This design comes from an exercise in tuning for small area on the open sky130 flow, not from production work.
In this exercise RTL edits were held to simulation tests only and were not proved equivalent to the original.
Some runs may be left out. An edit can pass the tests and still lose a function that they never use.

run_1/detail.png
The bar under the picture is 10 um long. Region (166, 241) to (206, 281) um. Cells in gray, sequential cells in the stronger gray; small squares are vias.
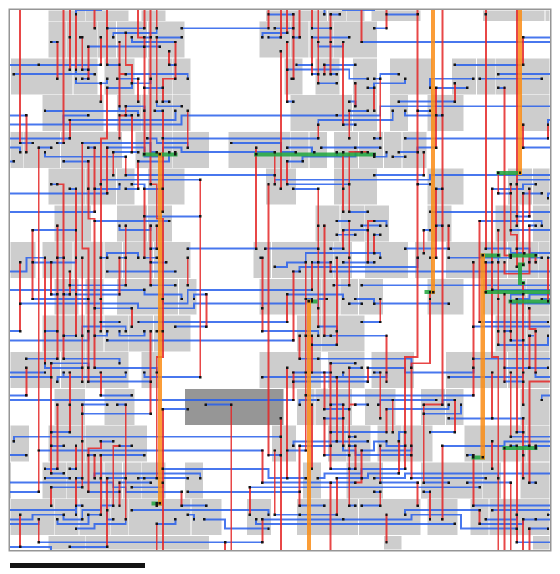
run_1/ir_drop.png
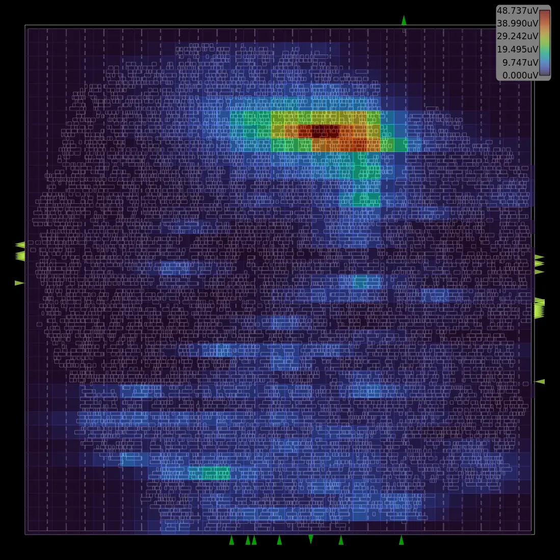
run_1/layer_met3.png
The bar under the picture is 100 um long.
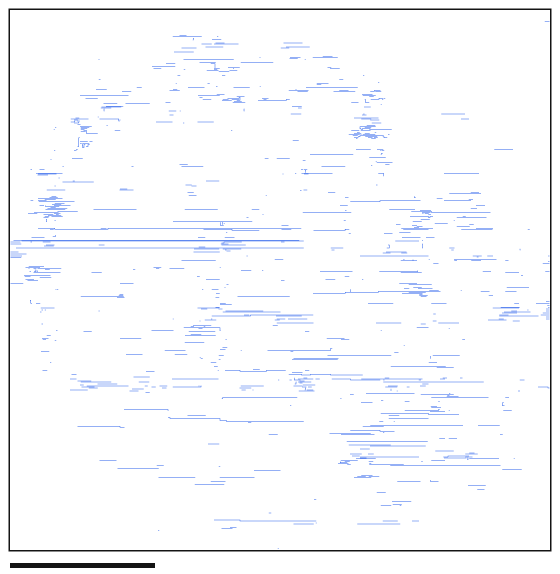
File: flow/run.sh
#!/bin/bash
# synth_recipe.tcl (not shown) runs the flow's synth.tcl, then flattens the netlist and writes it again
# the make line also repeats each setting of config.mk as NAME=value (left out here)
make -C /OpenROAD-flow-scripts/flow DESIGN_CONFIG=/design/flow/config.mk WORK_HOME=/design/flow/orfs CLKGATE_MAP_FILE= SYNTH_SCRIPT=/design/flow/synth_recipe.tcl finish
File: flow/config.mk
export PLATFORM = sky130hd
export DESIGN_NAME = Main
export DESIGN_NICKNAME = Main
export VERILOG_FILES = /design/flow/design.v
export SDC_FILE = /design/flow/constraint.sdc
export NUM_CORES = 4
export LEC_CHECK = 0
export CAP_MARGIN = 20
export CORE_MARGIN = 2
export CORE_UTILIZATION = 40
export SLEW_MARGIN = 20
File: flow/constraint.sdc
create_clock -name core_clock -period 100.0 [get_ports {clk}]
set_input_delay 20.0000 -clock core_clock [delete_from_list [all_inputs] [get_ports {clk}]]
set_output_delay 20.0000 -clock core_clock [all_outputs]
set_load 0.01 [all_outputs]
File: flow/design.v
`timescale 1ns / 1ps
module PosedgeDetector(edgeout, clk, signal, rst);
	input clk;
	input signal;
	input rst;
	output edgeout;
	wire signal;
	wire edgeout;
	reg signal_d;
	always @ (posedge clk) begin
		if (rst)
			signal_d <= 1'b0;
		else
			signal_d <= signal;
	end
	assign edgeout = signal & (~signal_d);
endmodule
`timescale 1ns / 1ps
module ShiftReg(Qout, clk, en, rst);
	input clk;
	input en;
	input rst;
	output [3:0] Qout;
	reg [3:0] Q;
	always @ (posedge clk) begin
		if (rst) begin
			Q <= 4'b0001;
		end else if (en) begin
			Q[3]<=Q[0];
			Q[2]<=Q[3];
			Q[1]<=Q[2];
			Q[0]<=Q[1];
		end
	end
	assign Qout = Q;
endmodule
`timescale 1ns / 1ps
module GameClockDivider(clock_out, tick, clock_in, hz, rst);
	 input [10:0] hz;
    input clock_in;
    input rst;
    output clock_out;
    output tick;
	 reg c_out;
	 reg [28:0] count;
	 wire wrap = (count >= 100000 / hz);
	 always @ (posedge clock_in) begin
		if (rst) begin
			c_out <= 1'b0;
			count <= 29'b0;
		end else begin
			count <= count + 1'b1;
			if (wrap) begin
				c_out <= c_out + 1'b1;
				count <= 29'b0;
			end
		end
	end
	assign clock_out = c_out;
	assign tick = wrap & ~c_out;
endmodule
`timescale 1ns / 1ps
module Clock220(clock_out, tick, clock_in, rst);
    input clock_in;
    input rst;
    output clock_out;
    output tick;
	 reg c_out;
	 reg [25:0] count;
	 wire wrap = (count >= 227);  
	 always @ (posedge clock_in) begin
		if (rst) begin
			c_out <= 1'b0;
			count <= 26'b0;
		end else begin
			count <= count + 1'b1;
			if (wrap) begin
				c_out <= c_out + 1'b1;
				count <= 26'b0;
			end
		end
	end
	assign clock_out = c_out;
	assign tick = wrap & ~c_out;
endmodule
`timescale 1ns / 1ps
module Debouncer250ms(debounced, signal, clk, rst);
	input signal;
	input clk;
	input rst;
	output debounced;
	reg [25:0] delay;
	reg [1:0] state;
	reg debounced;
	always @ (posedge clk) begin
		if (rst) begin
			delay <= 26'b0;
			state <= 2'b00;
			debounced <= 1'b0;
		end else begin
		case (state)
			2'b00: begin
				if (signal) begin
					state <= 2'b01;
				end
				debounced <= 0;
				delay <= 26'b0;
			end
			2'b01: begin
				debounced <= 1;
				state <= 2'b10;
			end
			2'b10: begin
				if (delay >= 25000) begin
					state <= 2'b00;
				end
				else begin
					delay <= delay + 1;
				end
			end
		endcase
		end
	end
endmodule
`timescale 1ns / 1ps
module Debouncer500ms(debounced, signal, clk, rst);
	input signal;
	input clk;
	input rst;
	output debounced;
	reg [25:0] delay;
	reg [1:0] state;
	reg debounced;
	always @ (posedge clk) begin
		if (rst) begin
			delay <= 26'b0;
			state <= 2'b00;
			debounced <= 1'b0;
		end else begin
		case (state)
			2'b00: begin
				if (signal) begin
					state <= 2'b01;
				end
				debounced <= 0;
				delay <= 26'b0;
			end
			2'b01: begin
				debounced <= 1;
				state <= 2'b10;
			end
			2'b10: begin
				debounced <= 0;
				if (delay >= 50000) begin
					state <= 2'b00;
				end
				else begin
					delay <= delay + 1;
				end
			end
		endcase
		end
	end
endmodule
`timescale 1ns / 1ps
module ButtonDebouncer(debounced, signal, clk, rst);
    input signal;
    input clk;
    input rst;
    output debounced;
	reg [25:0] delay;
	reg [1:0] state;
	reg debounced;
	always @ (posedge clk) begin
		if (rst) begin
			delay <= 26'b0;
			state <= 2'b00;
			debounced <= 1'b0;
		end else begin
		case (state)
			2'b00: begin
				if (signal) begin
					state <= 2'b01;
				end
				debounced <= 0;
				delay <= 26'b0;
			end
			2'b01: begin
				debounced <= 1;
				state <= 2'b10;
			end
			2'b10: begin
				debounced <= 0;
				if (delay >= 454) begin
					state <= 2'b00;
				end else begin
					delay <= delay + 1;
				end
			end
		endcase
		end
	end
endmodule
`timescale 1ns / 1ps
module Clock_Counter(count_o, clk, rst);
	input clk;
	input rst;
	output reg count_o;
	reg [13:0] count;
	always @ (posedge clk) begin
		if (rst) begin
			count <= 14'b0;
			count_o <= 1'b0;
		end else begin
			count <= count + 1'b1;
			if (count <= 8192)
				count_o <= 1'b0;
			else
				count_o <= 1'b1;
		end
	end
endmodule
`timescale 1ns / 1ps
module LED_Driver(LED, AN, num_0, num_1, count);
	input count;
	input [3:0] num_0, num_1;
	output reg [6:0] LED;
	output reg [3:0] AN;
	reg [3:0] led_num;
	always @ * begin
		case (count)
			1'b0: begin
				led_num <= num_0;
				AN = 4'b0111;
			end
			1'b1: begin
				led_num <= num_1;
				AN = 4'b1110;
			end
		endcase
	end
	always @ * begin
		case (led_num)
			4'b0000: LED = 7'b0000001;
			4'b0001: LED = 7'b1001111;
			4'b0010: LED = 7'b0010010;
			4'b0011: LED = 7'b0000110;
			4'b0100: LED = 7'b1001100;
			4'b0101: LED = 7'b0100100;
			4'b0110: LED = 7'b0100000;
			4'b0111: LED = 7'b0001111;		
			4'b1000: LED = 7'b0000000;
			4'b1001: LED = 7'b0000100;
			default LED = 7'b0000001;
		endcase
	end
endmodule
`timescale 1ns / 1ps
module ButtonCounter(countout, btn_0, btn_1, reset, clk, num_0, num_1, paddlewidth);
	input btn_0, btn_1, reset, clk;
	input [3:0] num_0, num_1;
	output [8:0] countout;	
	reg [8:0] count;
	wire btn_0_edge, btn_1_edge;
	input [5:0] paddlewidth;
	wire reset_debounced;
	PosedgeDetector p1(btn_0_edge, clk, btn_0, reset);
	PosedgeDetector p2(btn_1_edge, clk, btn_1, reset);
	Debouncer250ms d1(reset_debounced, reset, clk, reset);
	always @ (posedge clk) begin
		if (reset || reset_debounced || num_0 > 8 || num_1 > 8) begin
			count <= 9'b011011100;
		end else if (btn_0_edge && count >= 10 && count <= 470 - paddlewidth) begin
			count <= count + 9'b111111111;
		end else if (btn_1_edge && count <= 470 - paddlewidth && count >= 10) begin
			count <= count + 9'b000000001;
		end else if (count < 10) begin
			count <= 10;
		end else if (count > 470 - paddlewidth) begin
			count <= 470 - paddlewidth;
		end else begin
			count <= count;
		end
	end
	assign countout = count;
endmodule
`timescale 1ns / 1ps
module Collision(coll_L, coll_R, coll_T, coll_B, reset, score, 
						x, y, paddle_0, paddle_1, clk, en, rst, paddlewidth);
	input [9:0] x;
	input [8:0] y;
	input [8:0] paddle_0, paddle_1;
	input clk;
	input en;
	input rst;
	input [5:0] paddlewidth;
	output reg coll_L, coll_R, coll_T, coll_B, reset;
	output reg [1:0] score;
	always @ (posedge clk) begin
		if (rst) begin
			coll_L <= 0;
			coll_R <= 0;
			coll_T <= 0;
			coll_B <= 0;
			reset <= 0;
			score <= 0;
		end
		else if (en) begin
		if (y >= 10 && y <= (480 - 8 - 10) && x >= 40 && x <= (600 - 8)) begin    
			coll_L <= 0;
			coll_R <= 0;
			coll_T <= 0;
			coll_B <= 0;
			reset <= 0;
			score <= 0;
		end
		else begin		 
			if (y <= 10) begin		 
				coll_L <= 0;
				coll_R <= 0;
				coll_T <= 1;
				coll_B <= 0;
				reset <= 0;
				score <= 0;
			end
			else if ( y >= (480 - 8 - 10)) begin	 
				coll_L <= 0;
				coll_R <= 0;
				coll_T <= 0;
				coll_B <= 1;
				reset <= 0;
				score <= 0;
			end
			else if (x <= 40) begin	
				if ((y + 8) >= paddle_0 && (y) <= paddle_0 + paddlewidth) begin	 
					coll_L <= 1;
					coll_R <= 0;
					coll_T <= 0;
					coll_B <= 0;
					reset <= 0;
					score <= 0;
				end
				else begin
					coll_L <= 0;
					coll_R <= 0;
					coll_T <= 0;
					coll_B <= 0;
					reset <= 1;
					score <= 2;		 
				end
			end
			else if (x >= (600 - 8)) begin
				if ((y + 8) >= paddle_1 && (y) <= paddle_1 + paddlewidth) begin
					coll_L <= 0;
					coll_R <= 1;
					coll_T <= 0;
					coll_B <= 0;
					reset <= 0;
					score <= 0;	
				end
				else begin
					coll_L <= 0;
					coll_R <= 0;
					coll_T <= 0;
					coll_B <= 0;
					reset <= 1;
					score <= 1;		 
				end
			end
		end
		end
	end
endmodule
`timescale 1ns / 1ps
module AI(comppos, ball_x, ball_y, clk, rst, paddlewidth, gamestate, enabled, outofbounds);
	input [9:0] ball_x;
	input [8:0] ball_y;
	input clk;
	input rst;
	input [5:0] paddlewidth;
	input [3:0] gamestate;
	input enabled;
	input outofbounds;
	output [8:0] comppos;
	wire gs1_edge;
	wire gs2_edge;
	wire oob_edge;
	wire clock220;
	wire tick220;
	reg [8:0] aipos;
	reg hitreg;
	reg [1:0] noise;
	reg [6:0] count;
	PosedgeDetector p1(gs1_edge, clk, gamestate[0], rst);
	PosedgeDetector p2(gs2_edge, clk, gamestate[3], rst);
	PosedgeDetector p3(oob_edge, clk, outofbounds, rst);
	always @ (posedge clk) begin
		if (rst) begin
			hitreg <= 1'b0;
			noise <= 2'b0;
		end
		else if (gs1_edge || gs2_edge || oob_edge) begin
			if (count >= 100 && ~oob_edge) begin
				hitreg <= 0;  
			end
			else begin
				hitreg <= 1;  
			end
			if (count[0]) begin
				noise <= 0;  
			end
			else begin
				noise <= 1;  
			end
		end
	end
	Clock220 c220(clock220, tick220, clk, rst);
	always @ (posedge clk) begin
		if (rst) begin
			count <= 7'b0;
			aipos <= 9'b011011100;
		end
		else if (tick220) begin
		count <= count + 1;
		if (ball_x < 320 && (gamestate == 1 || gamestate == 8) && enabled && hitreg) begin 
			if (ball_y - paddlewidth/4 * noise  + 6 > aipos && aipos - (paddlewidth/2) <= 470 - paddlewidth) begin
				aipos <= aipos + 1;
			end
			else if (ball_y + paddlewidth/4 * noise - 6 < aipos && aipos - (paddlewidth/2) > 10) begin
				aipos <= aipos - 1;
			end
		end
		else if (ball_x < 320 && (gamestate == 1 || gamestate == 8) && enabled && ~hitreg) begin
			if ((paddlewidth/2 + 10 > ball_y) || (ball_y - paddlewidth/2 - 10 > aipos && aipos - (paddlewidth/2) <= 470 - paddlewidth)) begin
				aipos <= aipos + 1;
			end
			else if (ball_y + paddlewidth/2 + 10 < aipos && aipos - (paddlewidth/2) > 10) begin
				aipos <= aipos - 1;
			end		
		end
		else begin
			if (240 > aipos && aipos - (paddlewidth/2) <= 470 - paddlewidth) begin
				aipos <= aipos + 1;
			end
			else if (240 < aipos && aipos - (paddlewidth/2) > 10) begin
				aipos <= aipos - 1;
			end		
		end
		end
	end
	assign comppos = aipos - (paddlewidth / 2);
endmodule
`timescale 1ns / 1ps
module GameFSM(ballX, ballY, score1, score2, ballclockout, balltickout, winner, paddlewidth, gamestate, 
						clk, button0, button1, button2, button3, outofbounds, whoscored,
							coll_L, coll_T, coll_R, coll_B, reset, varyballspeed);
	input clk;
	input button0;
	input button1;
	input button2;
	input button3;
	input outofbounds;
	input [1:0] whoscored;
	input coll_L;
	input coll_T;
	input coll_R;
	input coll_B;
	input reset;
	input varyballspeed;
	output [9:0] ballX;
	output [8:0] ballY;
	output [3:0] score1;
	output [3:0] score2;
	output ballclockout;
	output balltickout;
	output [1:0] winner;
	output [5:0] paddlewidth;
	output [3:0] gamestate;
	reg [3:0] score1reg;
	reg [3:0] score2reg;
	reg [3:0] state;
	wire ballclock;
	wire balltick;
	reg startgamereg;
	reg [9:0] ballXreg;
	reg [8:0] ballYreg;
	reg stopgame;	
	reg [10:0] hz;
	reg gameover;
	wire startgame;
	wire outofbounds_debounced;
	wire [3:0] Qout;
	reg [1:0] winnereg;
	reg [5:0] paddlewidthreg;
	reg [10:0] hzreg;
	GameClockDivider CD(ballclock, balltick, clk, hzreg, reset);
	Debouncer250ms D(startgame, startgamereg, clk, reset);
	Debouncer500ms OOB(outofbounds_debounced, outofbounds, clk, reset);
	ShiftReg r1 (Qout, clk, balltick, reset);
	always @ * begin
		if (state == 0 && (button0 || button1 || button2 || button3) && gameover == 1'b0) begin  
			startgamereg = 1'b1;
		end 
		else begin
			startgamereg = 1'b0;
		end
	end
	always @ * begin
		if (varyballspeed && hz <= 250) begin
			hzreg = hz;
		end
		else if (varyballspeed) begin
			hzreg = 250;
		end
		else begin
			hzreg =  150;
		end
	end
	always @ (posedge clk) begin
		if (reset) begin
			ballXreg <= 0;
			ballYreg <= 0;
			score1reg <= 0;
			score2reg <= 0;
			gameover <= 1'b0;
			stopgame <= 1'b0;
			hz <=  150;
			state <= 0;
			winnereg <= 2'b00;
			paddlewidthreg <= 40;
		end
		else if (balltick || outofbounds_debounced) begin
		if (gameover == 1'b1) begin
			stopgame <= 1'b1;
			hz <= 150;
			state <= 0;
			ballXreg <= 316;  
			ballYreg <= 236;  
			if (score1reg > 8) begin
				winnereg <= 2'b01;
			end
			else if (score2reg > 8) begin
				winnereg <= 2'b10;
			end
		end
		else if (outofbounds_debounced) begin  
			stopgame <= 1'b1;
			if (score1reg > 8) begin
				winnereg <= 2'b01;
			end
			else if (score2reg > 8) begin
				winnereg <= 2'b10;
			end
		end 
		else begin
			if (score1reg > 8) begin
				winnereg <= 2'b01;
			end
			else if (score2reg > 8) begin
				winnereg <= 2'b10;
			end
			if (stopgame == 1'b1) begin  
				stopgame <= 1'b0;
				if (whoscored[0] == 1'b1 && score1reg < 9 && gameover == 1'b0) begin
					score1reg <= score1reg + 1;
					if (paddlewidthreg >= 18) begin
						paddlewidthreg <= paddlewidthreg - 2;
					end
				end 
				else if (whoscored[1] == 1'b1 && score1reg < 9 && gameover == 1'b0) begin
					score2reg <= score2reg + 1;
					if (paddlewidthreg >= 18) begin
						paddlewidthreg <= paddlewidthreg - 2;
					end
				end
				if (score1reg > 8 || score2reg > 8) begin
					gameover <= 1'b1;
				end
				ballXreg <= 316;  
				ballYreg <= 236;  
				state <= 0;
			end 
			else begin
				case (state)
						0: begin  
							ballXreg <= 316;  
							ballYreg <= 236;  
							if (startgame == 1'b1 && gameover == 1'b0 && score1reg < 9 && score2reg < 9) begin  
								state <= Qout;  
							end 
							else begin
								state <= 0;
							end
						end
						1: begin
							ballXreg <= ballXreg - 2;
							ballYreg <= ballYreg - 1;
							if (coll_T) begin
								state <= 8;
							end 
							else if (coll_L) begin
								state <= 2;
								hz <= hz + 10;
							end 
							else begin
								state <= 1;
							end							
						end
						2: begin
							ballXreg <= ballXreg + 2;
							ballYreg <= ballYreg - 1;
							state <= 2;
							if (coll_T) begin
								state <= 4;
							end 
							else if (coll_R) begin
								state <= 1;
								hz <= hz + 10;
							end 
							else begin
								state <= 2;
							end							
						end
						4: begin
							ballXreg <= ballXreg + 2;
							ballYreg <= ballYreg + 1;
							state <= 4;
							if (coll_B) begin
								state <= 2;
							end 
							else if (coll_R) begin
								state <= 8;
								hz <= hz + 10;
							end 
							else begin
								state <= 4;
							end							
						end				
						8: begin
							ballXreg <= ballXreg - 2;
							ballYreg <= ballYreg + 1;
							state <= 8;
							if (coll_B) begin
								state <= 1;
							end 
							else if (coll_L) begin
								state <= 4;
								hz <= hz + 10;
							end 
							else begin
								state <= 8;
							end							
						end			
				endcase
			end
		end
		end
	end
	assign ballX = ballXreg;
	assign ballY = ballYreg;
	assign score1 = score1reg;
	assign score2 = score2reg;
	assign ballclockout = ballclock;
	assign balltickout = balltick;
	assign winner = winnereg;
	assign paddlewidth = paddlewidthreg;
	assign gamestate = state;
endmodule
`timescale 1ns / 1ps
module vga_controller_640_60 (rst,clk,pixel_en,HS,VS,hcounter,vcounter,blank);
	input rst, clk;	 
	input pixel_en;	 
	output reg HS, VS, blank;	 
	output reg [10:0] hcounter, vcounter;	 
	parameter HMAX = 800; 	 
	parameter VMAX = 525; 	 
	parameter HLINES = 640;	 
	parameter HFP = 648; 	 
	parameter HSP = 744; 	 
	parameter VLINES = 480;	 
	parameter VFP = 482; 	 
	parameter VSP = 484; 	 
	parameter SPP = 0;		 
	wire video_enable;	 
	always@(posedge clk)begin
		if(rst == 1) blank <= 1'b1;
		else if (pixel_en) blank <= ~video_enable; 
	end
	always@(posedge clk)begin
		if(rst == 1) hcounter <= 0;
		else if (!pixel_en) hcounter <= hcounter;
		else if (hcounter == HMAX) hcounter <= 0;
		else hcounter <= hcounter + 1'b1;
	end
	always@(posedge clk)begin
		if(rst == 1) vcounter <=0;
		else if(pixel_en && hcounter == HMAX) begin
			if(vcounter == VMAX) vcounter <= 0;
			else vcounter <= vcounter + 1'b1; 
		end
	end
	always@(posedge clk)begin
		if(rst == 1) HS <= ~SPP;
		else if (!pixel_en) HS <= HS;
		else if(hcounter >= HFP && hcounter < HSP) HS <= SPP;
		else HS <= ~SPP; 
	end
	always@(posedge clk)begin
		if(rst == 1) VS <= ~SPP;
		else if (!pixel_en) VS <= VS;
		else if(vcounter >= VFP && vcounter < VSP) VS <= SPP;
		else VS <= ~SPP; 
	end
	assign video_enable = (hcounter < HLINES && vcounter < VLINES) ? 1'b1 : 1'b0;
endmodule
`timescale 1ns / 1ps
module vga_display(R, G, B, HS, VS, 
							rst, clk, invis_switch, count_0, count_1, 
								ball_x, ball_y, score0, score1, winner, paddlewidth);
	input rst;	 
	input clk;	 
	input [3:0] score0;
	input [3:0] score1;
	input [1:0] winner;
	input [5:0] paddlewidth;
	input invis_switch; 
	input [8:0] count_0, count_1;
	output reg [2:0] R, G;
	output reg [1:0] B;
	output HS;
	output VS;
	input [9:0] ball_x;
	input [8:0] ball_y;
	wire [10:0] hcount, vcount;	 
	wire blank;	 
	wire paddle_0;	 
	wire paddle_1;
	wire ball;
	wire frame_t, frame_b;
	parameter N = 2;	 
	reg clk_25Mhz;
	reg [N-1:0] count;
	always @ (posedge clk) begin
		if (rst) begin
			count <= 0;
			clk_25Mhz <= 1'b0;
		end else begin
			count <= count + 1'b1;
			clk_25Mhz <= count[N-1];
		end
	end
	wire pixel_en = count[N-1] & ~clk_25Mhz;
	vga_controller_640_60 vc(
		.rst(rst), 
		.clk(clk), 
		.pixel_en(pixel_en), 
		.HS(HS), 
		.VS(VS), 
		.hcounter(hcount), 
		.vcounter(vcount), 
		.blank(blank));
	wire [9:0] ssd_0_offset_x = 10;
	wire [9:0] ssd_0_offset_y = 20;
	reg num_0_A;
	reg num_0_B;
	reg num_0_C;
	reg num_0_D;
	reg num_0_E;
	reg num_0_F;
	reg num_0_G;
	reg [6:0] num_0_all;
	reg [9:0] ssd_w_offset_x;
	reg [9:0] ssd_w_offset_y;
	reg [9:0] ssd_i_offset_x;
	reg [9:0] ssd_i_offset_y;
	reg [9:0] ssd_n_offset_x;
	reg [9:0] ssd_n_offset_y;
	wire [9:0] ssd_1_offset_x = 620;
	wire [9:0] ssd_1_offset_y = 20;
	reg num_1_A;
	reg num_1_B;
	reg num_1_C;
	reg num_1_D;
	reg num_1_E;
	reg num_1_F;
	reg num_1_G;
	reg [6:0] num_1_all;
	wire ssd_0_A, ssd_0_B, ssd_0_C, ssd_0_D, ssd_0_E, ssd_0_F, ssd_0_G;
	wire ssd_w_1;
	wire ssd_w_2;
	wire ssd_w_3;
	wire ssd_w_4;
	wire ssd_i_1;
	wire ssd_n_1;
	wire ssd_n_2;
	wire ssd_n_3;	
	wire ssd_1_A, ssd_1_B, ssd_1_C, ssd_1_D, ssd_1_E, ssd_1_F, ssd_1_G;
	assign paddle_0 = ~blank & (hcount >= 30 & hcount <= 40 & vcount >= count_0 & vcount <= count_0 + paddlewidth);
	assign paddle_1 = ~blank & (hcount >= 600 & hcount <= 610 & vcount >= count_1 & vcount <= count_1 + paddlewidth);
	assign ball = ~blank & (hcount >= ball_x & hcount <= ball_x + 8 & vcount >= ball_y & vcount <= ball_y + 8);
	assign frame_t = ~blank & (hcount >= 0 & hcount <= 640 & vcount >= 0 & vcount <= 10);
	assign frame_b = ~blank & (hcount >= 0 & hcount <= 640 & vcount >= 470 & vcount <= 480);
	assign ssd_0_A = ~blank & (hcount >= ssd_0_offset_x & hcount <= ssd_0_offset_x + 12 & vcount >= ssd_0_offset_y & vcount <= ssd_0_offset_y + 3) & ~num_0_A;
	assign ssd_0_B = ~blank & (hcount >= ssd_0_offset_x + 9 & hcount <= ssd_0_offset_x + 12 & vcount >= ssd_0_offset_y & vcount <= ssd_0_offset_y + 10) & ~num_0_B;
	assign ssd_0_C = ~blank & (hcount >= ssd_0_offset_x + 9 & hcount <= ssd_0_offset_x + 12 & vcount >= ssd_0_offset_y + 10 & vcount <= ssd_0_offset_y + 20) & ~num_0_C;
	assign ssd_0_D = ~blank & (hcount >= ssd_0_offset_x & hcount <= ssd_0_offset_x + 12 & vcount >= ssd_0_offset_y + 17 & vcount <= ssd_0_offset_y + 20) & ~num_0_D;
	assign ssd_0_E = ~blank & (hcount >= ssd_0_offset_x & hcount <= ssd_0_offset_x + 3 & vcount >= ssd_0_offset_y + 10 & vcount <= ssd_0_offset_y + 20) & ~num_0_E;
	assign ssd_0_F = ~blank & (hcount >= ssd_0_offset_x & hcount <= ssd_0_offset_x + 3 & vcount >= ssd_0_offset_y & vcount <= ssd_0_offset_y + 10) & ~num_0_F;
	assign ssd_0_G = ~blank & (hcount >= ssd_0_offset_x & hcount <= ssd_0_offset_x + 12 & vcount >= ssd_0_offset_y + 9 & vcount <= ssd_0_offset_y + 12) & ~num_0_G;
	assign ssd_1_A = ~blank & (hcount >= ssd_1_offset_x & hcount <= ssd_1_offset_x + 12 & vcount >= ssd_1_offset_y & vcount <= ssd_1_offset_y + 3) & ~num_1_A;
	assign ssd_1_B = ~blank & (hcount >= ssd_1_offset_x + 9 & hcount <= ssd_1_offset_x + 12 & vcount >= ssd_1_offset_y & vcount <= ssd_1_offset_y + 10) & ~num_1_B;
	assign ssd_1_C = ~blank & (hcount >= ssd_1_offset_x + 9 & hcount <= ssd_1_offset_x + 12 & vcount >= ssd_1_offset_y + 10 & vcount <= ssd_1_offset_y + 20) & ~num_1_C;
	assign ssd_1_D = ~blank & (hcount >= ssd_1_offset_x & hcount <= ssd_1_offset_x + 12 & vcount >= ssd_1_offset_y + 17 & vcount <= ssd_1_offset_y + 20) & ~num_1_D;
	assign ssd_1_E = ~blank & (hcount >= ssd_1_offset_x & hcount <= ssd_1_offset_x + 3 & vcount >= ssd_1_offset_y + 10 & vcount <= ssd_1_offset_y + 20) & ~num_1_E;
	assign ssd_1_F = ~blank & (hcount >= ssd_1_offset_x & hcount <= ssd_1_offset_x + 3 & vcount >= ssd_1_offset_y & vcount <= ssd_1_offset_y + 10) & ~num_1_F;
	assign ssd_1_G = ~blank & (hcount >= ssd_1_offset_x & hcount <= ssd_1_offset_x + 12 & vcount >= ssd_1_offset_y + 9 & vcount <= ssd_1_offset_y + 12) & ~num_1_G;
	assign ssd_w_1 = (winner != 2'b0) & ~blank & (hcount >= ssd_w_offset_x & hcount <= ssd_w_offset_x + 5 & vcount >= ssd_w_offset_y & vcount <= ssd_w_offset_y + 26);
	assign ssd_w_2 = (winner != 2'b0) & ~blank & (hcount >= ssd_w_offset_x + 5 & hcount <= ssd_w_offset_x + 13 & vcount >= (-1 * hcount + ssd_w_offset_y + ssd_w_offset_x + 26) & vcount <= (-1 * hcount + ssd_w_offset_y + ssd_w_offset_x + 26 + 5));
	assign ssd_w_3 = (winner != 2'b0) & ~blank & (hcount >= ssd_w_offset_x + 13 & hcount <= ssd_w_offset_x + 21 & vcount >= (1 * hcount + ssd_w_offset_y - ssd_w_offset_x) & vcount <= (1 * hcount + ssd_w_offset_y - ssd_w_offset_x + 5));
	assign ssd_w_4 = (winner != 2'b0) & ~blank & (hcount >= ssd_w_offset_x + 21 & hcount <= ssd_w_offset_x + 26 & vcount >= ssd_w_offset_y & vcount <= ssd_w_offset_y + 26);
	assign ssd_i_1 = (winner != 2'b0) & ~blank & (hcount >= ssd_i_offset_x & hcount <= ssd_i_offset_x + 5 & vcount >= ssd_i_offset_y & vcount <= ssd_i_offset_y + 26);
	assign ssd_n_1 = (winner != 2'b0) & ~blank & (hcount >= ssd_n_offset_x & hcount <= ssd_n_offset_x + 5 & vcount >= ssd_n_offset_y & vcount <= ssd_n_offset_y + 26);
	assign ssd_n_2 = (winner != 2'b0) & ~blank & (hcount >= ssd_n_offset_x + 5 & hcount <= ssd_n_offset_x + 21 & vcount >= (1 * hcount + ssd_n_offset_y - ssd_n_offset_x - 5) & vcount <= (1 * hcount + ssd_n_offset_y - ssd_n_offset_x + 5));
	assign ssd_n_3 = (winner != 2'b0) & ~blank & (hcount >= ssd_n_offset_x + 21 & hcount <= ssd_n_offset_x + 26 & vcount >= ssd_n_offset_y & vcount <= ssd_n_offset_y + 26);
	always @ (posedge clk) begin
		case (score0)
			4'b0000: num_0_all = 7'b0000001;
			4'b0001: num_0_all = 7'b1001111;
			4'b0010: num_0_all = 7'b0010010;
			4'b0011: num_0_all = 7'b0000110;
			4'b0100: num_0_all = 7'b1001100;
			4'b0101: num_0_all = 7'b0100100;
			4'b0110: num_0_all = 7'b0100000;
			4'b0111: num_0_all = 7'b0001111;		
			4'b1000: num_0_all = 7'b0000000;
			4'b1001: num_0_all = 7'b0000100;
			default num_0_all = 7'b0000001;
		endcase
		case (score1)
			4'b0000: num_1_all = 7'b0000001;
			4'b0001: num_1_all = 7'b1001111;
			4'b0010: num_1_all = 7'b0010010;
			4'b0011: num_1_all = 7'b0000110;
			4'b0100: num_1_all = 7'b1001100;
			4'b0101: num_1_all = 7'b0100100;
			4'b0110: num_1_all = 7'b0100000;
			4'b0111: num_1_all = 7'b0001111;		
			4'b1000: num_1_all = 7'b0000000;
			4'b1001: num_1_all = 7'b0000100;
			default num_1_all = 7'b0000001;
		endcase
		num_0_A <= num_0_all[6];
		num_0_B <= num_0_all[5];
		num_0_C <= num_0_all[4];
		num_0_D <= num_0_all[3];
		num_0_E <= num_0_all[2];
		num_0_F <= num_0_all[1];
		num_0_G <= num_0_all[0];
		num_1_A <= num_1_all[6];
		num_1_B <= num_1_all[5];
		num_1_C <= num_1_all[4];
		num_1_D <= num_1_all[3];
		num_1_E <= num_1_all[2];
		num_1_F <= num_1_all[1];
		num_1_G <= num_1_all[0];
	end
	always @ * begin
		case (winner)
			2'b01: begin
				ssd_w_offset_x = 150;
				ssd_w_offset_y = 230;
				ssd_i_offset_x = 180;
				ssd_i_offset_y = 230;
				ssd_n_offset_x = 190;
				ssd_n_offset_y = 230;			
			end
			2'b10: begin
				ssd_w_offset_x = 424;
				ssd_w_offset_y = 230;
				ssd_i_offset_x = 454;
				ssd_i_offset_y = 230;
				ssd_n_offset_x = 464;
				ssd_n_offset_y = 230;				
			end
			default: begin
				ssd_w_offset_x = 150;
				ssd_w_offset_y = 230;
				ssd_i_offset_x = 180;
				ssd_i_offset_y = 230;
				ssd_n_offset_x = 190;
				ssd_n_offset_y = 230;					
			end
		endcase
	end
	always @ (posedge clk) begin
		if (paddle_0 || paddle_1) begin	 
			R <= {invis_switch, invis_switch, invis_switch};
			G <= {invis_switch, invis_switch, invis_switch};
			B <= {invis_switch, invis_switch};
		end
		else if (ssd_n_1 || ssd_n_2 || ssd_n_3 || ssd_w_1 || ssd_w_2 || ssd_w_3 || ssd_w_4 || ssd_i_1 || ball || frame_t || frame_b || ssd_0_A || ssd_0_B || ssd_0_C || ssd_0_D || ssd_0_E || ssd_0_F || ssd_0_G|| ssd_1_A || ssd_1_B || ssd_1_C || ssd_1_D || ssd_1_E || ssd_1_F || ssd_1_G) begin
			R <= 3'b111;
			G <= 3'b111;
			B <= 2'b11;
		end
		else begin	 
			R <= 0;
			G <= 0;
			B <= 0;
		end
	end
endmodule
`timescale 1ns / 1ps
module Main(LED, AN, R, G, B, HS, VS, 
					reset, clk, i_0, i_1, i_2, i_3, AI_switch, invis_switch, paddlesize_switch, ballspeed_switch);
	input i_0, i_1, i_2, i_3, clk, reset;
	input AI_switch;
	input paddlesize_switch;
	input ballspeed_switch;
	input invis_switch;
	output [2:0] R, G;
	output [1:0] B;
	output HS;
	output VS;
	output [6:0] LED;
	output [3:0] AN;
	wire btn_0, btn_1, btn_2, btn_3;
	wire [8:0] count_1, count_0_player;
	wire [3:0] num_0, num_1;
	wire clk_new;
	wire count_clk;
	wire ball_tick;
	wire [9:0] ball_x;
	wire [8:0] ball_y;
	wire ball_clk;
	wire [1:0] who_scored;
	wire coll_L, coll_R, coll_T, coll_B;
	wire outofbounds;
	wire [8:0] comppos;
	wire [1:0] winner;
	wire [5:0] variablepaddlewidth;
	wire [3:0] gamestate;
	reg [8:0] count_0;
	reg [5:0] paddlewidth;
	vga_display v0 (R, G, B, HS, VS, 
							reset, clk, invis_switch, count_0, count_1, 
								ball_x, ball_y, num_0, num_1, winner, paddlewidth);
	AI complayer(comppos, ball_x, ball_y, clk, reset, paddlewidth, gamestate, AI_switch, outofbounds);
	always @ * begin
		if (AI_switch) begin
			count_0 = comppos;
		end else begin
			count_0 = count_0_player;
		end
		if (paddlesize_switch) begin
			if (variablepaddlewidth >= 16) begin
				paddlewidth = variablepaddlewidth;
			end else begin
				paddlewidth = 16;
			end
		end else begin
			paddlewidth = 40;
		end
	end
	ButtonDebouncer d0 (btn_0, i_0, clk, reset);
	ButtonDebouncer d1 (btn_1, i_1, clk, reset);
	ButtonDebouncer d2 (btn_2, i_2, clk, reset);
	ButtonDebouncer d3 (btn_3, i_3, clk, reset);
	ButtonCounter b0 (count_0_player, btn_0, btn_1, reset, clk, num_0, num_1, paddlewidth);
	ButtonCounter b1 (count_1, btn_2, btn_3, reset, clk, num_0, num_1, paddlewidth);
	Clock_Counter c0 (count_clk, clk, reset);
	LED_Driver l0 (LED, AN, num_0, num_1, count_clk);
	GameFSM g0 (ball_x, ball_y, num_0, num_1, ball_clk, ball_tick, winner, variablepaddlewidth, gamestate, 
					clk, btn_0, btn_1, btn_2, btn_3, outofbounds, who_scored,
						coll_L, coll_T, coll_R, coll_B, reset, ballspeed_switch);
	Collision c1(coll_L, coll_R, coll_T, coll_B, outofbounds, who_scored, 
						ball_x, ball_y, count_0, count_1, clk, ball_tick, reset, paddlewidth);
endmodule
==> metrics.md, run 1 <==
| Metric | Value |
|---|---|
| Status | complete, no violations |
| DR iter-0 viols | between 3,000 and 4,000 |
| WL/cell | 16.8 um |
| Final Slew Violations | 0 |
| Pre-CTS setup slack | -1.52 ns |
| Vias/cell | 5.71 |
| Die width | about 370 um |
| PortBufs | 28 |
| Cts bufs inserted | 44 |
| Synth Area per Inst | roughly 7.4 um^2 |
| Row count | 135 |
| Starting Density | 0.402 |
| Dominant cells by area after synthesis | ha_1 (18%), dfxtp_1 (14%), nor2_1 (5.4%), a21oi_1 (5.3%), xnor2_1 (5.3%) |
| Cell total after placement | 9,250 |
| Clock transition at path regs | 0.07 ns |
| YS warnings | 16 |
| CP Capture Type | register |
| Critical path's top delay family | compound AO/OA/AOI/OAI gates |
| Gr usage total | 0.216 |
| HP Class | reg -> reg |
| Fmax | 10.6 MHz |
| Reg-to-reg endpoint | g0.hz[10]$_SDFFE_PP0P_ |
| CTS Buffer Depth | 3 |
| Tightest Pin Transition | around 1.2 ns |
| Worst skew pair latency | 0.61 ns |
| Die ar. | 139,000 um^2 |
| CP Data Required Time | 100.46 ns |
| Crit Path Class | in -> reg |
| Fraction of final layout cells with drive strength greater than 1 | 0.0952 |
| Hold path endpoint | v0.R[1]$_DFF_P_ |
| Yosys top cell area share | 0.177 |
| DRC Markers | 0 |
| Vias | 53,800 |
| Netlist cell types | ~130 |
| Core Footprint | approximately 140,000 um^2 |
| Setup violations, final | 0 |
| Most frequent CP cell | a21o_1 |
| CP Max Fanout | 12 |
| Fin worst setup slack | 5.51 ns |
| First-pass GRT wire length | 258,000 um |
| GPL Wtd Cong | 0.929 |
| I/O pins | 31 |
| GRT overflow | 0 |
| H-Tree Depth | 2 |
| TritonCTS clock tree | yes |
| HPWL Detailed | 123,000 um |
| ANT nets after route | 0 |
| Initial antenna violation count | 1 |
| Post-synth top flop | dfxtp_1 |
| Final worst-path cycle share | 0.945 |
| CTS root buf | clkbuf_16 |
| Top cells by count, synth | nor2_1 (787), ha_1 (769), a21oi_1 (581), nand2_1 (493), o21ai_0 (430) |
| Cell count after synthesis | 7,302 |
| Crit path DAT | 94.95 ns |
| Ys async rst share | 0 |
| Max_cap viols | 0 |
| Synth-to-layout area growth | 12.4% |
| Worst Hold Depth | 1 |
| Slew headroom | 0.199 |
| Startpoint types | input pin |
| Hold-fix buffers at CTS | 0 |
| Final hold viol count | 0 |
| Most frequent cell after synthesis | nor2_1 |
| Finished Layout Cells | roughly 9,400 |
| HP Start | v0.vc.blank$_SDFFE_PP1P_ |
| DRT Wirelength | 158,000 um |
Notes on detail.png above:
Key: metal 2 = red; metal 1 = blue; metal 4 = orange; metal 3 = green
Sequential cells in the window: 1. 141 logic cells have their middle in the window. Netlist names of flops here include g0.CD.count (1). Most frequent: ha_1 (21), o21ai_0 (16), nor2_1 (15).

Notes on ir_drop.png above:

Notes on layer_met3.png above:
The wires run mostly horizontal. The layer holds 4.4% of the routed length. 509 nets have wire on it. The layer carries 7,040 um of wire.

[run 1: per-stage QoR]
stage | setup TNS [ns] | hold WS [ns] | util | cell area, um^2
floorplan | 0 | 0.387 | - | 55000
global placement | 0 | 0.422 | 0.431 | 58300
detailed placement | -78.21 | 0.431 | 0.431 | 58300
CTS | 0 | 0.444 | 0.444 | 60000
global route | -20.33 | 0.448 | 0.452 | 61100
finish | 0 | 0.431 | 0.452 | 61100
[run 1: how the worst max path moves through the flow]
stage,startpoint,endpoint,slack (ns),cells after the start
3_5_place_dp,ballspeed_switch,g0.state[3]$_SDFFE_PP0P_,-1.52,443
4_1_cts,ballspeed_switch,g0.hz[10]$_SDFFE_PP0P_,0.06,445
5_1_grt,ballspeed_switch,g0.hz[10]$_SDFFE_PP0P_,-0.62,452
3_3_place_gp,ballspeed_switch,g0.state[3]$_SDFFE_PP0P_,0.17,437
2_1_floorplan,ballspeed_switch,g0.hz[10]$_SDFFE_PP0P_,0.007,478
6_report,ballspeed_switch,g0.hz[10]$_SDFFE_PP0P_,5.51,445
[run 1: cells in the final DEF, fill, tap and decap left out, types with 45 or more instances in the layout]
cell      count
a211oi_1     59
a21o_1      171
a21oi_1     540
a31oi_1      99
and2_1      102
and3_1       84
buf_4       302
conb_1      119
dfxtp_1     392
fa_1         59
ha_1        767
inv_1       381
mux2_2       53
mux2i_1      55
nand2_1     487
nand2b_1    210
nand3_1     233
nand4_1     137
nor2_1      780
nor2b_1     144
nor3_1      202
nor4_1       78
o211ai_1     48
o21a_1      117
o21ai_0     403
o21ai_1      45
o31ai_1      47
or2_2        48
or3_1        85
xnor2_1     326
xor2_1      188
[run 1: per-layer routing]
metal / vias to the layer above / GRT usage / routed length [um]
met5: - / 0 / 0
met4: 0 / 0.0538 / 3780
met1: 25200 / 0.294 / 74900
met2: 1300 / 0.366 / 72700
met3: 247 / 0.0186 / 7040
li1: 27100 / - / -
[run 1: sequential cells by signal (all words and copies together) (netlist names), 10 cells and up]
signal / cells
g0.CD.count: 29
complayer.c220.count: 26
d0.delay: 26
d1.delay: 26
d2.delay: 26
d3.delay: 26
g0.D.delay: 26
g0.OOB.delay: 26
c0.count: 14
v0.vc.hcounter: 11
v0.vc.vcounter: 11
g0.hz: 10
[run 1: what timing repair did]
action	CTS	global route
endpoints found under the setup margin	89	90
pin swaps	3	66
resized for setup	11	140
buffers inserted	1	79
cloned	2	5
[run 1: cell families after synthesis]
| group | after synthesis | synth area share |
|---|---|---|
| other | 2 | 0.000138 |
| muxes | 119 | 0.0240 |
| and+or+nand+nor | 2798 | 0.262 |
| DFF | 392 | 0.144 |
| AOI/OAI and AO/OA | 2040 | 0.244 |
| buffers and inverters | 609 | 0.0440 |
| adders and majority gates | 828 | 0.199 |
| xor gates and xnor gates | 514 | 0.0828 |
[run 1: cell type report]
class                   count  area [um^2]
fillers                 13800        74000
diodes                      2         5.00
multi-input cells        6424        45300
clock buffers              60         1270
inverters                 408         1570
clock inverters            21          343
repair inverters            1         5.00
repair buffers            331         2560
well taps                1781         2230
flip-flops and latches    392         7850
--- run 2 (changed files replaced; the others as in run 1) ---
==> flow/design.v <==
module Deb454(deb, sig, clk, rst);
  input sig, clk, rst;
  output deb;
  reg [8:0] c;
  always @(posedge clk) begin
    if (rst) c <= 9'd0;
    else if (c == 9'd0) c <= {8'd0, sig};
    else if (c == 9'd456) c <= 9'd0;
    else c <= c + 9'd1;
  end
  assign deb = (c == 9'd2);
endmodule
module Main(LED, AN, R, G, B, HS, VS,
            reset, clk, i_0, i_1, i_2, i_3, AI_switch, invis_switch, paddlesize_switch, ballspeed_switch);
  input i_0, i_1, i_2, i_3, clk, reset;
  input AI_switch;
  input paddlesize_switch;
  input ballspeed_switch;
  input invis_switch;
  output [2:0] R, G;
  output [1:0] B;
  output HS;
  output VS;
  output [6:0] LED;
  output [3:0] AN;
  function [6:0] seg;
    input [3:0] n;
    case (n)
      4'd0: seg = 7'b0000001;
      4'd1: seg = 7'b1001111;
      4'd2: seg = 7'b0010010;
      4'd3: seg = 7'b0000110;
      4'd4: seg = 7'b1001100;
      4'd5: seg = 7'b0100100;
      4'd6: seg = 7'b0100000;
      4'd7: seg = 7'b0001111;
      4'd8: seg = 7'b0000000;
      4'd9: seg = 7'b0000100;
      default: seg = 7'b0000001;
    endcase
  endfunction
  reg [13:0] cc;
  reg cc_o;
  always @(posedge clk) begin
    if (reset) begin
      cc <= 14'd0;
      cc_o <= 1'b0;
    end else begin
      cc <= cc + 14'd1;
      cc_o <= (cc > 14'd8192);
    end
  end
  wire pixel_en = (cc[1:0] == 2'd2);
  reg [9:0] hc, vc;
  always @(posedge clk) begin
    if (reset) begin
      hc <= 10'd0;
      vc <= 10'd0;
    end else if (pixel_en) begin
      if (hc == 10'd800) begin
        hc <= 10'd0;
        vc <= (vc == 10'd525) ? 10'd0 : vc + 10'd1;
      end else
        hc <= hc + 10'd1;
    end
  end
  wire vis = (hc != 10'd0) && (hc <= 10'd640) && (vc < 10'd480);
  assign HS = ~((hc >= 10'd649) && (hc <= 10'd744));
  assign VS = ~((hc != 10'd0) ? (vc == 10'd482 || vc == 10'd483) : (vc == 10'd483 || vc == 10'd484));
  wire btn_0, btn_1, btn_2, btn_3;
  Deb454 d0(btn_0, i_0, clk, reset);
  Deb454 d1(btn_1, i_1, clk, reset);
  Deb454 d2(btn_2, i_2, clk, reset);
  Deb454 d3(btn_3, i_3, clk, reset);
  reg [3:0] s1, s2;
  reg gameover, stopgame;
  reg [9:0] hh;            
  reg mv, left, up;        
  reg ql, qu;              
  reg [1:0] winner;
  reg [3:0] pk;            
  reg [8:0] bx;            
  reg [8:0] by;
  reg cL, cR, cT, cB;
  reg [1:0] sc;
  wire outofbounds = sc[0] | sc[1];
  wire [5:0] pwreg = 6'd16 + {1'b0, pk, 1'b0};
  wire [5:0] paddlewidth = paddlesize_switch ? pwreg : 6'd40;
  wire [9:0] ball_x = {bx, 1'b0};
  wire [8:0] ball_y = by;
  wire [9:0] hsel = ballspeed_switch ? ((hh <= 10'd125) ? hh : 10'd125) : 10'd75;
  reg [15:0] tdiv;
  always @* begin
    case (hsel[6:0])
      7'd0: tdiv = 16'd0;
      7'd1: tdiv = 16'd50000;
      7'd2: tdiv = 16'd25000;
      7'd3: tdiv = 16'd16666;
      7'd4: tdiv = 16'd12500;
      7'd5: tdiv = 16'd10000;
      7'd6: tdiv = 16'd8333;
      7'd7: tdiv = 16'd7142;
      7'd8: tdiv = 16'd6250;
      7'd9: tdiv = 16'd5555;
      7'd10: tdiv = 16'd5000;
      7'd11: tdiv = 16'd4545;
      7'd12: tdiv = 16'd4166;
      7'd13: tdiv = 16'd3846;
      7'd14: tdiv = 16'd3571;
      7'd15: tdiv = 16'd3333;
      7'd16: tdiv = 16'd3125;
      7'd17: tdiv = 16'd2941;
      7'd18: tdiv = 16'd2777;
      7'd19: tdiv = 16'd2631;
      7'd20: tdiv = 16'd2500;
      7'd21: tdiv = 16'd2380;
      7'd22: tdiv = 16'd2272;
      7'd23: tdiv = 16'd2173;
      7'd24: tdiv = 16'd2083;
      7'd25: tdiv = 16'd2000;
      7'd26: tdiv = 16'd1923;
      7'd27: tdiv = 16'd1851;
      7'd28: tdiv = 16'd1785;
      7'd29: tdiv = 16'd1724;
      7'd30: tdiv = 16'd1666;
      7'd31: tdiv = 16'd1612;
      7'd32: tdiv = 16'd1562;
      7'd33: tdiv = 16'd1515;
      7'd34: tdiv = 16'd1470;
      7'd35: tdiv = 16'd1428;
      7'd36: tdiv = 16'd1388;
      7'd37: tdiv = 16'd1351;
      7'd38: tdiv = 16'd1315;
      7'd39: tdiv = 16'd1282;
      7'd40: tdiv = 16'd1250;
      7'd41: tdiv = 16'd1219;
      7'd42: tdiv = 16'd1190;
      7'd43: tdiv = 16'd1162;
      7'd44: tdiv = 16'd1136;
      7'd45: tdiv = 16'd1111;
      7'd46: tdiv = 16'd1086;
      7'd47: tdiv = 16'd1063;
      7'd48: tdiv = 16'd1041;
      7'd49: tdiv = 16'd1020;
      7'd50: tdiv = 16'd1000;
      7'd51: tdiv = 16'd980;
      7'd52: tdiv = 16'd961;
      7'd53: tdiv = 16'd943;
      7'd54: tdiv = 16'd925;
      7'd55: tdiv = 16'd909;
      7'd56: tdiv = 16'd892;
      7'd57: tdiv = 16'd877;
      7'd58: tdiv = 16'd862;
      7'd59: tdiv = 16'd847;
      7'd60: tdiv = 16'd833;
      7'd61: tdiv = 16'd819;
      7'd62: tdiv = 16'd806;
      7'd63: tdiv = 16'd793;
      7'd64: tdiv = 16'd781;
      7'd65: tdiv = 16'd769;
      7'd66: tdiv = 16'd757;
      7'd67: tdiv = 16'd746;
      7'd68: tdiv = 16'd735;
      7'd69: tdiv = 16'd724;
      7'd70: tdiv = 16'd714;
      7'd71: tdiv = 16'd704;
      7'd72: tdiv = 16'd694;
      7'd73: tdiv = 16'd684;
      7'd74: tdiv = 16'd675;
      7'd75: tdiv = 16'd666;
      7'd76: tdiv = 16'd657;
      7'd77: tdiv = 16'd649;
      7'd78: tdiv = 16'd641;
      7'd79: tdiv = 16'd632;
      7'd80: tdiv = 16'd625;
      7'd81: tdiv = 16'd617;
      7'd82: tdiv = 16'd609;
      7'd83: tdiv = 16'd602;
      7'd84: tdiv = 16'd595;
      7'd85: tdiv = 16'd588;
      7'd86: tdiv = 16'd581;
      7'd87: tdiv = 16'd574;
      7'd88: tdiv = 16'd568;
      7'd89: tdiv = 16'd561;
      7'd90: tdiv = 16'd555;
      7'd91: tdiv = 16'd549;
      7'd92: tdiv = 16'd543;
      7'd93: tdiv = 16'd537;
      7'd94: tdiv = 16'd531;
      7'd95: tdiv = 16'd526;
      7'd96: tdiv = 16'd520;
      7'd97: tdiv = 16'd515;
      7'd98: tdiv = 16'd510;
      7'd99: tdiv = 16'd505;
      7'd100: tdiv = 16'd500;
      7'd101: tdiv = 16'd495;
      7'd102: tdiv = 16'd490;
      7'd103: tdiv = 16'd485;
      7'd104: tdiv = 16'd480;
      7'd105: tdiv = 16'd476;
      7'd106: tdiv = 16'd471;
      7'd107: tdiv = 16'd467;
      7'd108: tdiv = 16'd462;
      7'd109: tdiv = 16'd458;
      7'd110: tdiv = 16'd454;
      7'd111: tdiv = 16'd450;
      7'd112: tdiv = 16'd446;
      7'd113: tdiv = 16'd442;
      7'd114: tdiv = 16'd438;
      7'd115: tdiv = 16'd434;
      7'd116: tdiv = 16'd431;
      7'd117: tdiv = 16'd427;
      7'd118: tdiv = 16'd423;
      7'd119: tdiv = 16'd420;
      7'd120: tdiv = 16'd416;
      7'd121: tdiv = 16'd413;
      7'd122: tdiv = 16'd409;
      7'd123: tdiv = 16'd406;
      7'd124: tdiv = 16'd403;
      7'd125: tdiv = 16'd400;
      default: tdiv = 16'd0;
    endcase
  end
  reg [15:0] gcnt;
  reg gc_o;
  wire gwrap = (gcnt >= tdiv);
  always @(posedge clk) begin
    if (reset) begin
      gcnt <= 16'd0;
      gc_o <= 1'b0;
    end else if (gwrap) begin
      gcnt <= 16'd0;
      gc_o <= ~gc_o;
    end else
      gcnt <= gcnt + 16'd1;
  end
  wire balltick = gwrap & ~gc_o;
  wire startgamereg = ~mv & (btn_0 | btn_1 | btn_2 | btn_3) & ~gameover;
  reg [14:0] sd;
  always @(posedge clk) begin
    if (reset) sd <= 15'd0;
    else if (sd == 15'd0 || sd == 15'd25003) sd <= {14'd0, startgamereg};
    else if (sd == 15'd25002) sd <= 15'd25003;
    else sd <= sd + 15'd1;
  end
  wire startgame = (sd >= 15'd2);
  reg [15:0] od;
  always @(posedge clk) begin
    if (reset) od <= 16'd0;
    else if (od == 16'd0) od <= {15'd0, outofbounds};
    else if (od == 16'd50002) od <= 16'd0;
    else od <= od + 16'd1;
  end
  wire oobd = (od == 16'd2);
  reg [8:0] aipos;
  wire [8:0] comppos = aipos - (paddlewidth / 2);
  reg [8:0] p0, p1;
  wire [8:0] count_0 = AI_switch ? comppos : p0;
  wire [8:0] count_1 = p1;
  wire prst = reset | (s1 > 4'd8) | (s2 > 4'd8);
  always @(posedge clk) begin
    if (prst) p0 <= 9'd220;
    else if (btn_0 && p0 >= 10 && p0 <= 470 - paddlewidth) p0 <= p0 - 9'd1;
    else if (btn_1 && p0 <= 470 - paddlewidth && p0 >= 10) p0 <= p0 + 9'd1;
    else if (p0 < 10) p0 <= 9'd10;
    else if (p0 > 470 - paddlewidth) p0 <= 470 - paddlewidth;
  end
  always @(posedge clk) begin
    if (prst) p1 <= 9'd220;
    else if (btn_2 && p1 >= 10 && p1 <= 470 - paddlewidth) p1 <= p1 - 9'd1;
    else if (btn_3 && p1 <= 470 - paddlewidth && p1 >= 10) p1 <= p1 + 9'd1;
    else if (p1 < 10) p1 <= 9'd10;
    else if (p1 > 470 - paddlewidth) p1 <= 470 - paddlewidth;
  end
  always @(posedge clk) begin
    if (reset) begin
      cL <= 0; cR <= 0; cT <= 0; cB <= 0; sc <= 2'd0;
    end else if (balltick) begin
      cL <= 0; cR <= 0; cT <= 0; cB <= 0; sc <= 2'd0;
      if (ball_y >= 10 && ball_y <= 462 && ball_x >= 40 && ball_x <= 592) begin
      end else if (ball_y <= 10) cT <= 1;
      else if (ball_y >= 462) cB <= 1;
      else if (ball_x <= 40) begin
        if ((ball_y + 8) >= count_0 && (ball_y) <= count_0 + paddlewidth) cL <= 1;
        else sc <= 2'd2;
      end else if (ball_x >= 592) begin
        if ((ball_y + 8) >= count_1 && (ball_y) <= count_1 + paddlewidth) cR <= 1;
        else sc <= 2'd1;
      end
    end
  end
  wire gev = balltick | oobd;
  wire scoring = gev & ~gameover & ~oobd & stopgame;
  wire inc1 = scoring & sc[0] & (s1 < 4'd9);
  wire inc2 = scoring & ~(sc[0] & (s1 < 4'd9)) & sc[1] & (s1 < 4'd9);
  always @(posedge clk) begin
    if (reset) begin
      bx <= 9'd0; by <= 9'd0; s1 <= 4'd0; s2 <= 4'd0;
      gameover <= 1'b0; stopgame <= 1'b0; hh <= 10'd75;
      mv <= 1'b0; left <= 1'b0; up <= 1'b0; winner <= 2'b00; pk <= 4'd12;
    end else if (gev) begin
      if (s1 > 4'd8) winner <= 2'b01;
      else if (s2 > 4'd8) winner <= 2'b10;
      if (gameover) begin
        stopgame <= 1'b1; hh <= 10'd75; mv <= 1'b0; bx <= 9'd158; by <= 9'd236;
      end else if (oobd) begin
        stopgame <= 1'b1;
      end else if (stopgame) begin
        stopgame <= 1'b0;
        if (inc1) s1 <= s1 + 4'd1;
        if (inc2) s2 <= s2 + 4'd1;
        if ((inc1 | inc2) && pk != 4'd0) pk <= pk - 4'd1;
        if (s1 > 4'd8 || s2 > 4'd8) gameover <= 1'b1;
        bx <= 9'd158; by <= 9'd236; mv <= 1'b0;
      end else if (!mv) begin
        bx <= 9'd158; by <= 9'd236;
        if (startgame && s1 < 4'd9 && s2 < 4'd9) begin
          mv <= 1'b1; left <= ql; up <= qu;
        end
      end else begin
        bx <= left ? bx - 9'd1 : bx + 9'd1;
        by <= up ? by - 9'd1 : by + 9'd1;
        if (up ? cT : cB) up <= ~up;
        else if (left ? cL : cR) begin
          left <= ~left;
          hh <= hh + 10'd5;
        end
      end
    end
  end
  always @(posedge clk) begin
    if (reset) begin
      ql <= 1'b1; qu <= 1'b1;
    end else if (balltick) begin
      ql <= qu; qu <= ~ql;
    end
  end
  wire gs1 = mv & left & up;
  wire gs2 = mv & left & ~up;
  reg gs1_d, gs2_d, oob_d;
  always @(posedge clk) begin
    if (reset) begin
      gs1_d <= 1'b0; gs2_d <= 1'b0; oob_d <= 1'b0;
    end else begin
      gs1_d <= gs1; gs2_d <= gs2; oob_d <= outofbounds;
    end
  end
  wire gs1_edge = gs1 & ~gs1_d;
  wire gs2_edge = gs2 & ~gs2_d;
  wire oob_edge = outofbounds & ~oob_d;
  reg hitreg;
  reg noise;
  reg [6:0] aicnt;
  always @(posedge clk) begin
    if (reset) begin
      hitreg <= 1'b0; noise <= 1'b0;
    end else if (gs1_edge || gs2_edge || oob_edge) begin
      hitreg <= ~(aicnt >= 7'd100 && ~oob_edge);
      noise <= ~aicnt[0];
    end
  end
  reg [8:0] c220;
  always @(posedge clk) begin
    if (reset) c220 <= 9'd0;
    else if (c220 == 9'd455) c220 <= 9'd0;
    else c220 <= c220 + 9'd1;
  end
  wire tick220 = (c220 == 9'd227);
  wire [1:0] noise2 = {1'b0, noise};
  wire aiplay = (ball_x < 320) && mv && left && AI_switch;
  always @(posedge clk) begin
    if (reset) begin
      aicnt <= 7'd0;
      aipos <= 9'd220;
    end else if (tick220) begin
      aicnt <= aicnt + 7'd1;
      if (aiplay && hitreg) begin
        if (ball_y - paddlewidth/4 * noise2 + 6 > aipos && aipos - (paddlewidth/2) <= 470 - paddlewidth)
          aipos <= aipos + 9'd1;
        else if (ball_y + paddlewidth/4 * noise2 - 6 < aipos && aipos - (paddlewidth/2) > 10)
          aipos <= aipos - 9'd1;
      end else if (aiplay && ~hitreg) begin
        if ((paddlewidth/2 + 10 > ball_y) || (ball_y - paddlewidth/2 - 10 > aipos && aipos - (paddlewidth/2) <= 470 - paddlewidth))
          aipos <= aipos + 9'd1;
        else if (ball_y + paddlewidth/2 + 10 < aipos && aipos - (paddlewidth/2) > 10)
          aipos <= aipos - 9'd1;
      end else begin
        if (240 > aipos && aipos - (paddlewidth/2) <= 470 - paddlewidth)
          aipos <= aipos + 9'd1;
        else if (240 < aipos && aipos - (paddlewidth/2) > 10)
          aipos <= aipos - 9'd1;
      end
    end
  end
  wire [3:0] led_num = cc_o ? s2 : s1;
  assign AN = cc_o ? 4'b1110 : 4'b0111;
  assign LED = seg(led_num);
  reg inc1_d, inc2_d;
  always @(posedge clk) begin
    if (reset) begin
      inc1_d <= 1'b0; inc2_d <= 1'b0;
    end else begin
      inc1_d <= inc1; inc2_d <= inc2;
    end
  end
  wire [6:0] n0 = seg(s1 - {3'd0, inc1_d});
  wire [6:0] n1 = seg(s2 - {3'd0, inc2_d});
  wire [10:0] h = {1'b0, hc};
  wire [10:0] v = {1'b0, vc};
  wire pad0 = (h >= 30 && h <= 40 && v >= count_0 && v <= count_0 + paddlewidth);
  wire pad1 = (h >= 600 && h <= 610 && v >= count_1 && v <= count_1 + paddlewidth);
  wire ball = (h >= ball_x && h <= ball_x + 8 && v >= ball_y && v <= ball_y + 8);
  wire frame = (v <= 10) || (v >= 470);
  wire d0A = (h >= 10 && h <= 22 && v >= 20 && v <= 23) & ~n0[6];
  wire d0B = (h >= 19 && h <= 22 && v >= 20 && v <= 30) & ~n0[5];
  wire d0C = (h >= 19 && h <= 22 && v >= 30 && v <= 40) & ~n0[4];
  wire d0D = (h >= 10 && h <= 22 && v >= 37 && v <= 40) & ~n0[3];
  wire d0E = (h >= 10 && h <= 13 && v >= 30 && v <= 40) & ~n0[2];
  wire d0F = (h >= 10 && h <= 13 && v >= 20 && v <= 30) & ~n0[1];
  wire d0G = (h >= 10 && h <= 22 && v >= 29 && v <= 32) & ~n0[0];
  wire d1A = (h >= 620 && h <= 632 && v >= 20 && v <= 23) & ~n1[6];
  wire d1B = (h >= 629 && h <= 632 && v >= 20 && v <= 30) & ~n1[5];
  wire d1C = (h >= 629 && h <= 632 && v >= 30 && v <= 40) & ~n1[4];
  wire d1D = (h >= 620 && h <= 632 && v >= 37 && v <= 40) & ~n1[3];
  wire d1E = (h >= 620 && h <= 623 && v >= 30 && v <= 40) & ~n1[2];
  wire d1F = (h >= 620 && h <= 623 && v >= 20 && v <= 30) & ~n1[1];
  wire d1G = (h >= 620 && h <= 632 && v >= 29 && v <= 32) & ~n1[0];
  wire digits = d0A | d0B | d0C | d0D | d0E | d0F | d0G | d1A | d1B | d1C | d1D | d1E | d1F | d1G;
  wire signed [11:0] dh = {1'b0, h} - ((winner == 2'b10) ? 12'sd424 : 12'sd150);
  wire signed [11:0] dv = {1'b0, v} - 12'sd230;
  wire signed [11:0] sp = dv + dh;
  wire signed [11:0] sm = dv - dh;
  wire bar = (dv >= 0) && (dv <= 26);
  wire w1 = (dh >= 0) && (dh <= 5) && bar;
  wire w2 = (dh >= 5) && (dh <= 13) && (sp >= 26) && (sp <= 31);
  wire w3 = (dh >= 13) && (dh <= 21) && (sm >= 0) && (sm <= 5);
  wire w4 = (dh >= 21) && (dh <= 26) && bar;
  wire i1 = (dh >= 30) && (dh <= 35) && bar;
  wire m1 = (dh >= 40) && (dh <= 45) && bar;
  wire m2 = (dh >= 45) && (dh <= 61) && (sm >= -45) && (sm <= -35);
  wire m3 = (dh >= 61) && (dh <= 66) && bar;
  wire win = (winner != 2'b00) && (w1 | w2 | w3 | w4 | i1 | m1 | m2 | m3);
  wire pad = vis & (pad0 | pad1);
  wire white = vis & (ball | frame | digits | win);
  reg col;
  always @(posedge clk) col <= pad ? invis_switch : white;
  assign R = {3{col}};
  assign G = {3{col}};
  assign B = {2{col}};
endmodule
==> flow/config.mk <==
export PLATFORM = sky130hd
export DESIGN_NAME = Main
export DESIGN_NICKNAME = Main
export VERILOG_FILES = /design/flow/design.v
export SDC_FILE = /design/flow/constraint.sdc
export NUM_CORES = 4
export LEC_CHECK = 0
export ABC_AREA = 1
export CAP_MARGIN = 20
export CORE_MARGIN = 2
export CORE_UTILIZATION = 70
export SLEW_MARGIN = 20
run_2/io_fan.png
The bar under the picture is 50 um long.
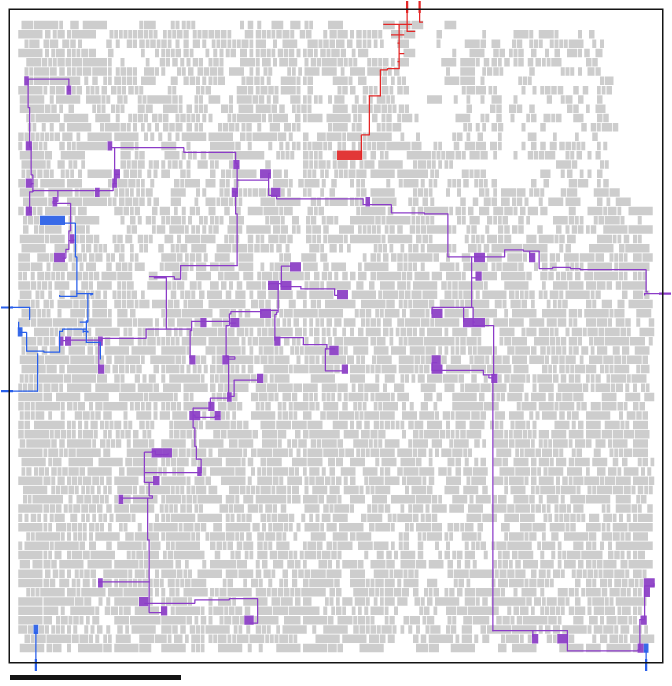
Key: AN = blue [bits 4, direction output, edge 2 left, 2 bottom, end cells 4, buffers 2, wire 140 um]; reset = purple [bits 1, direction input, edge right, end cells 63, buffers 2, wire 1,070 um]; B = red [bits 2, direction output, edge top, end cells 1, buffers 2, wire 77.0 um]

run_2/layer_met3.png
The bar under the picture is 50 um long.
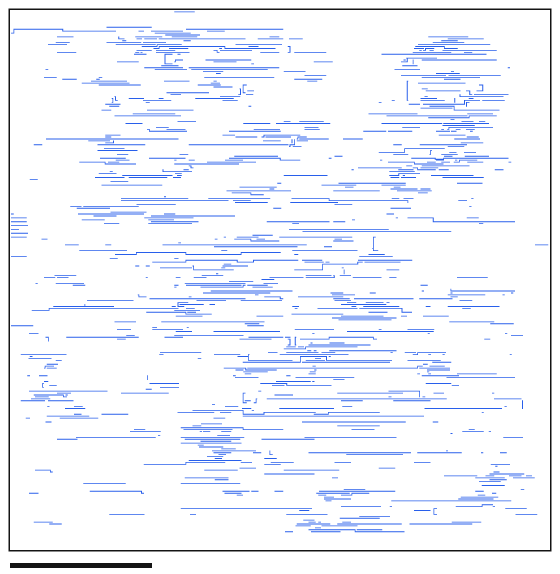
The layer holds 9.7% of the routed length. The layer carries 7,030 um of wire. 474 nets have wire on it. The wires run mostly horizontal. The longest straight run is 63.7 um.

run_2/layer_met4.png
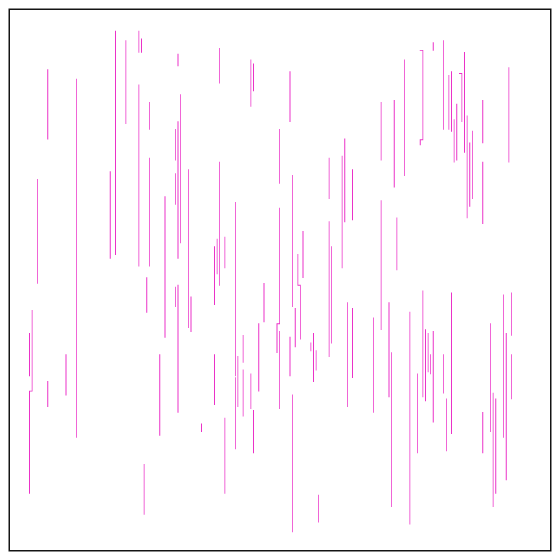
The wires run mostly vertical. The layer holds 4.2% of the routed length. The longest straight run is 127 um. 95 nets have wire on it. The layer carries 3,020 um of wire.
DRT Wirelength: 72,200 um
vias: 25,800

==> run 2 against run 1 <==
Synthesized cell count shrank 50%. Worst setup slack better by 69 ns. Sequential cell count fell by 167. Clock-buffer cell count is 24 lower. Largest cell class unchanged. Maximum frequency rose to 3.7 times the previous value. Wire length shrank 54%. Critical endpoint is now col$_DFF_P_. Global-route usage is 17 points higher. Critical path depth down 415.
==> metrics.md, run 2 <==
| Metric | Value |
|---|---|
| Met2 Usage GRT | 0.647 |
| Largest family of logic cells by synthesized area | simple AND/OR/NAND/NOR gates |
| Slowest-stage cell, CP | clkdlybuf4s50_1 |
| M3 GR Usage | 0.0615 |
| Startpoint types | input pin |
| Initial antenna violation count | 0 |
| Die ar. | 36,400 um^2 |
| Worst skew pair latency | 0.59 ns |
| Compound-Gate Fraction of Synth Area | 0.166 |
| Synthesized area | between 20,000 and 25,000 um^2 |
| CP Capture Type | register |
| Cell count after synthesis | 3,672 |
| EDFF count, synth | 0 |
| Gr usage total | 0.389 |
| Fmax | about 40 MHz |
| Starting Density | 0.708 |
| First-pass GRT wire length | 118,000 um |
| Fin worst setup slack | 74.57 ns |
| Core Footprint | between 30,000 and 40,000 um^2 |
| RSZ-0062 raised after global routing | false |
| Fill cells | 2,702 |
| TritonCTS sink count | roughly 230 |
| Reg2Reg Depth | 28 |
| Setup violations, final | 0 |
| Initial DRT Pass Iterations | 6 |
| Commonest non-fill, non-tap cell in the layout | nand2_1 |
| Fraction of final layout cells with drive strength greater than 1 | 0.0396 |
| Largest net degree at the start of global routing | 49 |
| Synth area leader | ha_1 |
| Hold-fix buffers at CTS | 0 |
| I/O pins | 31 |
| Post-Synth XOR/XNOR Area | 0.0539 |
| HPWL Detailed | 54,400 um |
| Top cells by count, synth | nand2_1 (679), inv_1 (505), nor2_1 (406), ha_1 (377), a21oi_1 (273) |
| Synth Area per Inst | between 6 and 7 um^2 |
| HP Class | reg -> reg |
| Simple-Gate Fraction of Synth Area | 0.294 |
| Post-place instance area | between 20,000 and 25,000 um^2 |
| Critical path's top delay family | compound AO/OA/AOI/OAI gates |
| Most frequent cells in the layout | nand2_1 (679), inv_1 (504), nor2_1 (405) |
| Final hold viol count | 0 |
| DRC Markers | 0 |
| Slew headroom | 0.363 |
| CP Data Required Time | 100.45 ns |
| Max_cap viols | 0 |
| Tightest Pin Transition | 0.955 ns |
| R2r startpoint | hh[1]$_SDFFE_PP1P_ |
| Most frequent cell after synthesis | nand2_1 |
| Crit Path Class | in -> reg |
| PortBufs | 28 |
| Final worst-path cycle share | 0.254 |
| Final Slew Violations | 0 |
| Row count | 68 |
| YS warnings | 2 |
| Cts bufs inserted | 27 |
| Met1 Resource Use GR | 0.499 |
| Dominant cells by area after synthesis | ha_1 (19%), dfxtp_1 (18%), nand2_1 (10%), inv_1 (7.8%), nor2_1 (6.2%) |
| Worst Hold Depth | 1 |
| Crit path from | paddlesize_switch |
| CTS root buf | clkbuf_16 |
| Synth-to-layout area growth | 5.88% |
| Synth Area in Adders | 0.203 |
| WL/cell | 17.4 um |
| Post-synth top flop | dfxtp_1 |
| Setup TNS | 0 ns |
| Clock transition at path regs | 0.06 ns |
| CTS Buffer Depth | 3 |
| Vias/cell | 6.22 |
| GPL Wtd Cong | 1.04 |
| Die width | 191 um |
| Final instance area | 25,800 um^2 |
| Mux share of post-synthesis cell area | 0.000410 |
| Cell total after placement | between 4,000 and 5,000 |
| Buf/Inv on CP | 8 |
| ANT nets after route | 0 |
| DR iter-0 viols | 2,759 |
| GRT overflow | 0 |
| HP Start | cc[0]$_SDFF_PP0_ |
| H-Tree Depth | 1 |
| Status | complete, no violations |
| Pre-CTS setup slack | 74.06 ns |
| TritonCTS clock tree | yes |
| Yosys top cell area share | 0.193 |
| Stages on the worst setup path | 30 |
| Flops & latches, synth | 225 |
| Post-CTS Resized | 0 |
| Finished Layout Cells | 4,144 |
| Crit path DAT | 25.87 ns |
| Ys async rst share | 0 |
| CP Max Fanout | 10 |
| Busiest grt layer | met2 |
| Post-CTS setup buffers | 0 |
| Most frequent CP cell | inv_1 |
| Seq/Total Area, Yosys | 0.185 |
| Netlist cell types | 80 |
| Biggest regs | gcnt x16, od x16, sd x15 |
-- run 2: area by class of cell --
cell class / instances / area (um^2) / share of cell area
Inverter: 535 / 2010 / 0.0777
Antenna cell: 2 / 5.00 / 0.000194
Tap cell: 455 / 569 / 0.0220
Clock inverter: 10 / 129 / 0.00499
Clock buffer: 36 / 749 / 0.0290
Multi-Input combinational cell: 2845 / 17500 / 0.679
Sequential cell: 225 / 4500 / 0.174
Timing Repair Buffer: 36 / 335 / 0.0130
-- run 2: final timing paths --
check,to
setup / recovery,col$_DFF_P_
hold / removal,cc[0]$_SDFF_PP0_
setup reg to reg,bx[6]$_SDFFE_PP0P_
hold reg to reg,cc[0]$_SDFF_PP0_
-- run 2: cells by family after synthesis --
group,Yosys count
xor+xnor,148
fa+ha+maj,389
buf+inv,603
simple gates,1617
mux,1
other cells,1
flops,225
compound gates,688
-- run 2: layer usage --
metal | share of wire | up-vias | wire [um]
met5 | 0 | - | 0
met4 | 0.042 | 0 | 3020
met3 | 0.097 | 246 | 7030
met2 | 0.45 | 1415 | 32200
met1 | 0.41 | 11800 | 30000
li1 | - | 12400 | -
-- run 2: through the flow --
step	hold slack (ns)	utilization
2_1_floorplan	0.417	-
3_3_place_gp	0.427	0.724
3_5_place_dp	0.437	0.724
4_1_cts	0.451	0.750
5_1_grt	0.477	0.750
6_report	0.448	0.750
-- run 2: worst reg2reg max path: cells and delay by family, from the launching register on --
kind	cells	cell delay, ns
simple gates	17	3.52
fa+ha+maj	2	0.47
buf+inv	3	0.92
compound gates	6	0.88
flops	1	0.36
## Run 3: what changed since run 2
--- a/flow/design.v
+++ b/flow/design.v
@@ -272,21 +272,24 @@
     else if (p1 < 10) p1 <= 9'd10;
     else if (p1 > 470 - paddlewidth) p1 <= 470 - paddlewidth;
   end
+  wire yT = (by <= 10);
+  wire yB = (by >= 462);
+  wire xL = (bx <= 20);
+  wire mid = (by >= 10) && (by <= 462) && (bx >= 20) && (bx <= 296);
+  wire [8:0] cpad = xL ? count_0 : count_1;
+  wire [9:0] fy = {1'b0, by} - {1'b0, cpad};
+  wire [9:0] cw = {1'b0, cpad} + {4'b0, paddlewidth};
+  wire hit = !cw[9] && (fy[9] ? (fy[8:3] == 6'h3f) : (fy[8:0] <= {3'b0, paddlewidth}));
+  wire side = !yT && !yB && !mid;
   always @(posedge clk) begin
     if (reset) begin
       cL <= 0; cR <= 0; cT <= 0; cB <= 0; sc <= 2'd0;
     end else if (balltick) begin
-      cL <= 0; cR <= 0; cT <= 0; cB <= 0; sc <= 2'd0;
-      if (ball_y >= 10 && ball_y <= 462 && ball_x >= 40 && ball_x <= 592) begin
-      end else if (ball_y <= 10) cT <= 1;
-      else if (ball_y >= 462) cB <= 1;
-      else if (ball_x <= 40) begin
-        if ((ball_y + 8) >= count_0 && (ball_y) <= count_0 + paddlewidth) cL <= 1;
-        else sc <= 2'd2;
-      end else if (ball_x >= 592) begin
-        if ((ball_y + 8) >= count_1 && (ball_y) <= count_1 + paddlewidth) cR <= 1;
-        else sc <= 2'd1;
-      end
+      cT <= yT && !mid;
+      cB <= !yT && yB && !mid;
+      cL <= side && xL && hit;
+      cR <= side && !xL && hit;
+      sc <= {side && xL && !hit, side && !xL && !hit};
     end
   end
   wire gev = balltick | oobd;
@@ -366,30 +369,32 @@
     else c220 <= c220 + 9'd1;
   end
   wire tick220 = (c220 == 9'd227);
-  wire [1:0] noise2 = {1'b0, noise};
-  wire aiplay = (ball_x < 320) && mv && left && AI_switch;
+  wire aiplay = (bx < 9'd160) && mv && left && AI_switch;
+  wire [4:0] hp = paddlewidth[5:1];             
+  wire [3:0] qn = noise ? paddlewidth[5:2] : 4'd0;   
+  wire signed [11:0] sby = {3'b0, by};
+  wire signed [11:0] sap = {3'b0, aipos};
+  wire signed [11:0] shp = {7'b0, hp};
+  wire signed [11:0] sqn = {8'b0, qn};
+  wire signed [11:0] dya = sby - sap;
+  wire Bc = (sap >= shp) && (sap + shp <= 12'sd470);
+  wire Dc = (sap < shp) || (sap > shp + 12'sd10);
+  wire cA = (sby + 12'sd6 < sqn) || (dya + 12'sd6 - sqn > 12'sd0);
+  wire cC = (sby + sqn >= 12'sd6) && (dya + sqn - 12'sd6 < 12'sd0);
+  wire cE = (sby < shp + 12'sd10) || ((dya > shp + 12'sd10) && Bc);
+  wire cF = (dya + shp + 12'sd10 < 12'sd0) && Dc;
+  wire cG = (sap < 12'sd240) && Bc;
+  wire cH = (sap > 12'sd240) && Dc;
+  wire ai_inc = aiplay ? (hitreg ? (cA && Bc) : cE) : cG;
+  wire ai_dec = aiplay ? (hitreg ? (cC && Dc) : cF) : cH;
   always @(posedge clk) begin
     if (reset) begin
       aicnt <= 7'd0;
       aipos <= 9'd220;
     end else if (tick220) begin
       aicnt <= aicnt + 7'd1;
-      if (aiplay && hitreg) begin
-        if (ball_y - paddlewidth/4 * noise2 + 6 > aipos && aipos - (paddlewidth/2) <= 470 - paddlewidth)
-          aipos <= aipos + 9'd1;
-        else if (ball_y + paddlewidth/4 * noise2 - 6 < aipos && aipos - (paddlewidth/2) > 10)
-          aipos <= aipos - 9'd1;
-      end else if (aiplay && ~hitreg) begin
-        if ((paddlewidth/2 + 10 > ball_y) || (ball_y - paddlewidth/2 - 10 > aipos && aipos - (paddlewidth/2) <= 470 - paddlewidth))
-          aipos <= aipos + 9'd1;
-        else if (ball_y + paddlewidth/2 + 10 < aipos && aipos - (paddlewidth/2) > 10)
-          aipos <= aipos - 9'd1;
-      end else begin
-        if (240 > aipos && aipos - (paddlewidth/2) <= 470 - paddlewidth)
-          aipos <= aipos + 9'd1;
-        else if (240 < aipos && aipos - (paddlewidth/2) > 10)
-          aipos <= aipos - 9'd1;
-      end
+      if (ai_inc) aipos <= aipos + 9'd1;
+      else if (ai_dec) aipos <= aipos - 9'd1;
     end
   end
   wire [3:0] led_num = cc_o ? s2 : s1;
@@ -405,42 +410,45 @@
   end
   wire [6:0] n0 = seg(s1 - {3'd0, inc1_d});
   wire [6:0] n1 = seg(s2 - {3'd0, inc2_d});
-  wire [10:0] h = {1'b0, hc};
-  wire [10:0] v = {1'b0, vc};
-  wire pad0 = (h >= 30 && h <= 40 && v >= count_0 && v <= count_0 + paddlewidth);
-  wire pad1 = (h >= 600 && h <= 610 && v >= count_1 && v <= count_1 + paddlewidth);
-  wire ball = (h >= ball_x && h <= ball_x + 8 && v >= ball_y && v <= ball_y + 8);
-  wire frame = (v <= 10) || (v >= 470);
-  wire d0A = (h >= 10 && h <= 22 && v >= 20 && v <= 23) & ~n0[6];
-  wire d0B = (h >= 19 && h <= 22 && v >= 20 && v <= 30) & ~n0[5];
-  wire d0C = (h >= 19 && h <= 22 && v >= 30 && v <= 40) & ~n0[4];
-  wire d0D = (h >= 10 && h <= 22 && v >= 37 && v <= 40) & ~n0[3];
-  wire d0E = (h >= 10 && h <= 13 && v >= 30 && v <= 40) & ~n0[2];
-  wire d0F = (h >= 10 && h <= 13 && v >= 20 && v <= 30) & ~n0[1];
-  wire d0G = (h >= 10 && h <= 22 && v >= 29 && v <= 32) & ~n0[0];
-  wire d1A = (h >= 620 && h <= 632 && v >= 20 && v <= 23) & ~n1[6];
-  wire d1B = (h >= 629 && h <= 632 && v >= 20 && v <= 30) & ~n1[5];
-  wire d1C = (h >= 629 && h <= 632 && v >= 30 && v <= 40) & ~n1[4];
-  wire d1D = (h >= 620 && h <= 632 && v >= 37 && v <= 40) & ~n1[3];
-  wire d1E = (h >= 620 && h <= 623 && v >= 30 && v <= 40) & ~n1[2];
-  wire d1F = (h >= 620 && h <= 623 && v >= 20 && v <= 30) & ~n1[1];
-  wire d1G = (h >= 620 && h <= 632 && v >= 29 && v <= 32) & ~n1[0];
-  wire digits = d0A | d0B | d0C | d0D | d0E | d0F | d0G | d1A | d1B | d1C | d1D | d1E | d1F | d1G;
-  wire signed [11:0] dh = {1'b0, h} - ((winner == 2'b10) ? 12'sd424 : 12'sd150);
-  wire signed [11:0] dv = {1'b0, v} - 12'sd230;
-  wire signed [11:0] sp = dv + dh;
-  wire signed [11:0] sm = dv - dh;
-  wire bar = (dv >= 0) && (dv <= 26);
-  wire w1 = (dh >= 0) && (dh <= 5) && bar;
-  wire w2 = (dh >= 5) && (dh <= 13) && (sp >= 26) && (sp <= 31);
-  wire w3 = (dh >= 13) && (dh <= 21) && (sm >= 0) && (sm <= 5);
-  wire w4 = (dh >= 21) && (dh <= 26) && bar;
-  wire i1 = (dh >= 30) && (dh <= 35) && bar;
-  wire m1 = (dh >= 40) && (dh <= 45) && bar;
-  wire m2 = (dh >= 45) && (dh <= 61) && (sm >= -45) && (sm <= -35);
-  wire m3 = (dh >= 61) && (dh <= 66) && bar;
-  wire win = (winner != 2'b00) && (w1 | w2 | w3 | w4 | i1 | m1 | m2 | m3);
-  wire pad = vis & (pad0 | pad1);
+  wire hl = (hc >= 30 && hc <= 40);
+  wire hr = (hc >= 600 && hc <= 610);
+  wire [8:0] cp = hc[9] ? count_1 : count_0;
+  wire [10:0] e0 = {1'b0, vc} - {2'b0, cp};
+  wire padx = (hl | hr) && !e0[10] && e0[9:6] == 4'd0 && e0[5:0] <= paddlewidth;
+  wire [9:0] eh = {1'b0, hc[9:1]} - {1'b0, bx};
+  wire [10:0] ev = {1'b0, vc} - {2'b0, by};
+  wire ball = (eh[9:2] == 8'd0 || eh == 10'd4 && !hc[0]) && !ev[10] && (ev[9:3] == 8'd0 || ev[9:0] == 10'd8);
+  wire frame = (vc <= 10) || (vc >= 470);
+  wire h0 = (hc >= 10 && hc <= 22);
+  wire h0l = (hc >= 10 && hc <= 13);
+  wire h0r = (hc >= 19 && hc <= 22);
+  wire h1 = (hc >= 620 && hc <= 632);
+  wire h1l = (hc >= 620 && hc <= 623);
+  wire h1r = (hc >= 629 && hc <= 632);
+  wire vA = (vc >= 20 && vc <= 23);
+  wire vBF = (vc >= 20 && vc <= 30);
+  wire vCE = (vc >= 30 && vc <= 40);
+  wire vD = (vc >= 37 && vc <= 40);
+  wire vG = (vc >= 29 && vc <= 32);
+  wire digits = (h0 & (vA & ~n0[6] | vD & ~n0[3] | vG & ~n0[0])) | (h0r & (vBF & ~n0[5] | vCE & ~n0[4])) | (h0l & (vCE & ~n0[2] | vBF & ~n0[1]))
+              | (h1 & (vA & ~n1[6] | vD & ~n1[3] | vG & ~n1[0])) | (h1r & (vBF & ~n1[5] | vCE & ~n1[4])) | (h1l & (vCE & ~n1[2] | vBF & ~n1[1]));
+  wire wr = (winner == 2'b10);
+  wire [9:0] dh10 = hc - (wr ? 10'd424 : 10'd150);
+  wire [6:0] dh = dh10[6:0];
+  wire bar = (vc >= 230) && (vc <= 256);
+  wire [4:0] dv = vc[4:0] + 5'd26;
+  wire [5:0] s6 = {2'b0, dh[3:0]} + {1'b0, dv};
+  wire [5:0] d6 = {1'b0, dv} - {1'b0, dh[4:0]};
+  wire w1 = (dh <= 5);
+  wire w2 = (dh >= 5) && (dh <= 13) && (s6 >= 26) && (s6 <= 31);
+  wire w3 = (dh >= 13) && (dh <= 21) && (d6 <= 5);
+  wire w4 = (dh >= 21) && (dh <= 26);
+  wire i1 = (dh >= 30) && (dh <= 35);
+  wire m1 = (dh >= 40) && (dh <= 45);
+  wire m2 = (dh >= 45) && (dh <= 61) && (d6 >= 64-13) && (d6 <= 64-3);
+  wire m3 = (dh >= 61) && (dh <= 66);
+  wire win = (winner != 2'b00) && bar && (dh10[9:7] == 3'd0) && (w1 | w2 | w3 | w4 | i1 | m1 | m2 | m3);
+  wire pad = vis & padx;
   wire white = vis & (ball | frame | digits | win);
   reg col;
   always @(posedge clk) col <= pad ? invis_switch : white;
run_3/layer_met4.png
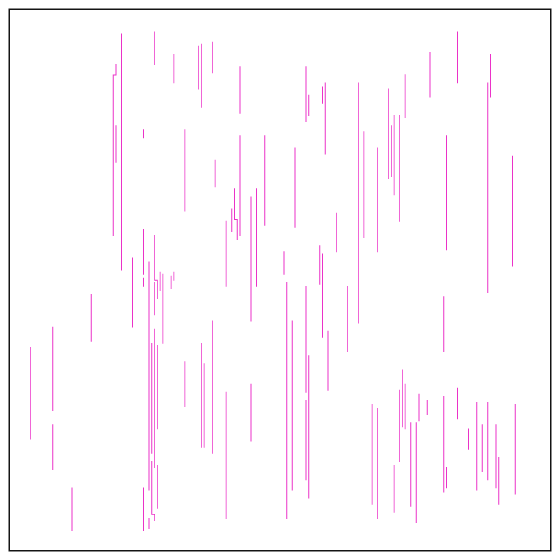
The layer holds 4.0% of the routed length. The wires run mostly vertical. The longest straight run is 80.2 um.
vias: 22,700
DRT Wirelength: 60,600 um

run_3/ir_drop.png
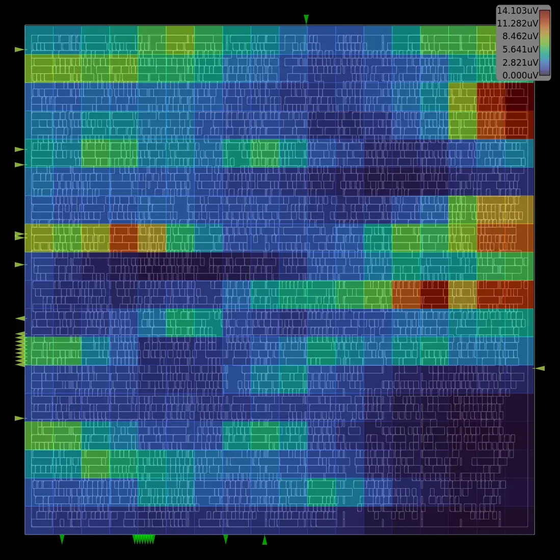

run_3/layer_met3.png
The bar under the picture is 50 um long.
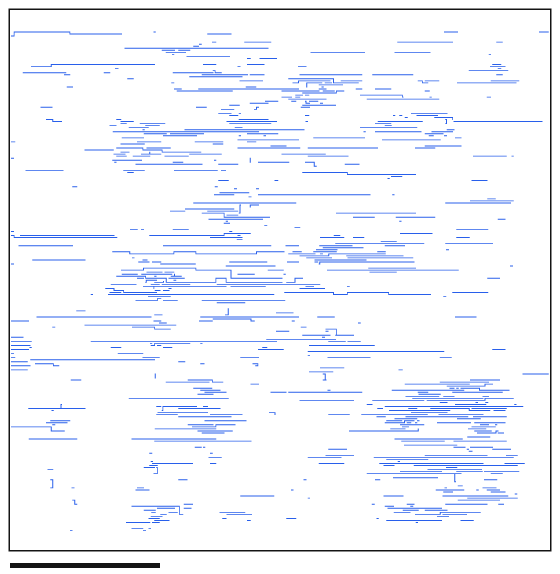
369 nets have wire on it. The layer carries 5,210 um of wire. The wires run mostly horizontal.
M3 GR Usage: 0.0576

==> run 3 against run 2 <==
Maximum frequency decreased by 0.28%. Global-route usage down 2.6 points. Via count is 12% lower. Die area shrank 11%. Clock-buffer cell count shrank 3. Cell area is 10% lower. Critical path type unchanged. Highest routed layer unchanged.
==> metrics.md, run 3 <==
| Metric | Value |
|---|---|
| Status | complete, no violations |
| HP Start | aicnt[6]$_SDFFE_PP0P_ |
| Initial DRT Pass Iterations | 7 |
| Finished Layout Cells | 3,750 |
| Biggest regs | gcnt x16, od x16, sd x15 |
| Commonest non-fill, non-tap cell in the layout | nand2_1 |
| Slowest-stage cell, CP | nor2_1 |
| Most frequent CP cell | nand2_1 |
| TritonCTS sink count | 225 |
| Pre-CTS setup slack | 74.09 ns |
| Top cells by count, synth | nand2_1 (651), inv_1 (512), nor2_1 (344), ha_1 (279), a21oi_1 (252) |
| Tightest Pin Transition | 1.13 ns |
| WL/cell | 16.1 um |
| Fill cells | approximately 2,400 |
| Compound-Gate Fraction of Synth Area | 0.173 |
| Final Slew Violations | 0 |
| CTS Buffer Depth | 3 |
| RSZ-0062 raised after global routing | false |
| Post-CTS Resized | 0 |
| Hold-fix buffers at CTS | 0 |
| Antenna cells | 0 |
| Seq/Total Area, Yosys | 0.207 |
| Mux share of post-synthesis cell area | 0 |
| Die width | 180 um |
| CTS root buf | clkbuf_16 |
| Min Tclk post-route | 25.50 ns |
| Synth area leader | dfxtp_1 |
| Netlist cell types | 66 |
| Gr usage total | 0.363 |
| Synth-to-layout area growth | 6.42% |
| Post-CTS setup buffers | 0 |
| Cell count after synthesis | 3,344 |
| Synth Area in Adders | 0.175 |
| Flops & latches, synth | 225 |
| Slew headroom | 0.245 |
| Setup TNS | 0 ns |
| GRT overflow | 0 |
| Startpoint types | input pin |
| R2r startpoint | by[0]$_SDFFE_PP0P_ |
| Post-Synth XOR/XNOR Area | 0.0446 |
| Synth Area per Inst | 6.51 um^2 |
| Fin worst setup slack | between 70 and 80 ns |
| Core Footprint | 30,600 um^2 |
| Critical path's top delay family | simple AND/OR/NAND/NOR gates |
| Worst skew pair latency | 0.59 ns |
| Die ar. | 32,500 um^2 |
| CP Data Required Time | 100.45 ns |
| Max incr delay on CP | 0.64 ns |
| ANT nets after route | 0 |
| Fraction of final layout cells with drive strength greater than 1 | 0.0361 |
| I/O pins | 31 |
| TritonCTS clock tree | yes |
| Hold path endpoint | aicnt[6]$_SDFFE_PP0P_ |
| Post-synth top flop | dfxtp_1 |
| Vias/cell | a little over 6 |
| Max_cap viols | 0 |
| EDFF count, synth | 0 |
| Fmax | 39.2 MHz |
| Simple-Gate Fraction of Synth Area | 0.293 |
| Final worst-path cycle share | 0.255 |
| Yosys top cell area share | 0.207 |
| Reg-to-reg endpoint | aipos[8]$_SDFFE_PP0P_ |
| Largest net degree at the start of global routing | 60 |
| Most frequent cell after synthesis | nand2_1 |
| Setup violations, final | 0 |
| H-Tree Depth | 1 |
| Crit Path Class | in -> reg |
| Initial antenna violation count | 0 |
| CP Max Fanout | 11 |
| GPL Wtd Cong | 0.970 |
| Clock transition at path regs | 0.06 ns |
| HPWL Detailed | 45,000 um |
| Dominant cells by area after synthesis | dfxtp_1 (21%), ha_1 (16%), nand2_1 (11%), inv_1 (8.8%), nor2_1 (5.9%) |
| Most frequent cells in the layout | nand2_1 (651), inv_1 (511), nor2_1 (344) |
| Worst Hold Depth | 2 |
| Synthesized area | 21,800 um^2 |
| PortBufs | 28 |
| Reg2Reg Depth | 40 |
## run 3: cell types whose count changed after synthesis, sizes merged, moves of 24 or more
cell   change
ha        -98
xor2      -40
nand2     -33
nand4     -30
a21oi     -24
nor2      -70
## run 3: worst min-delay path, cell delays in order (launching register included)
cell and delay (ns):
dfxtp_1 0.31, inv_1 0.05, a21oi_1 0.05
## run 3: cells by family (layout without fill, tap and decap cells)
logic type | count (synthesis) | count (layout)
flops | 225 | 225
compound gates | 651 | 651
other cells | 1 | 2
fa+ha+maj | 295 | 295
buf+inv | 598 | 607
simple gates | 1463 | 1463
xor+xnor | 111 | 111
## run 3: area by class of cell
class | instances | area (um^2) | share of cell area
sequential | 225 | 4500 | 0.194
clock inverter | 13 | 250 | 0.0108
timing repair buffer | 35 | 328 | 0.0141
multi-input combinational | 2522 | 14900 | 0.644
tap | 396 | 495 | 0.0214
inverter | 526 | 1970 | 0.0852
clock buffer | 33 | 697 | 0.0301
## run 3: how the worst max path moves through the flow
stage	from	end	slack, ns	depth (start not counted)
finish	paddlesize_switch	aipos[8]$_SDFFE_PP0P_	74.50	39
detailed placement	paddlesize_switch	aipos[8]$_SDFFE_PP0P_	74.09	39
floorplan	paddlesize_switch	aipos[8]$_SDFFE_PP0P_	75.78	37
global route	paddlesize_switch	aipos[8]$_SDFFE_PP0P_	73.89	39
global placement	paddlesize_switch	aipos[8]$_SDFFE_PP0P_	74.33	39
CTS	paddlesize_switch	aipos[8]$_SDFFE_PP0P_	74.63	39
## run 3: stage by stage
stage | instance area (um^2)
after floorplan | 21800
after global placement | 22200
after detailed placement | 22200
after CTS | 23200
after global routing | 23200
final | 23200
## run 3: routing by layer
metal,GRT usage,part of all wire,wire length [um]
met5,0,0,0
met4,0.148,0.040,2410
met1,0.457,0.41,25000
met2,0.619,0.46,27900
met3,0.0576,0.086,5210
## Run 4: what changed since run 3
--- a/flow/design.v
+++ b/flow/design.v
@@ -4,9 +4,8 @@
   reg [8:0] c;
   always @(posedge clk) begin
     if (rst) c <= 9'd0;
-    else if (c == 9'd0) c <= {8'd0, sig};
-    else if (c == 9'd456) c <= 9'd0;
-    else c <= c + 9'd1;
+    else if (c == 9'd108) c <= 9'd0;
+    else c <= {c[7:0], c[8] ^ c[4]} | {8'd0, (c == 9'd0) & sig};
   end
   assign deb = (c == 9'd2);
 endmodule
@@ -39,18 +38,22 @@
       default: seg = 7'b0000001;
     endcase
   endfunction
-  reg [13:0] cc;
+  reg [1:0] cl;
+  reg [11:0] cu;
   reg cc_o;
   always @(posedge clk) begin
     if (reset) begin
-      cc <= 14'd0;
+      cl <= 2'd0;
+      cu <= 12'd0;
       cc_o <= 1'b0;
     end else begin
-      cc <= cc + 14'd1;
-      cc_o <= (cc > 14'd8192);
+      cl <= cl + 2'd1;
+      if (cl == 2'd3) cu <= {cu[10:0], cu[11] ^ cu[5] ^ cu[3] ^ cu[0] ^ (cu[10:0] == 11'd0)};
+      if (cu == 12'd1601 && cl == 2'd1) cc_o <= 1'b1;        
+      else if (cu == 12'd0 && cl == 2'd0) cc_o <= 1'b0;      
     end
   end
-  wire pixel_en = (cc[1:0] == 2'd2);
+  wire pixel_en = (cl == 2'd2);
   reg [9:0] hc, vc;
   always @(posedge clk) begin
     if (reset) begin
@@ -239,17 +242,15 @@
   reg [14:0] sd;
   always @(posedge clk) begin
     if (reset) sd <= 15'd0;
-    else if (sd == 15'd0 || sd == 15'd25003) sd <= {14'd0, startgamereg};
-    else if (sd == 15'd25002) sd <= 15'd25003;
-    else sd <= sd + 15'd1;
+    else if (sd == 15'd0 || sd == 15'd18002) sd <= {14'd0, startgamereg};
+    else sd <= {sd[13:0], sd[14] ^ sd[13]};
   end
-  wire startgame = (sd >= 15'd2);
+  wire startgame = (sd != 15'd0) && (sd != 15'd1);
   reg [15:0] od;
   always @(posedge clk) begin
     if (reset) od <= 16'd0;
-    else if (od == 16'd0) od <= {15'd0, outofbounds};
-    else if (od == 16'd50002) od <= 16'd0;
-    else od <= od + 16'd1;
+    else if (od == 16'd63010) od <= 16'd0;
+    else od <= {od[14:0], od[15] ^ od[14] ^ od[12] ^ od[3]} | {15'd0, (od == 16'd0) & outofbounds};
   end
   wire oobd = (od == 16'd2);
   reg [8:0] aipos;
@@ -258,19 +259,22 @@
   wire [8:0] count_0 = AI_switch ? comppos : p0;
   wire [8:0] count_1 = p1;
   wire prst = reset | (s1 > 4'd8) | (s2 > 4'd8);
+  wire [8:0] plim = 9'd470 - {3'd0, paddlewidth};
+  wire p0le = p0 <= plim;
+  wire p0ge = p0 >= 9'd10;
+  wire p1le = p1 <= plim;
+  wire p1ge = p1 >= 9'd10;
   always @(posedge clk) begin
     if (prst) p0 <= 9'd220;
-    else if (btn_0 && p0 >= 10 && p0 <= 470 - paddlewidth) p0 <= p0 - 9'd1;
-    else if (btn_1 && p0 <= 470 - paddlewidth && p0 >= 10) p0 <= p0 + 9'd1;
-    else if (p0 < 10) p0 <= 9'd10;
-    else if (p0 > 470 - paddlewidth) p0 <= 470 - paddlewidth;
+    else if (p0ge && p0le && (btn_0 || btn_1)) p0 <= p0 + {{8{btn_0}}, 1'b1};
+    else if (!p0ge) p0 <= 9'd10;
+    else if (!p0le) p0 <= plim;
   end
   always @(posedge clk) begin
     if (prst) p1 <= 9'd220;
-    else if (btn_2 && p1 >= 10 && p1 <= 470 - paddlewidth) p1 <= p1 - 9'd1;
-    else if (btn_3 && p1 <= 470 - paddlewidth && p1 >= 10) p1 <= p1 + 9'd1;
-    else if (p1 < 10) p1 <= 9'd10;
-    else if (p1 > 470 - paddlewidth) p1 <= 470 - paddlewidth;
+    else if (p1ge && p1le && (btn_2 || btn_3)) p1 <= p1 + {{8{btn_2}}, 1'b1};
+    else if (!p1ge) p1 <= 9'd10;
+    else if (!p1le) p1 <= plim;
   end
   wire yT = (by <= 10);
   wire yB = (by >= 462);
@@ -364,11 +368,11 @@
   end
   reg [8:0] c220;
   always @(posedge clk) begin
-    if (reset) c220 <= 9'd0;
-    else if (c220 == 9'd455) c220 <= 9'd0;
-    else c220 <= c220 + 9'd1;
+    if (reset) c220 <= 9'd1;
+    else if (c220 == 9'd108) c220 <= 9'd1;
+    else c220 <= {c220[7:0], c220[8] ^ c220[4]};
   end
-  wire tick220 = (c220 == 9'd227);
+  wire tick220 = (c220 == 9'd374);
   wire aiplay = (bx < 9'd160) && mv && left && AI_switch;
   wire [4:0] hp = paddlewidth[5:1];             
   wire [3:0] qn = noise ? paddlewidth[5:2] : 4'd0;   
==> flow/flow/run.sh (new file) <==
#!/bin/bash
# Own layout flow: the standard synthesis, then the combinational logic between the
# registers is re-mapped for area with ABC (registers untouched), then the standard
# layout from floorplan to finish.
set -euo pipefail
WORK=$(pwd)
R=$WORK/orfs/results/${FLOW_PLATFORM}/Main/base
YOSYS=${FLOW_HOME}/../tools/install/yosys/bin/yosys
LIB=${FLOW_HOME}/platforms/${FLOW_PLATFORM}/lib/sky130_fd_sc_hd__tt_025C_1v80.lib

bash standard.sh synth > $WORK/flow_synth.log 2>&1

cp $R/1_2_yosys.v $WORK/std_synth.v
ABC_SCRIPT=$(cat $WORK/flow/abc.script | tr -d '\n')
$YOSYS -p "
read_liberty -ignore_miss_func $LIB
read_verilog $WORK/std_synth.v
hierarchy -top ${FLOW_TOP}
setattr -mod -set keep_hierarchy 1 sky130_fd_sc_hd__df*
flatten
opt_clean -purge
abc -liberty $LIB -script +$ABC_SCRIPT -dont_use *probe* -dont_use *lpflow*
opt_clean -purge
hilomap -singleton -hicell sky130_fd_sc_hd__conb_1 HI -locell sky130_fd_sc_hd__conb_1 LO
insbuf -buf sky130_fd_sc_hd__buf_4 A X
splitnets
opt_clean -purge
select ${FLOW_TOP}
tee -o $WORK/reopt_stat.txt stat -liberty $LIB
write_verilog -noattr -nohex -nodec -selected $WORK/reopt.v
" > $WORK/flow_reopt.log 2>&1

cp $WORK/reopt.v $R/1_2_yosys.v
rm -f $R/1_synth.odb
bash standard.sh finish > $WORK/flow_layout.log 2>&1
==> flow/flow/abc.script (new file) <==
strash;&get,-n;&deepsyn,-T,60;&put;&get,-n;&nf;&put
==> flow/standard.sh (new file) <==
#!/bin/bash
# synth_recipe.tcl (not shown) runs the flow's synth.tcl, then flattens the netlist and writes it again
# the make line also repeats each setting of config.mk as NAME=value (left out here)
make -C /OpenROAD-flow-scripts/flow DESIGN_CONFIG=/design/flow/config.mk WORK_HOME=/design/flow/orfs CLKGATE_MAP_FILE= SYNTH_SCRIPT=/design/flow/synth_recipe.tcl "${@:-finish}"
--- a/flow/config.mk
+++ b/flow/config.mk
@@ -8,5 +8,5 @@
 export ABC_AREA = 1
 export CAP_MARGIN = 20
 export CORE_MARGIN = 2
-export CORE_UTILIZATION = 70
+export CORE_UTILIZATION = 55
 export SLEW_MARGIN = 20
removed: flow/run.sh
run_4/ir_drop.png
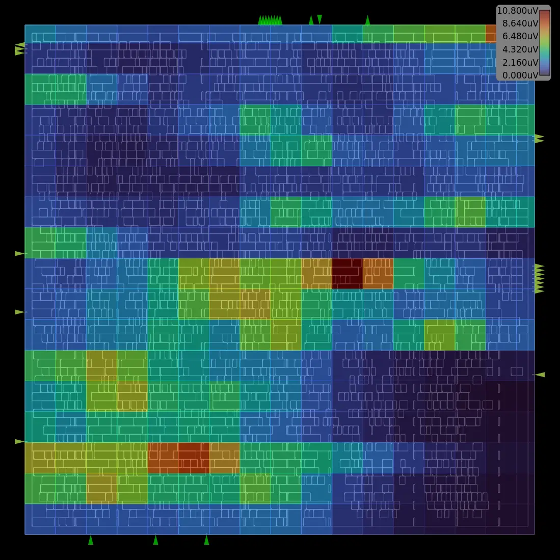

run_4/layer_met4.png
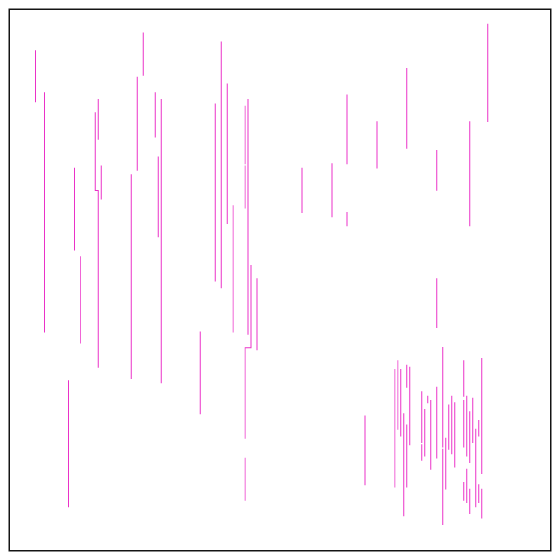
The layer holds 3.8% of the routed length. The longest straight run is 87.0 um. The layer carries 1,680 um of wire.
vias: 15,300
DRT Wirelength: 44,300 um

run_4/io_fan.png
The bar under the picture is 50 um long.
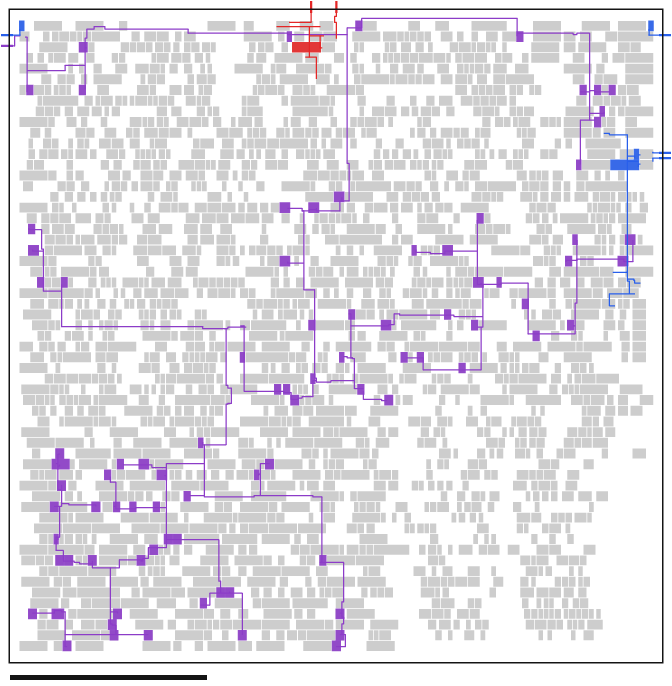
Key: AN = blue [bits 4, direction output, edge 3 right, 1 left, end cells 4, buffers 2, wire 84.8 um]; B = red [bits 2, direction output, edge top, end cells 1, buffers 2, wire 50.6 um]; reset = purple [bits 1, direction input, edge left, end cells 88, buffers 2, wire 1,140 um]

==> run 4 against run 3 <==
Wire length decreased by 27%. Core utilization decreased by 14 points. Cell area decreased by 30%. Sequential cell count unchanged. Global-route usage decreased by 4.8 points. Critical endpoint is now hh[9]$_SDFFE_PP0P_.
==> metrics.md, run 4 <==
| Metric | Value |
|---|---|
| Cts bufs inserted | 25 |
| First-pass GRT wire length | 73,700 um |
| Post-CTS setup buffers | 0 |
| Largest net degree at the start of global routing | between 40 and 50 |
| Die width | 166 um |
| Synth Area per Inst | 7.53 um^2 |
| Synthesized area | 14,400 um^2 |
| Tightest Pin Transition | between 1 and 1.5 ns |
| Antenna cells | 0 |
| Reg2Reg Depth | 17 |
| Die ar. | roughly 28,000 um^2 |
| TritonCTS clock tree | yes |
| Core Footprint | 25,900 um^2 |
| Initial antenna violation count | 0 |
| Biggest regs | gcnt x16, od x16, sd x15 |
| CP Max Fanout | 17 |
| GPL Wtd Cong | 1.03 |
| R2r startpoint | hh[9]$_SDFFE_PP0P_ |
| Final hold viol count | 0 |
| Cell count after synthesis | around 1,900 |
| Clock transition at path regs | around 0.060 ns |
| Status | complete, no violations |
| Worst Hold Depth | 2 |
| H-Tree Depth | 1 |
| Starting Density | 0.556 |
| CP Capture Type | register |
| Most frequent cells in the layout | dfxtp_1 (225), nor2_1 (209), nand2_1 (190) |
| Synth-to-layout area growth | 12.0% |
| Fin util | 0.623 |
| TritonCTS sink count | 225 |
| Fraction of final layout cells with drive strength greater than 1 | 0.0365 |
| Hold-fix buffers at CTS | 0 |
| Crit Path Class | in -> reg |
| CTS Buffer Depth | 3 |
| I/O pins | 31 |
| GRT overflow | 0 |
| Reg-to-reg endpoint | hh[9]$_SDFFE_PP0P_ |
| WL/cell | between 15 and 20 um |
| Vias/cell | 6.55 |
| Finished Layout Cells | 2,336 |
| DRC Markers | 0 |
| Hold path endpoint | c220[2]$_SDFF_PP0_ |
| Gr usage total | 0.315 |
| CTS root buf | clkbuf_16 |
| Commonest non-fill, non-tap cell in the layout | dfxtp_1 |
| Pre-CTS setup slack | 74.10 ns |
| Row count | 59 |
| DR iter-0 viols | 1,735 |
| Setup violations, final | 0 |
| Fmax | 39.0 MHz |
| Cell total after placement | 2,290 |
## run 4: final cells by class
type                    instances  area [um^2]
flip-flops and latches        225         4500
fillers                      2408         9780
inverters                      55          206
well taps                     335          419
repair buffers                 52          458
clock buffers                  31          698
clock inverters                15          206
multi-input cells            1623         9640
## run 4: worst max-delay path: stages
cell and delay [ns]:
clkdlybuf4s50_1 0.68, or4b_1 0.78, nor3_1 0.58, nor2_1 0.20
a221o_1 0.44, a221oi_1 0.34, o21ai_0 0.15, a311oi_1 0.28
o22ai_1 0.11, a21oi_1 0.16, o221ai_1 0.14, a21oi_1 0.25
o21ai_0 0.19, a2111oi_0 0.80, nand4_1 0.29, nor4_1 0.41
o21ai_0 0.14, a21oi_1 0.13
## run 4: worst max-delay path by stage
stage	startpoint	endpoint	slack, ns	cells past startpoint
CTS	ballspeed_switch	hh[9]$_SDFFE_PP0P_	74.60	18
global route	ballspeed_switch	hh[9]$_SDFFE_PP0P_	73.79	18
detailed placement	ballspeed_switch	hh[9]$_SDFFE_PP0P_	74.10	18
finish	ballspeed_switch	hh[9]$_SDFFE_PP0P_	74.38	18
global placement	ballspeed_switch	hh[9]$_SDFFE_PP0P_	74.07	18
floorplan	paddlesize_switch	sc[0]$_SDFFE_PP0P_	75.43	15
## run 4: routing by layer
layer  global-route usage  share of wire  vias to the layer above
met5                    0              0                        -
met1                0.429           0.43                     7088
met2                0.499           0.44                      739
met4                0.113          0.038                        0
li1                     -              -                     7329
met3               0.0620          0.090                      144
## Run 5: what changed since run 4
--- a/flow/design.v
+++ b/flow/design.v
@@ -286,14 +286,15 @@
   wire hit = !cw[9] && (fy[9] ? (fy[8:3] == 6'h3f) : (fy[8:0] <= {3'b0, paddlewidth}));
   wire side = !yT && !yB && !mid;
   always @(posedge clk) begin
-    if (reset) begin
-      cL <= 0; cR <= 0; cT <= 0; cB <= 0; sc <= 2'd0;
-    end else if (balltick) begin
+    if (reset) sc <= 2'd0;
+    else if (balltick) sc <= {side && xL && !hit, side && !xL && !hit};
+  end
+  always @(posedge clk) begin
+    if (balltick) begin
       cT <= yT && !mid;
       cB <= !yT && yB && !mid;
       cL <= side && xL && hit;
       cR <= side && !xL && hit;
-      sc <= {side && xL && !hit, side && !xL && !hit};
     end
   end
   wire gev = balltick | oobd;
@@ -346,11 +347,7 @@
   wire gs2 = mv & left & ~up;
   reg gs1_d, gs2_d, oob_d;
   always @(posedge clk) begin
-    if (reset) begin
-      gs1_d <= 1'b0; gs2_d <= 1'b0; oob_d <= 1'b0;
-    end else begin
-      gs1_d <= gs1; gs2_d <= gs2; oob_d <= outofbounds;
-    end
+    gs1_d <= gs1; gs2_d <= gs2; oob_d <= outofbounds;
   end
   wire gs1_edge = gs1 & ~gs1_d;
   wire gs2_edge = gs2 & ~gs2_d;
@@ -374,23 +371,25 @@
   end
   wire tick220 = (c220 == 9'd374);
   wire aiplay = (bx < 9'd160) && mv && left && AI_switch;
-  wire [4:0] hp = paddlewidth[5:1];             
-  wire [3:0] qn = noise ? paddlewidth[5:2] : 4'd0;   
+  wire [4:0] hp = paddlewidth[5:1];                   
+  wire [3:0] qn = noise ? paddlewidth[5:2] : 4'd0;    
   wire signed [11:0] sby = {3'b0, by};
   wire signed [11:0] sap = {3'b0, aipos};
   wire signed [11:0] shp = {7'b0, hp};
   wire signed [11:0] sqn = {8'b0, qn};
   wire signed [11:0] dya = sby - sap;
-  wire Bc = (sap >= shp) && (sap + shp <= 12'sd470);
-  wire Dc = (sap < shp) || (sap > shp + 12'sd10);
-  wire cA = (sby + 12'sd6 < sqn) || (dya + 12'sd6 - sqn > 12'sd0);
-  wire cC = (sby + sqn >= 12'sd6) && (dya + sqn - 12'sd6 < 12'sd0);
-  wire cE = (sby < shp + 12'sd10) || ((dya > shp + 12'sd10) && Bc);
-  wire cF = (dya + shp + 12'sd10 < 12'sd0) && Dc;
-  wire cG = (sap < 12'sd240) && Bc;
-  wire cH = (sap > 12'sd240) && Dc;
-  wire ai_inc = aiplay ? (hitreg ? (cA && Bc) : cE) : cG;
-  wire ai_dec = aiplay ? (hitreg ? (cC && Dc) : cF) : cH;
+  wire signed [11:0] aoff = hitreg ? (sqn - 12'sd6) : (shp + 12'sd10);
+  wire aup = (dya - aoff) > 12'sd0;
+  wire adn = (dya + aoff) < 12'sd0;
+  wire Bc = (sap >= shp) && (sap + shp <= 12'sd470);            
+  wire Dc = (sap < shp) || (sap > shp + 12'sd10);               
+  wire lowA = (sby + 12'sd6 < sqn);
+  wire lowC = (sby + sqn < 12'sd6);
+  wire lowE = (sby < shp + 12'sd10);
+  wire pinc = hitreg ? ((lowA || aup) && Bc) : (lowE || (aup && Bc));
+  wire pdec = hitreg ? (!lowC && adn && Dc) : (adn && Dc);
+  wire ai_inc = aiplay ? pinc : ((sap < 12'sd240) && Bc);
+  wire ai_dec = aiplay ? pdec : ((sap > 12'sd240) && Dc);
   always @(posedge clk) begin
     if (reset) begin
       aicnt <= 7'd0;
@@ -406,14 +405,10 @@
   assign LED = seg(led_num);
   reg inc1_d, inc2_d;
   always @(posedge clk) begin
-    if (reset) begin
-      inc1_d <= 1'b0; inc2_d <= 1'b0;
-    end else begin
-      inc1_d <= inc1; inc2_d <= inc2;
-    end
+    inc1_d <= inc1 & ~reset; inc2_d <= inc2 & ~reset;
   end
-  wire [6:0] n0 = seg(s1 - {3'd0, inc1_d});
-  wire [6:0] n1 = seg(s2 - {3'd0, inc2_d});
+  wire [3:0] sd_sel = hc[9] ? (s2 - {3'd0, inc2_d}) : (s1 - {3'd0, inc1_d});
+  wire [6:0] nd = seg(sd_sel);
   wire hl = (hc >= 30 && hc <= 40);
   wire hr = (hc >= 600 && hc <= 610);
   wire [8:0] cp = hc[9] ? count_1 : count_0;
@@ -423,19 +418,15 @@
   wire [10:0] ev = {1'b0, vc} - {2'b0, by};
   wire ball = (eh[9:2] == 8'd0 || eh == 10'd4 && !hc[0]) && !ev[10] && (ev[9:3] == 8'd0 || ev[9:0] == 10'd8);
   wire frame = (vc <= 10) || (vc >= 470);
-  wire h0 = (hc >= 10 && hc <= 22);
-  wire h0l = (hc >= 10 && hc <= 13);
-  wire h0r = (hc >= 19 && hc <= 22);
-  wire h1 = (hc >= 620 && hc <= 632);
-  wire h1l = (hc >= 620 && hc <= 623);
-  wire h1r = (hc >= 629 && hc <= 632);
+  wire hA = (hc >= 10 && hc <= 22) || (hc >= 620 && hc <= 632);
+  wire hL = (hc >= 10 && hc <= 13) || (hc >= 620 && hc <= 623);
+  wire hR = (hc >= 19 && hc <= 22) || (hc >= 629 && hc <= 632);
   wire vA = (vc >= 20 && vc <= 23);
   wire vBF = (vc >= 20 && vc <= 30);
   wire vCE = (vc >= 30 && vc <= 40);
   wire vD = (vc >= 37 && vc <= 40);
   wire vG = (vc >= 29 && vc <= 32);
-  wire digits = (h0 & (vA & ~n0[6] | vD & ~n0[3] | vG & ~n0[0])) | (h0r & (vBF & ~n0[5] | vCE & ~n0[4])) | (h0l & (vCE & ~n0[2] | vBF & ~n0[1]))
-              | (h1 & (vA & ~n1[6] | vD & ~n1[3] | vG & ~n1[0])) | (h1r & (vBF & ~n1[5] | vCE & ~n1[4])) | (h1l & (vCE & ~n1[2] | vBF & ~n1[1]));
+  wire digits = (hA & (vA & ~nd[6] | vD & ~nd[3] | vG & ~nd[0])) | (hR & (vBF & ~nd[5] | vCE & ~nd[4])) | (hL & (vCE & ~nd[2] | vBF & ~nd[1]));
   wire wr = (winner == 2'b10);
   wire [9:0] dh10 = hc - (wr ? 10'd424 : 10'd150);
   wire [6:0] dh = dh10[6:0];
==> flow/flow/run.sh (replaced) <==
#!/bin/bash
# Own layout flow: the standard synthesis, then the combinational logic between the
# registers is re-mapped for area with ABC (registers untouched; a few ABC seeds are
# tried in parallel and the smallest netlist kept), then the standard layout from
# floorplan to finish with the knobs in flow/knobs.sh.
set -euo pipefail
WORK=$(pwd)
R=$WORK/orfs/results/${FLOW_PLATFORM}/Main/base
YOSYS=${FLOW_HOME}/../tools/install/yosys/bin/yosys
LIB=${FLOW_HOME}/platforms/${FLOW_PLATFORM}/lib/sky130_fd_sc_hd__tt_025C_1v80.lib

# layout knobs read by the ORFS scripts
source $WORK/flow/knobs.sh

bash standard.sh synth > $WORK/flow_synth.log 2>&1
cp $R/1_2_yosys.v $WORK/std_synth.v

reopt() {
  local S=$1
  local SCRIPT
  SCRIPT=$(sed "s/@SEED@/$S/" $WORK/flow/abc.script | tr -d '\n')
  $YOSYS -p "
read_liberty -ignore_miss_func $LIB
read_verilog $WORK/std_synth.v
hierarchy -top ${FLOW_TOP}
setattr -mod -set keep_hierarchy 1 sky130_fd_sc_hd__*df* sky130_fd_sc_hd__*dl*
flatten
opt_clean -purge
abc -liberty $LIB -script +$SCRIPT -dont_use *probe* -dont_use *lpflow*
opt_clean -purge
hilomap -singleton -hicell sky130_fd_sc_hd__conb_1 HI -locell sky130_fd_sc_hd__conb_1 LO
insbuf -buf sky130_fd_sc_hd__buf_4 A X
splitnets
opt_clean -purge
select ${FLOW_TOP}
tee -o $WORK/reopt_stat_$S.txt stat -liberty $LIB
write_verilog -noattr -nohex -nodec -selected $WORK/reopt_$S.v
" > $WORK/flow_reopt_$S.log 2>&1 || true
}

SEEDS="1 2 3"
for S in $SEEDS; do reopt $S & done
wait

# keep the smallest re-mapped netlist that has exactly the standard synthesis's registers
seqcells() { grep -oE '^ *sky130_fd_sc_hd__[a-z0-9_]*(df|dl)[a-z0-9_]* +[^ ]+' "$1" | sed 's/^ *//' | sort; }
seqcells $WORK/std_synth.v > $WORK/std_regs.txt
best=""; best_area=""
for S in $SEEDS; do
  f=$WORK/reopt_$S.v
  [[ -s $f ]] || continue
  grep -qE '^ *reg ' $f && continue
  seqcells $f | cmp -s - $WORK/std_regs.txt || continue
  a=$(grep -oE "Chip area for module .*: [0-9.]+" $WORK/reopt_stat_$S.txt | awk '{print $NF}' || true)
  [[ -n "$a" ]] || continue
  echo "seed $S area $a" >> $WORK/reopt_choice.txt
  if [[ -z "$best" ]] || awk -v a="$a" -v b="$best_area" 'BEGIN{exit !(a<b)}'; then best=$S; best_area=$a; fi
done
if [[ -n "$best" ]]; then
  echo "chosen seed $best" >> $WORK/reopt_choice.txt
  cp $WORK/reopt_$best.v $R/1_2_yosys.v
else
  echo "no re-mapped netlist kept, using the standard one" >> $WORK/reopt_choice.txt
fi
rm -f $R/1_synth.odb
bash standard.sh finish > $WORK/flow_layout.log 2>&1
==> flow/flow/abc.script (replaced) <==
strash;&get,-n;&deepsyn,-T,300,-S,@SEED@;&put;dch;amap;topo
==> flow/flow/knobs.sh (new file) <==
# Port buffers: the smallest buffer. Clock tree: no dummy loads, clkbuf_8 leaves of at most 15 sinks.
export BUFFER_PORTS_ARGS="-buffer_cell sky130_fd_sc_hd__buf_1"
export CTS_ARGS="-sink_clustering_enable -repair_clock_nets -dont_use_dummy_load -buf_list sky130_fd_sc_hd__clkbuf_8 -sink_clustering_size 15 -sink_clustering_max_diameter 60"
run_5/ir_drop.png
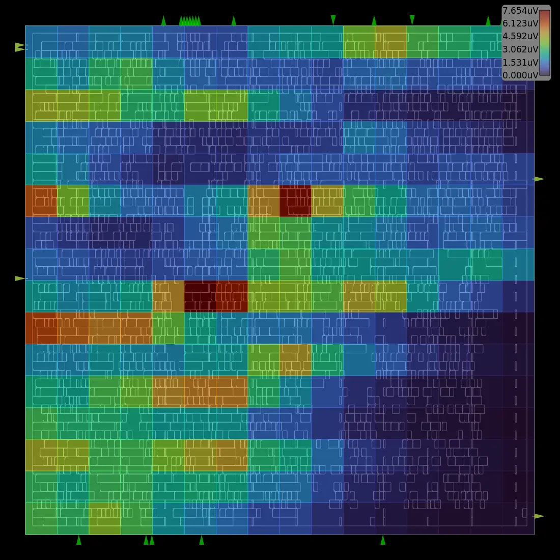

run_5/layer_met3.png
The bar under the picture is 50 um long.
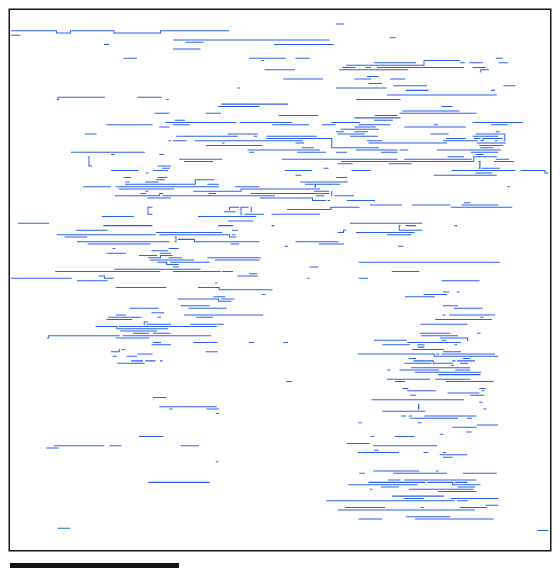
M3 GR Usage: 0.0327
vias: 14,900
DRT Wirelength: 42,200 um

run_5/layer_met4.png
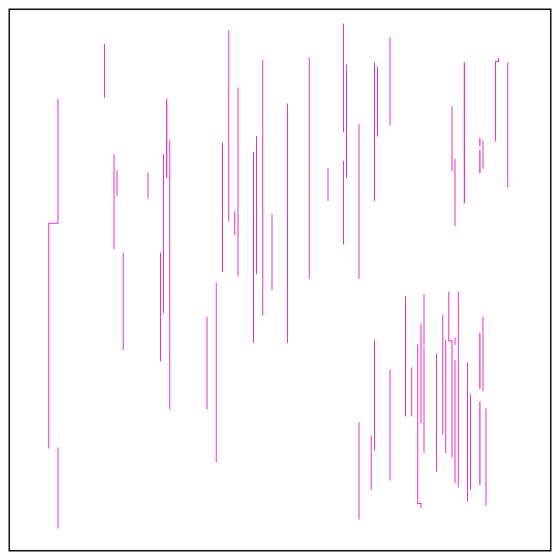
The wires run mostly vertical. The layer carries 2,050 um of wire. The layer holds 4.9% of the routed length. The longest straight run is 79.6 um. 53 nets have wire on it.

==> run 5 against run 4 <==
Cell area shrank 12%. Clock-buffer cell count is 10 lower. Hold slack got worse by 0.014 ns. Area after synthesis down 6.9%. Clock skew rose by 0.051 ns. Maximum frequency grew 0.30%. Die area decreased by 6.7%. Sequential share of layout area up 4.0 points. Register-to-register slack worse by 2.1 ns. Largest cell class unchanged.
==> metrics.md, run 5 <==
| Metric | Value |
|---|---|
| Busiest grt layer | met2 |
| Worst Hold Depth | 2 |
| Die ar. | 25,700 um^2 |
| Min Tclk post-route | around 26 ns |
| Max_cap viols | 0 |
| Fmax | 39.2 MHz |
| ANT nets after route | 0 |
| Final Slew Violations | 0 |
| GRT overflow | 0 |
| Core Footprint | around 24,000 um^2 |
| Clock transition at path regs | 0.09 ns |
| Setup TNS | 0 ns |
| Startpoint types | input pin |
| Crit path DAT | 25.98 ns |
| HPWL Detailed | 32,300 um |
| HP Class | reg -> reg |
| Row count | 57 |
| Synthesized area | roughly 13,000 um^2 |
| Fraction of final layout cells with drive strength greater than 1 | 0.0176 |
| Reg-to-reg endpoint | by[8]$_SDFFE_PP0P_ |
| CTS Buffer Depth | 3 |
| Fill cells | roughly 2,300 |
| Cell count after synthesis | 1,991 |
| Gr usage total | 0.320 |
| Post-CTS Resized | 0 |
| DRC Markers | 0 |
| Final hold viol count | 0 |
| Hold-fix buffers at CTS | 0 |
| Met2 Usage GRT | 0.513 |
| CP Capture Type | register |
| Reg2Reg Depth | 38 |
| Post-place instance area | 14,000 um^2 |
| Slowest-stage cell, CP | nor2_1 |
| Max incr delay on CP | 0.54 ns |
| Cts bufs inserted | 21 |
| DR iter-0 viols | ~1,500 |
| Post-CTS setup buffers | 0 |
| Most frequent cells in the layout | nor2_1 (448), clkinv_1 (274), dfxtp_1 (221) |
| First-pass GRT wire length | about 68,000 um |
| Worst clock skew | 0.0733 ns |
| R2r startpoint | hh[0]$_SDFFE_PP1P_ |
| TritonCTS sink count | 225 |
| Biggest regs | gcnt x16, od x16, sd x15 |
| Antenna cells | 0 |
| Most frequent CP cell | nor2_1 |
| Setup violations, final | 0 |
| Fin worst setup slack | roughly 74 ns |
| Initial DRT Pass Iterations | 6 |
| Tightest Pin Transition | 1.03 ns |
| Starting Density | 0.557 |
| Hold path endpoint | d3.c[8]$_SDFF_PP0_ |
| Synth-to-layout area growth | 6.16% |
| CP Data Required Time | 100.44 ns |
| Final nets | 2,056 |
| CTS root buf | clkbuf_8 |
| I/O pins | 31 |
| TritonCTS clock tree | yes |
| Initial antenna violation count | 0 |
| Die height | 160 um |
| HP Start | d3.c[7]$_SDFF_PP0_ |
| PortBufs | 28 |
| Largest net degree at the start of global routing | 49 |
| Status | complete, no violations |
| YS warnings | 2 |
| GPL Wtd Cong | 1.03 |
| H-Tree Depth | 1 |
| Synth Area per Inst | around 6.7 um^2 |
| Vias in the first global route | between 10,000 and 15,000 |
| Met1 Resource Use GR | 0.436 |
| Vias/cell | 6.30 |
| WL/cell | between 15 and 20 um |
| Setup slack, reg-to-reg | 91.97 ns |
| Die width | ~160 um |
| RSZ-0062 raised after global routing | false |
| Final instance area | around 14,000 um^2 |
| Slew headroom | 0.307 |
| Worst skew pair latency | about 0.55 ns |
| Commonest non-fill, non-tap cell in the layout | nor2_1 |
| CP Max Fanout | 10 |
| Pre-CTS setup slack | between 70 and 80 ns |
| Crit Path Class | in -> reg |
| Final worst-path cycle share | 0.255 |
## run 5: how the worst max path moves through the flow
stage,from,endpoint,slack (ns)
detailed placement,ballspeed_switch,by[8]$_SDFFE_PP0P_,73.98
floorplan,ballspeed_switch,by[8]$_SDFFE_PP0P_,74.61
CTS,ballspeed_switch,by[8]$_SDFFE_PP0P_,74.51
global placement,ballspeed_switch,by[8]$_SDFFE_PP0P_,74.15
global route,ballspeed_switch,by[8]$_SDFFE_PP0P_,73.55
finish,ballspeed_switch,by[8]$_SDFFE_PP0P_,74.46
## run 5: cell type report
class	count	area, um^2	area share
tap	324	405	0.0285
timing repair buffer	42	211	0.0148
clock buffer	21	289	0.0203
inverter	274	1030	0.0722
multi-input combinational	1482	7760	0.545
sequential	225	4540	0.319
## run 5: critical path, delay by kind of cell
kind,cells,cell delay (ns)
buffers and inverters,4,0.59
AND/OR/NAND/NOR,19,3.29
AO/OA/AOI/OAI,16,2.10
## run 5: metrics by stage
stage,hold slack (ns),utilization,std cells
2_1_floorplan,0.398,-,1992
3_3_place_gp,0.408,0.579,2347
3_5_place_dp,0.412,0.579,2347
4_1_cts,0.426,0.591,2368
5_1_grt,0.442,0.591,2368
6_report,0.422,0.591,2368
## run 5: metal layers
layer,part of all wire,up-vias,routed length (um)
met2,0.44,730,18500
li1,-,7289,-
met4,0.049,0,2050
met3,0.084,147,3540
met5,0,-,0
met1,0.43,6762,18200
## Run 6: what changed since run 5
--- a/flow/design.v
+++ b/flow/design.v
@@ -254,7 +254,8 @@
   end
   wire oobd = (od == 16'd2);
   reg [8:0] aipos;
-  wire [8:0] comppos = aipos - (paddlewidth / 2);
+  wire [9:0] cpx = {1'b0, aipos} - {5'b0, paddlewidth[5:1]};    
+  wire [8:0] comppos = cpx[8:0];
   reg [8:0] p0, p1;
   wire [8:0] count_0 = AI_switch ? comppos : p0;
   wire [8:0] count_1 = p1;
@@ -381,8 +382,8 @@
   wire signed [11:0] aoff = hitreg ? (sqn - 12'sd6) : (shp + 12'sd10);
   wire aup = (dya - aoff) > 12'sd0;
   wire adn = (dya + aoff) < 12'sd0;
-  wire Bc = (sap >= shp) && (sap + shp <= 12'sd470);            
-  wire Dc = (sap < shp) || (sap > shp + 12'sd10);               
+  wire Bc = !cpx[9] && (comppos <= plim);                       
+  wire Dc = cpx[9] || (comppos > 9'd10);                        
   wire lowA = (sby + 12'sd6 < sqn);
   wire lowC = (sby + sqn < 12'sd6);
   wire lowE = (sby < shp + 12'sd10);
run_6/detail.png
The bar under the picture is 10 um long. Region (60, 92) to (100, 132) um. Cells in gray, sequential cells in the stronger gray; small squares are vias.
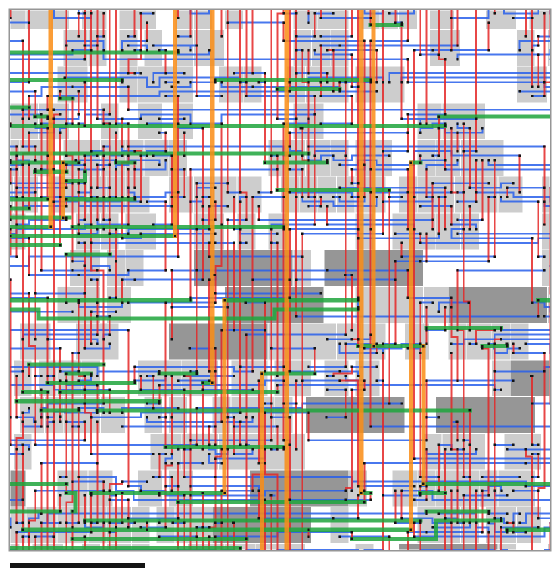
Key: metal 2 = red; metal 1 = blue; metal 3 = green; metal 4 = orange
Sequential cells in the window: 9. Most frequent: nor2_1 (36), clkinv_1 (18), o21ai_0 (17). 166 logic cells have their middle in the window. Netlist names of flops here include by (7), bx (2).

run_6/ir_drop.png
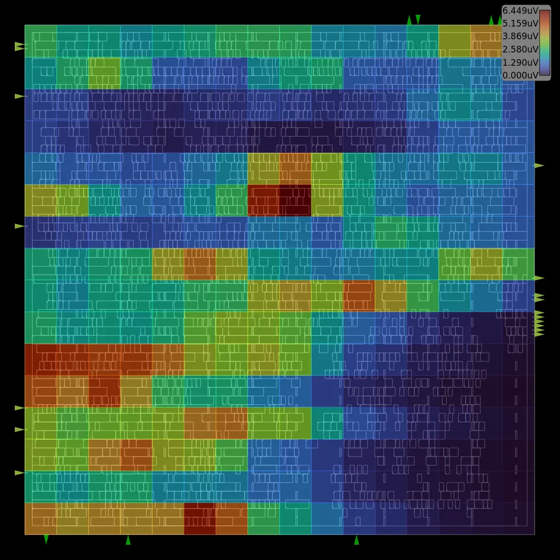

run_6/layer_met3.png
The bar under the picture is 50 um long.
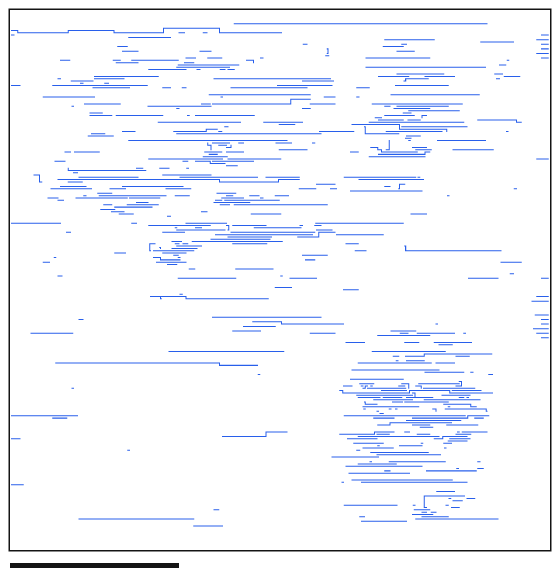
The longest straight run is 75.0 um. The layer holds 8.7% of the routed length.
DRT Wirelength: 42,700 um
vias: 15,000
M3 GR Usage: 0.0501

==> run 6 against run 5 <==
Critical path depth decreased by 6. Sequential share of layout area about the same. Critical endpoint is now bx[8]$_SDFFE_PP0P_. Highest routed layer unchanged.
==> metrics.md, run 6 <==
| Metric | Value |
|---|---|
| Min Tclk post-route | approximately 25 ns |
| Tightest Pin Transition | 1.06 ns |
| YS warnings | 2 |
| Startpoint types | input pin |
| Die height | 160 um |
| Synth-to-layout area growth | 6.11% |
| Max incr delay on CP | 0.52 ns |
| Worst clock skew | 0.0467 ns |
| Max_cap viols | 0 |
| Die width | 160 um |
| Largest net degree at the start of global routing | 47 |
| CTS Buffer Depth | 3 |
| HP Class | reg -> reg |
| Final Slew Violations | 0 |
| Final nets | 2,045 |
| CP Max Fanout | 11 |
| DRC Markers | 0 |
| Clock transition at path regs | 0.08 ns |
| Critical path endpoint | bx[8]$_SDFFE_PP0P_ |
| Final hold viol count | 0 |
| Crit path from | ballspeed_switch |
| Post-CTS Resized | 0 |
| PortBufs | 28 |
| TritonCTS clock tree | yes |
| Initial antenna violation count | 0 |
| Most frequent CP cell | nor2_1 |
| Final worst-path cycle share | 0.253 |
| Biggest regs | gcnt x16, od x16, sd x15 |
| Initial DRT Pass Iterations | 6 |
| Vias in the first global route | roughly 14,000 |
| Cell count after synthesis | 1,983 |
| RSZ-0062 raised after global routing | false |
| Die ar. | 25,600 um^2 |
| GRT overflow | 0 |
| Final instance area | 14,200 um^2 |
| Worst skew pair latency | 0.55 ns |
| Finished Layout Cells | 2,357 |
| First-pass GRT wire length | slightly below 70,000 um |
| Setup TNS | 0 ns |
| Post-CTS setup buffers | 0 |
| Slowest-stage cell, CP | a2111oi_0 |
| Register area | 4540 um^2 |
| GPL Wtd Cong | 0.987 |
| Most frequent cells in the layout | nor2_1 (458), clkinv_1 (270), dfxtp_1 (221) |
| Synth Area per Inst | 6.76 um^2 |
| Final hold slack | 0.408 ns |
| CTS root buf | clkbuf_8 |
| Setup violations, final | 0 |
| Cts bufs inserted | 22 |
| Cell total after placement | 2,335 |
| Crit path DAT | 25.76 ns |
| Reg-to-reg endpoint | bx[8]$_SDFFE_PP0P_ |
| Starting Density | 0.556 |
| Gr usage total | 0.326 |
| HPWL Detailed | 32,200 um |
| Commonest non-fill, non-tap cell in the layout | nor2_1 |
| TritonCTS sink count | roughly 230 |
| Synthesized area | 13,400 um^2 |
| Core Footprint | ~24,000 um^2 |
| Reg2Reg Depth | 39 |
| Vias/cell | 6.34 |
| I/O pins | 31 |
| WL/cell | between 15 and 20 um |
| H-Tree Depth | 1 |
| DR iter-0 viols | 1,568 |
| Fmax | between 30 and 40 MHz |
| Row count | 57 |
| Status | complete, no violations |
| Setup slack, reg-to-reg | 91.13 ns |
| Crit Path Class | in -> reg |
| Hold-fix buffers at CTS | 0 |
| ANT nets after route | 0 |
| Slew headroom | 0.283 |
| CP Capture Type | register |
| R2r startpoint | hh[0]$_SDFFE_PP1P_ |
| Area of the multi-input gates | 7770 um^2 |
| Antenna cells | 0 |
| Fill cells | ~2,400 |
| Post-place instance area | approximately 14,000 um^2 |
| Fraction of final layout cells with drive strength greater than 1 | 0.0167 |
| CP Data Required Time | about 100 ns |
run 6: worst min-delay path by stage:
stage / start / to / slack, ns / depth (start not counted)
floorplan: d1.c[0]$_SDFF_PP0_ / d1.c[1]$_SDFF_PP0_ / 0.40 / 2
global placement: d2.c[0]$_SDFF_PP0_ / d2.c[1]$_SDFF_PP0_ / 0.41 / 2
detailed placement: d1.c[7]$_SDFF_PP0_ / d1.c[8]$_SDFF_PP0_ / 0.41 / 2
CTS: d1.c[0]$_SDFF_PP0_ / d1.c[1]$_SDFF_PP0_ / 0.41 / 2
global route: d1.c[0]$_SDFF_PP0_ / d1.c[1]$_SDFF_PP0_ / 0.42 / 2
finish: d1.c[0]$_SDFF_PP0_ / d1.c[1]$_SDFF_PP0_ / 0.41 / 2
run 6: stage by stage:
step,utilization,worst slack [ns]
after global routing,0.590,73.72
after CTS,0.590,74.78
after floorplan,-,75.13
after global placement,0.577,74.37
after detailed placement,0.577,74.22
final,0.590,74.70
run 6: cell type report:
class / count / area share
clock buffers: 22 / 0.0213
repair buffers: 38 / 0.0128
inverters: 270 / 0.0713
multi-input cells: 1478 / 0.547
well taps: 324 / 0.0285
flip-flops and latches: 225 / 0.320
run 6: critical path: cells and delay by family:
kind | cells | cell delay (ns)
and+or+nand+nor | 12 | 2.38
AOI/OAI and AO/OA | 16 | 2.61
buffers and inverters | 5 | 0.75
run 6: layer usage:
metal	wire (um)	track usage	up-vias	part of all wire
li1	-	-	7252	-
met1	18100	0.428	6805	0.43
met2	19000	0.530	741	0.44
met3	3730	0.0501	153	0.087
met4	1850	0.146	0	0.043
met5	0	0	-	0

## port drivers added, routing unchanged
No port has a modelled driver above. Below, the same layouts with a new extraction and two added sets of constraints. Step 1 assumes that a clkbuf_16 drives the clock port and a buf_2 every other input. Step 2, shift: input delay + t, output delay - t, t = (earliest + latest rising clock arrival at the registers) / 2. This alone moves slack from input paths to output paths. a / b / c = ideal / step 1 / step 2; a / b = the first two.
| run | t, ns | slack for setup (ns) | worst register clock-pin slew, ns | pins driven straight from the clock port |
|---|---|---|---|---|
| run 1 | 0.637 | 5.506 / 5.416 / 4.779 | 0.07 / 0.07 | 1 |
| run 2 | 0.633 | 74.574 / 74.594 / 73.961 | 0.07 / 0.07 | 1 |
| run 3 | 0.625 | 74.502 / 74.495 / 73.870 | 0.07 / 0.07 | 1 |
| run 4 | 0.590 | 74.385 / 74.414 / 73.824 | 0.07 / 0.07 | 1 |
| run 5 | 0.555 | 74.460 / 74.481 / 73.926 | 0.10 / 0.10 | 1 |
| run 6 | 0.576 | 74.697 / 74.725 / 74.149 | 0.09 / 0.09 | 1 |
After both steps every run listed still meets setup and hold. The setup slack of run 1, which loses most, moves by -0.090 ns with the drivers and by -0.727 ns with both steps.
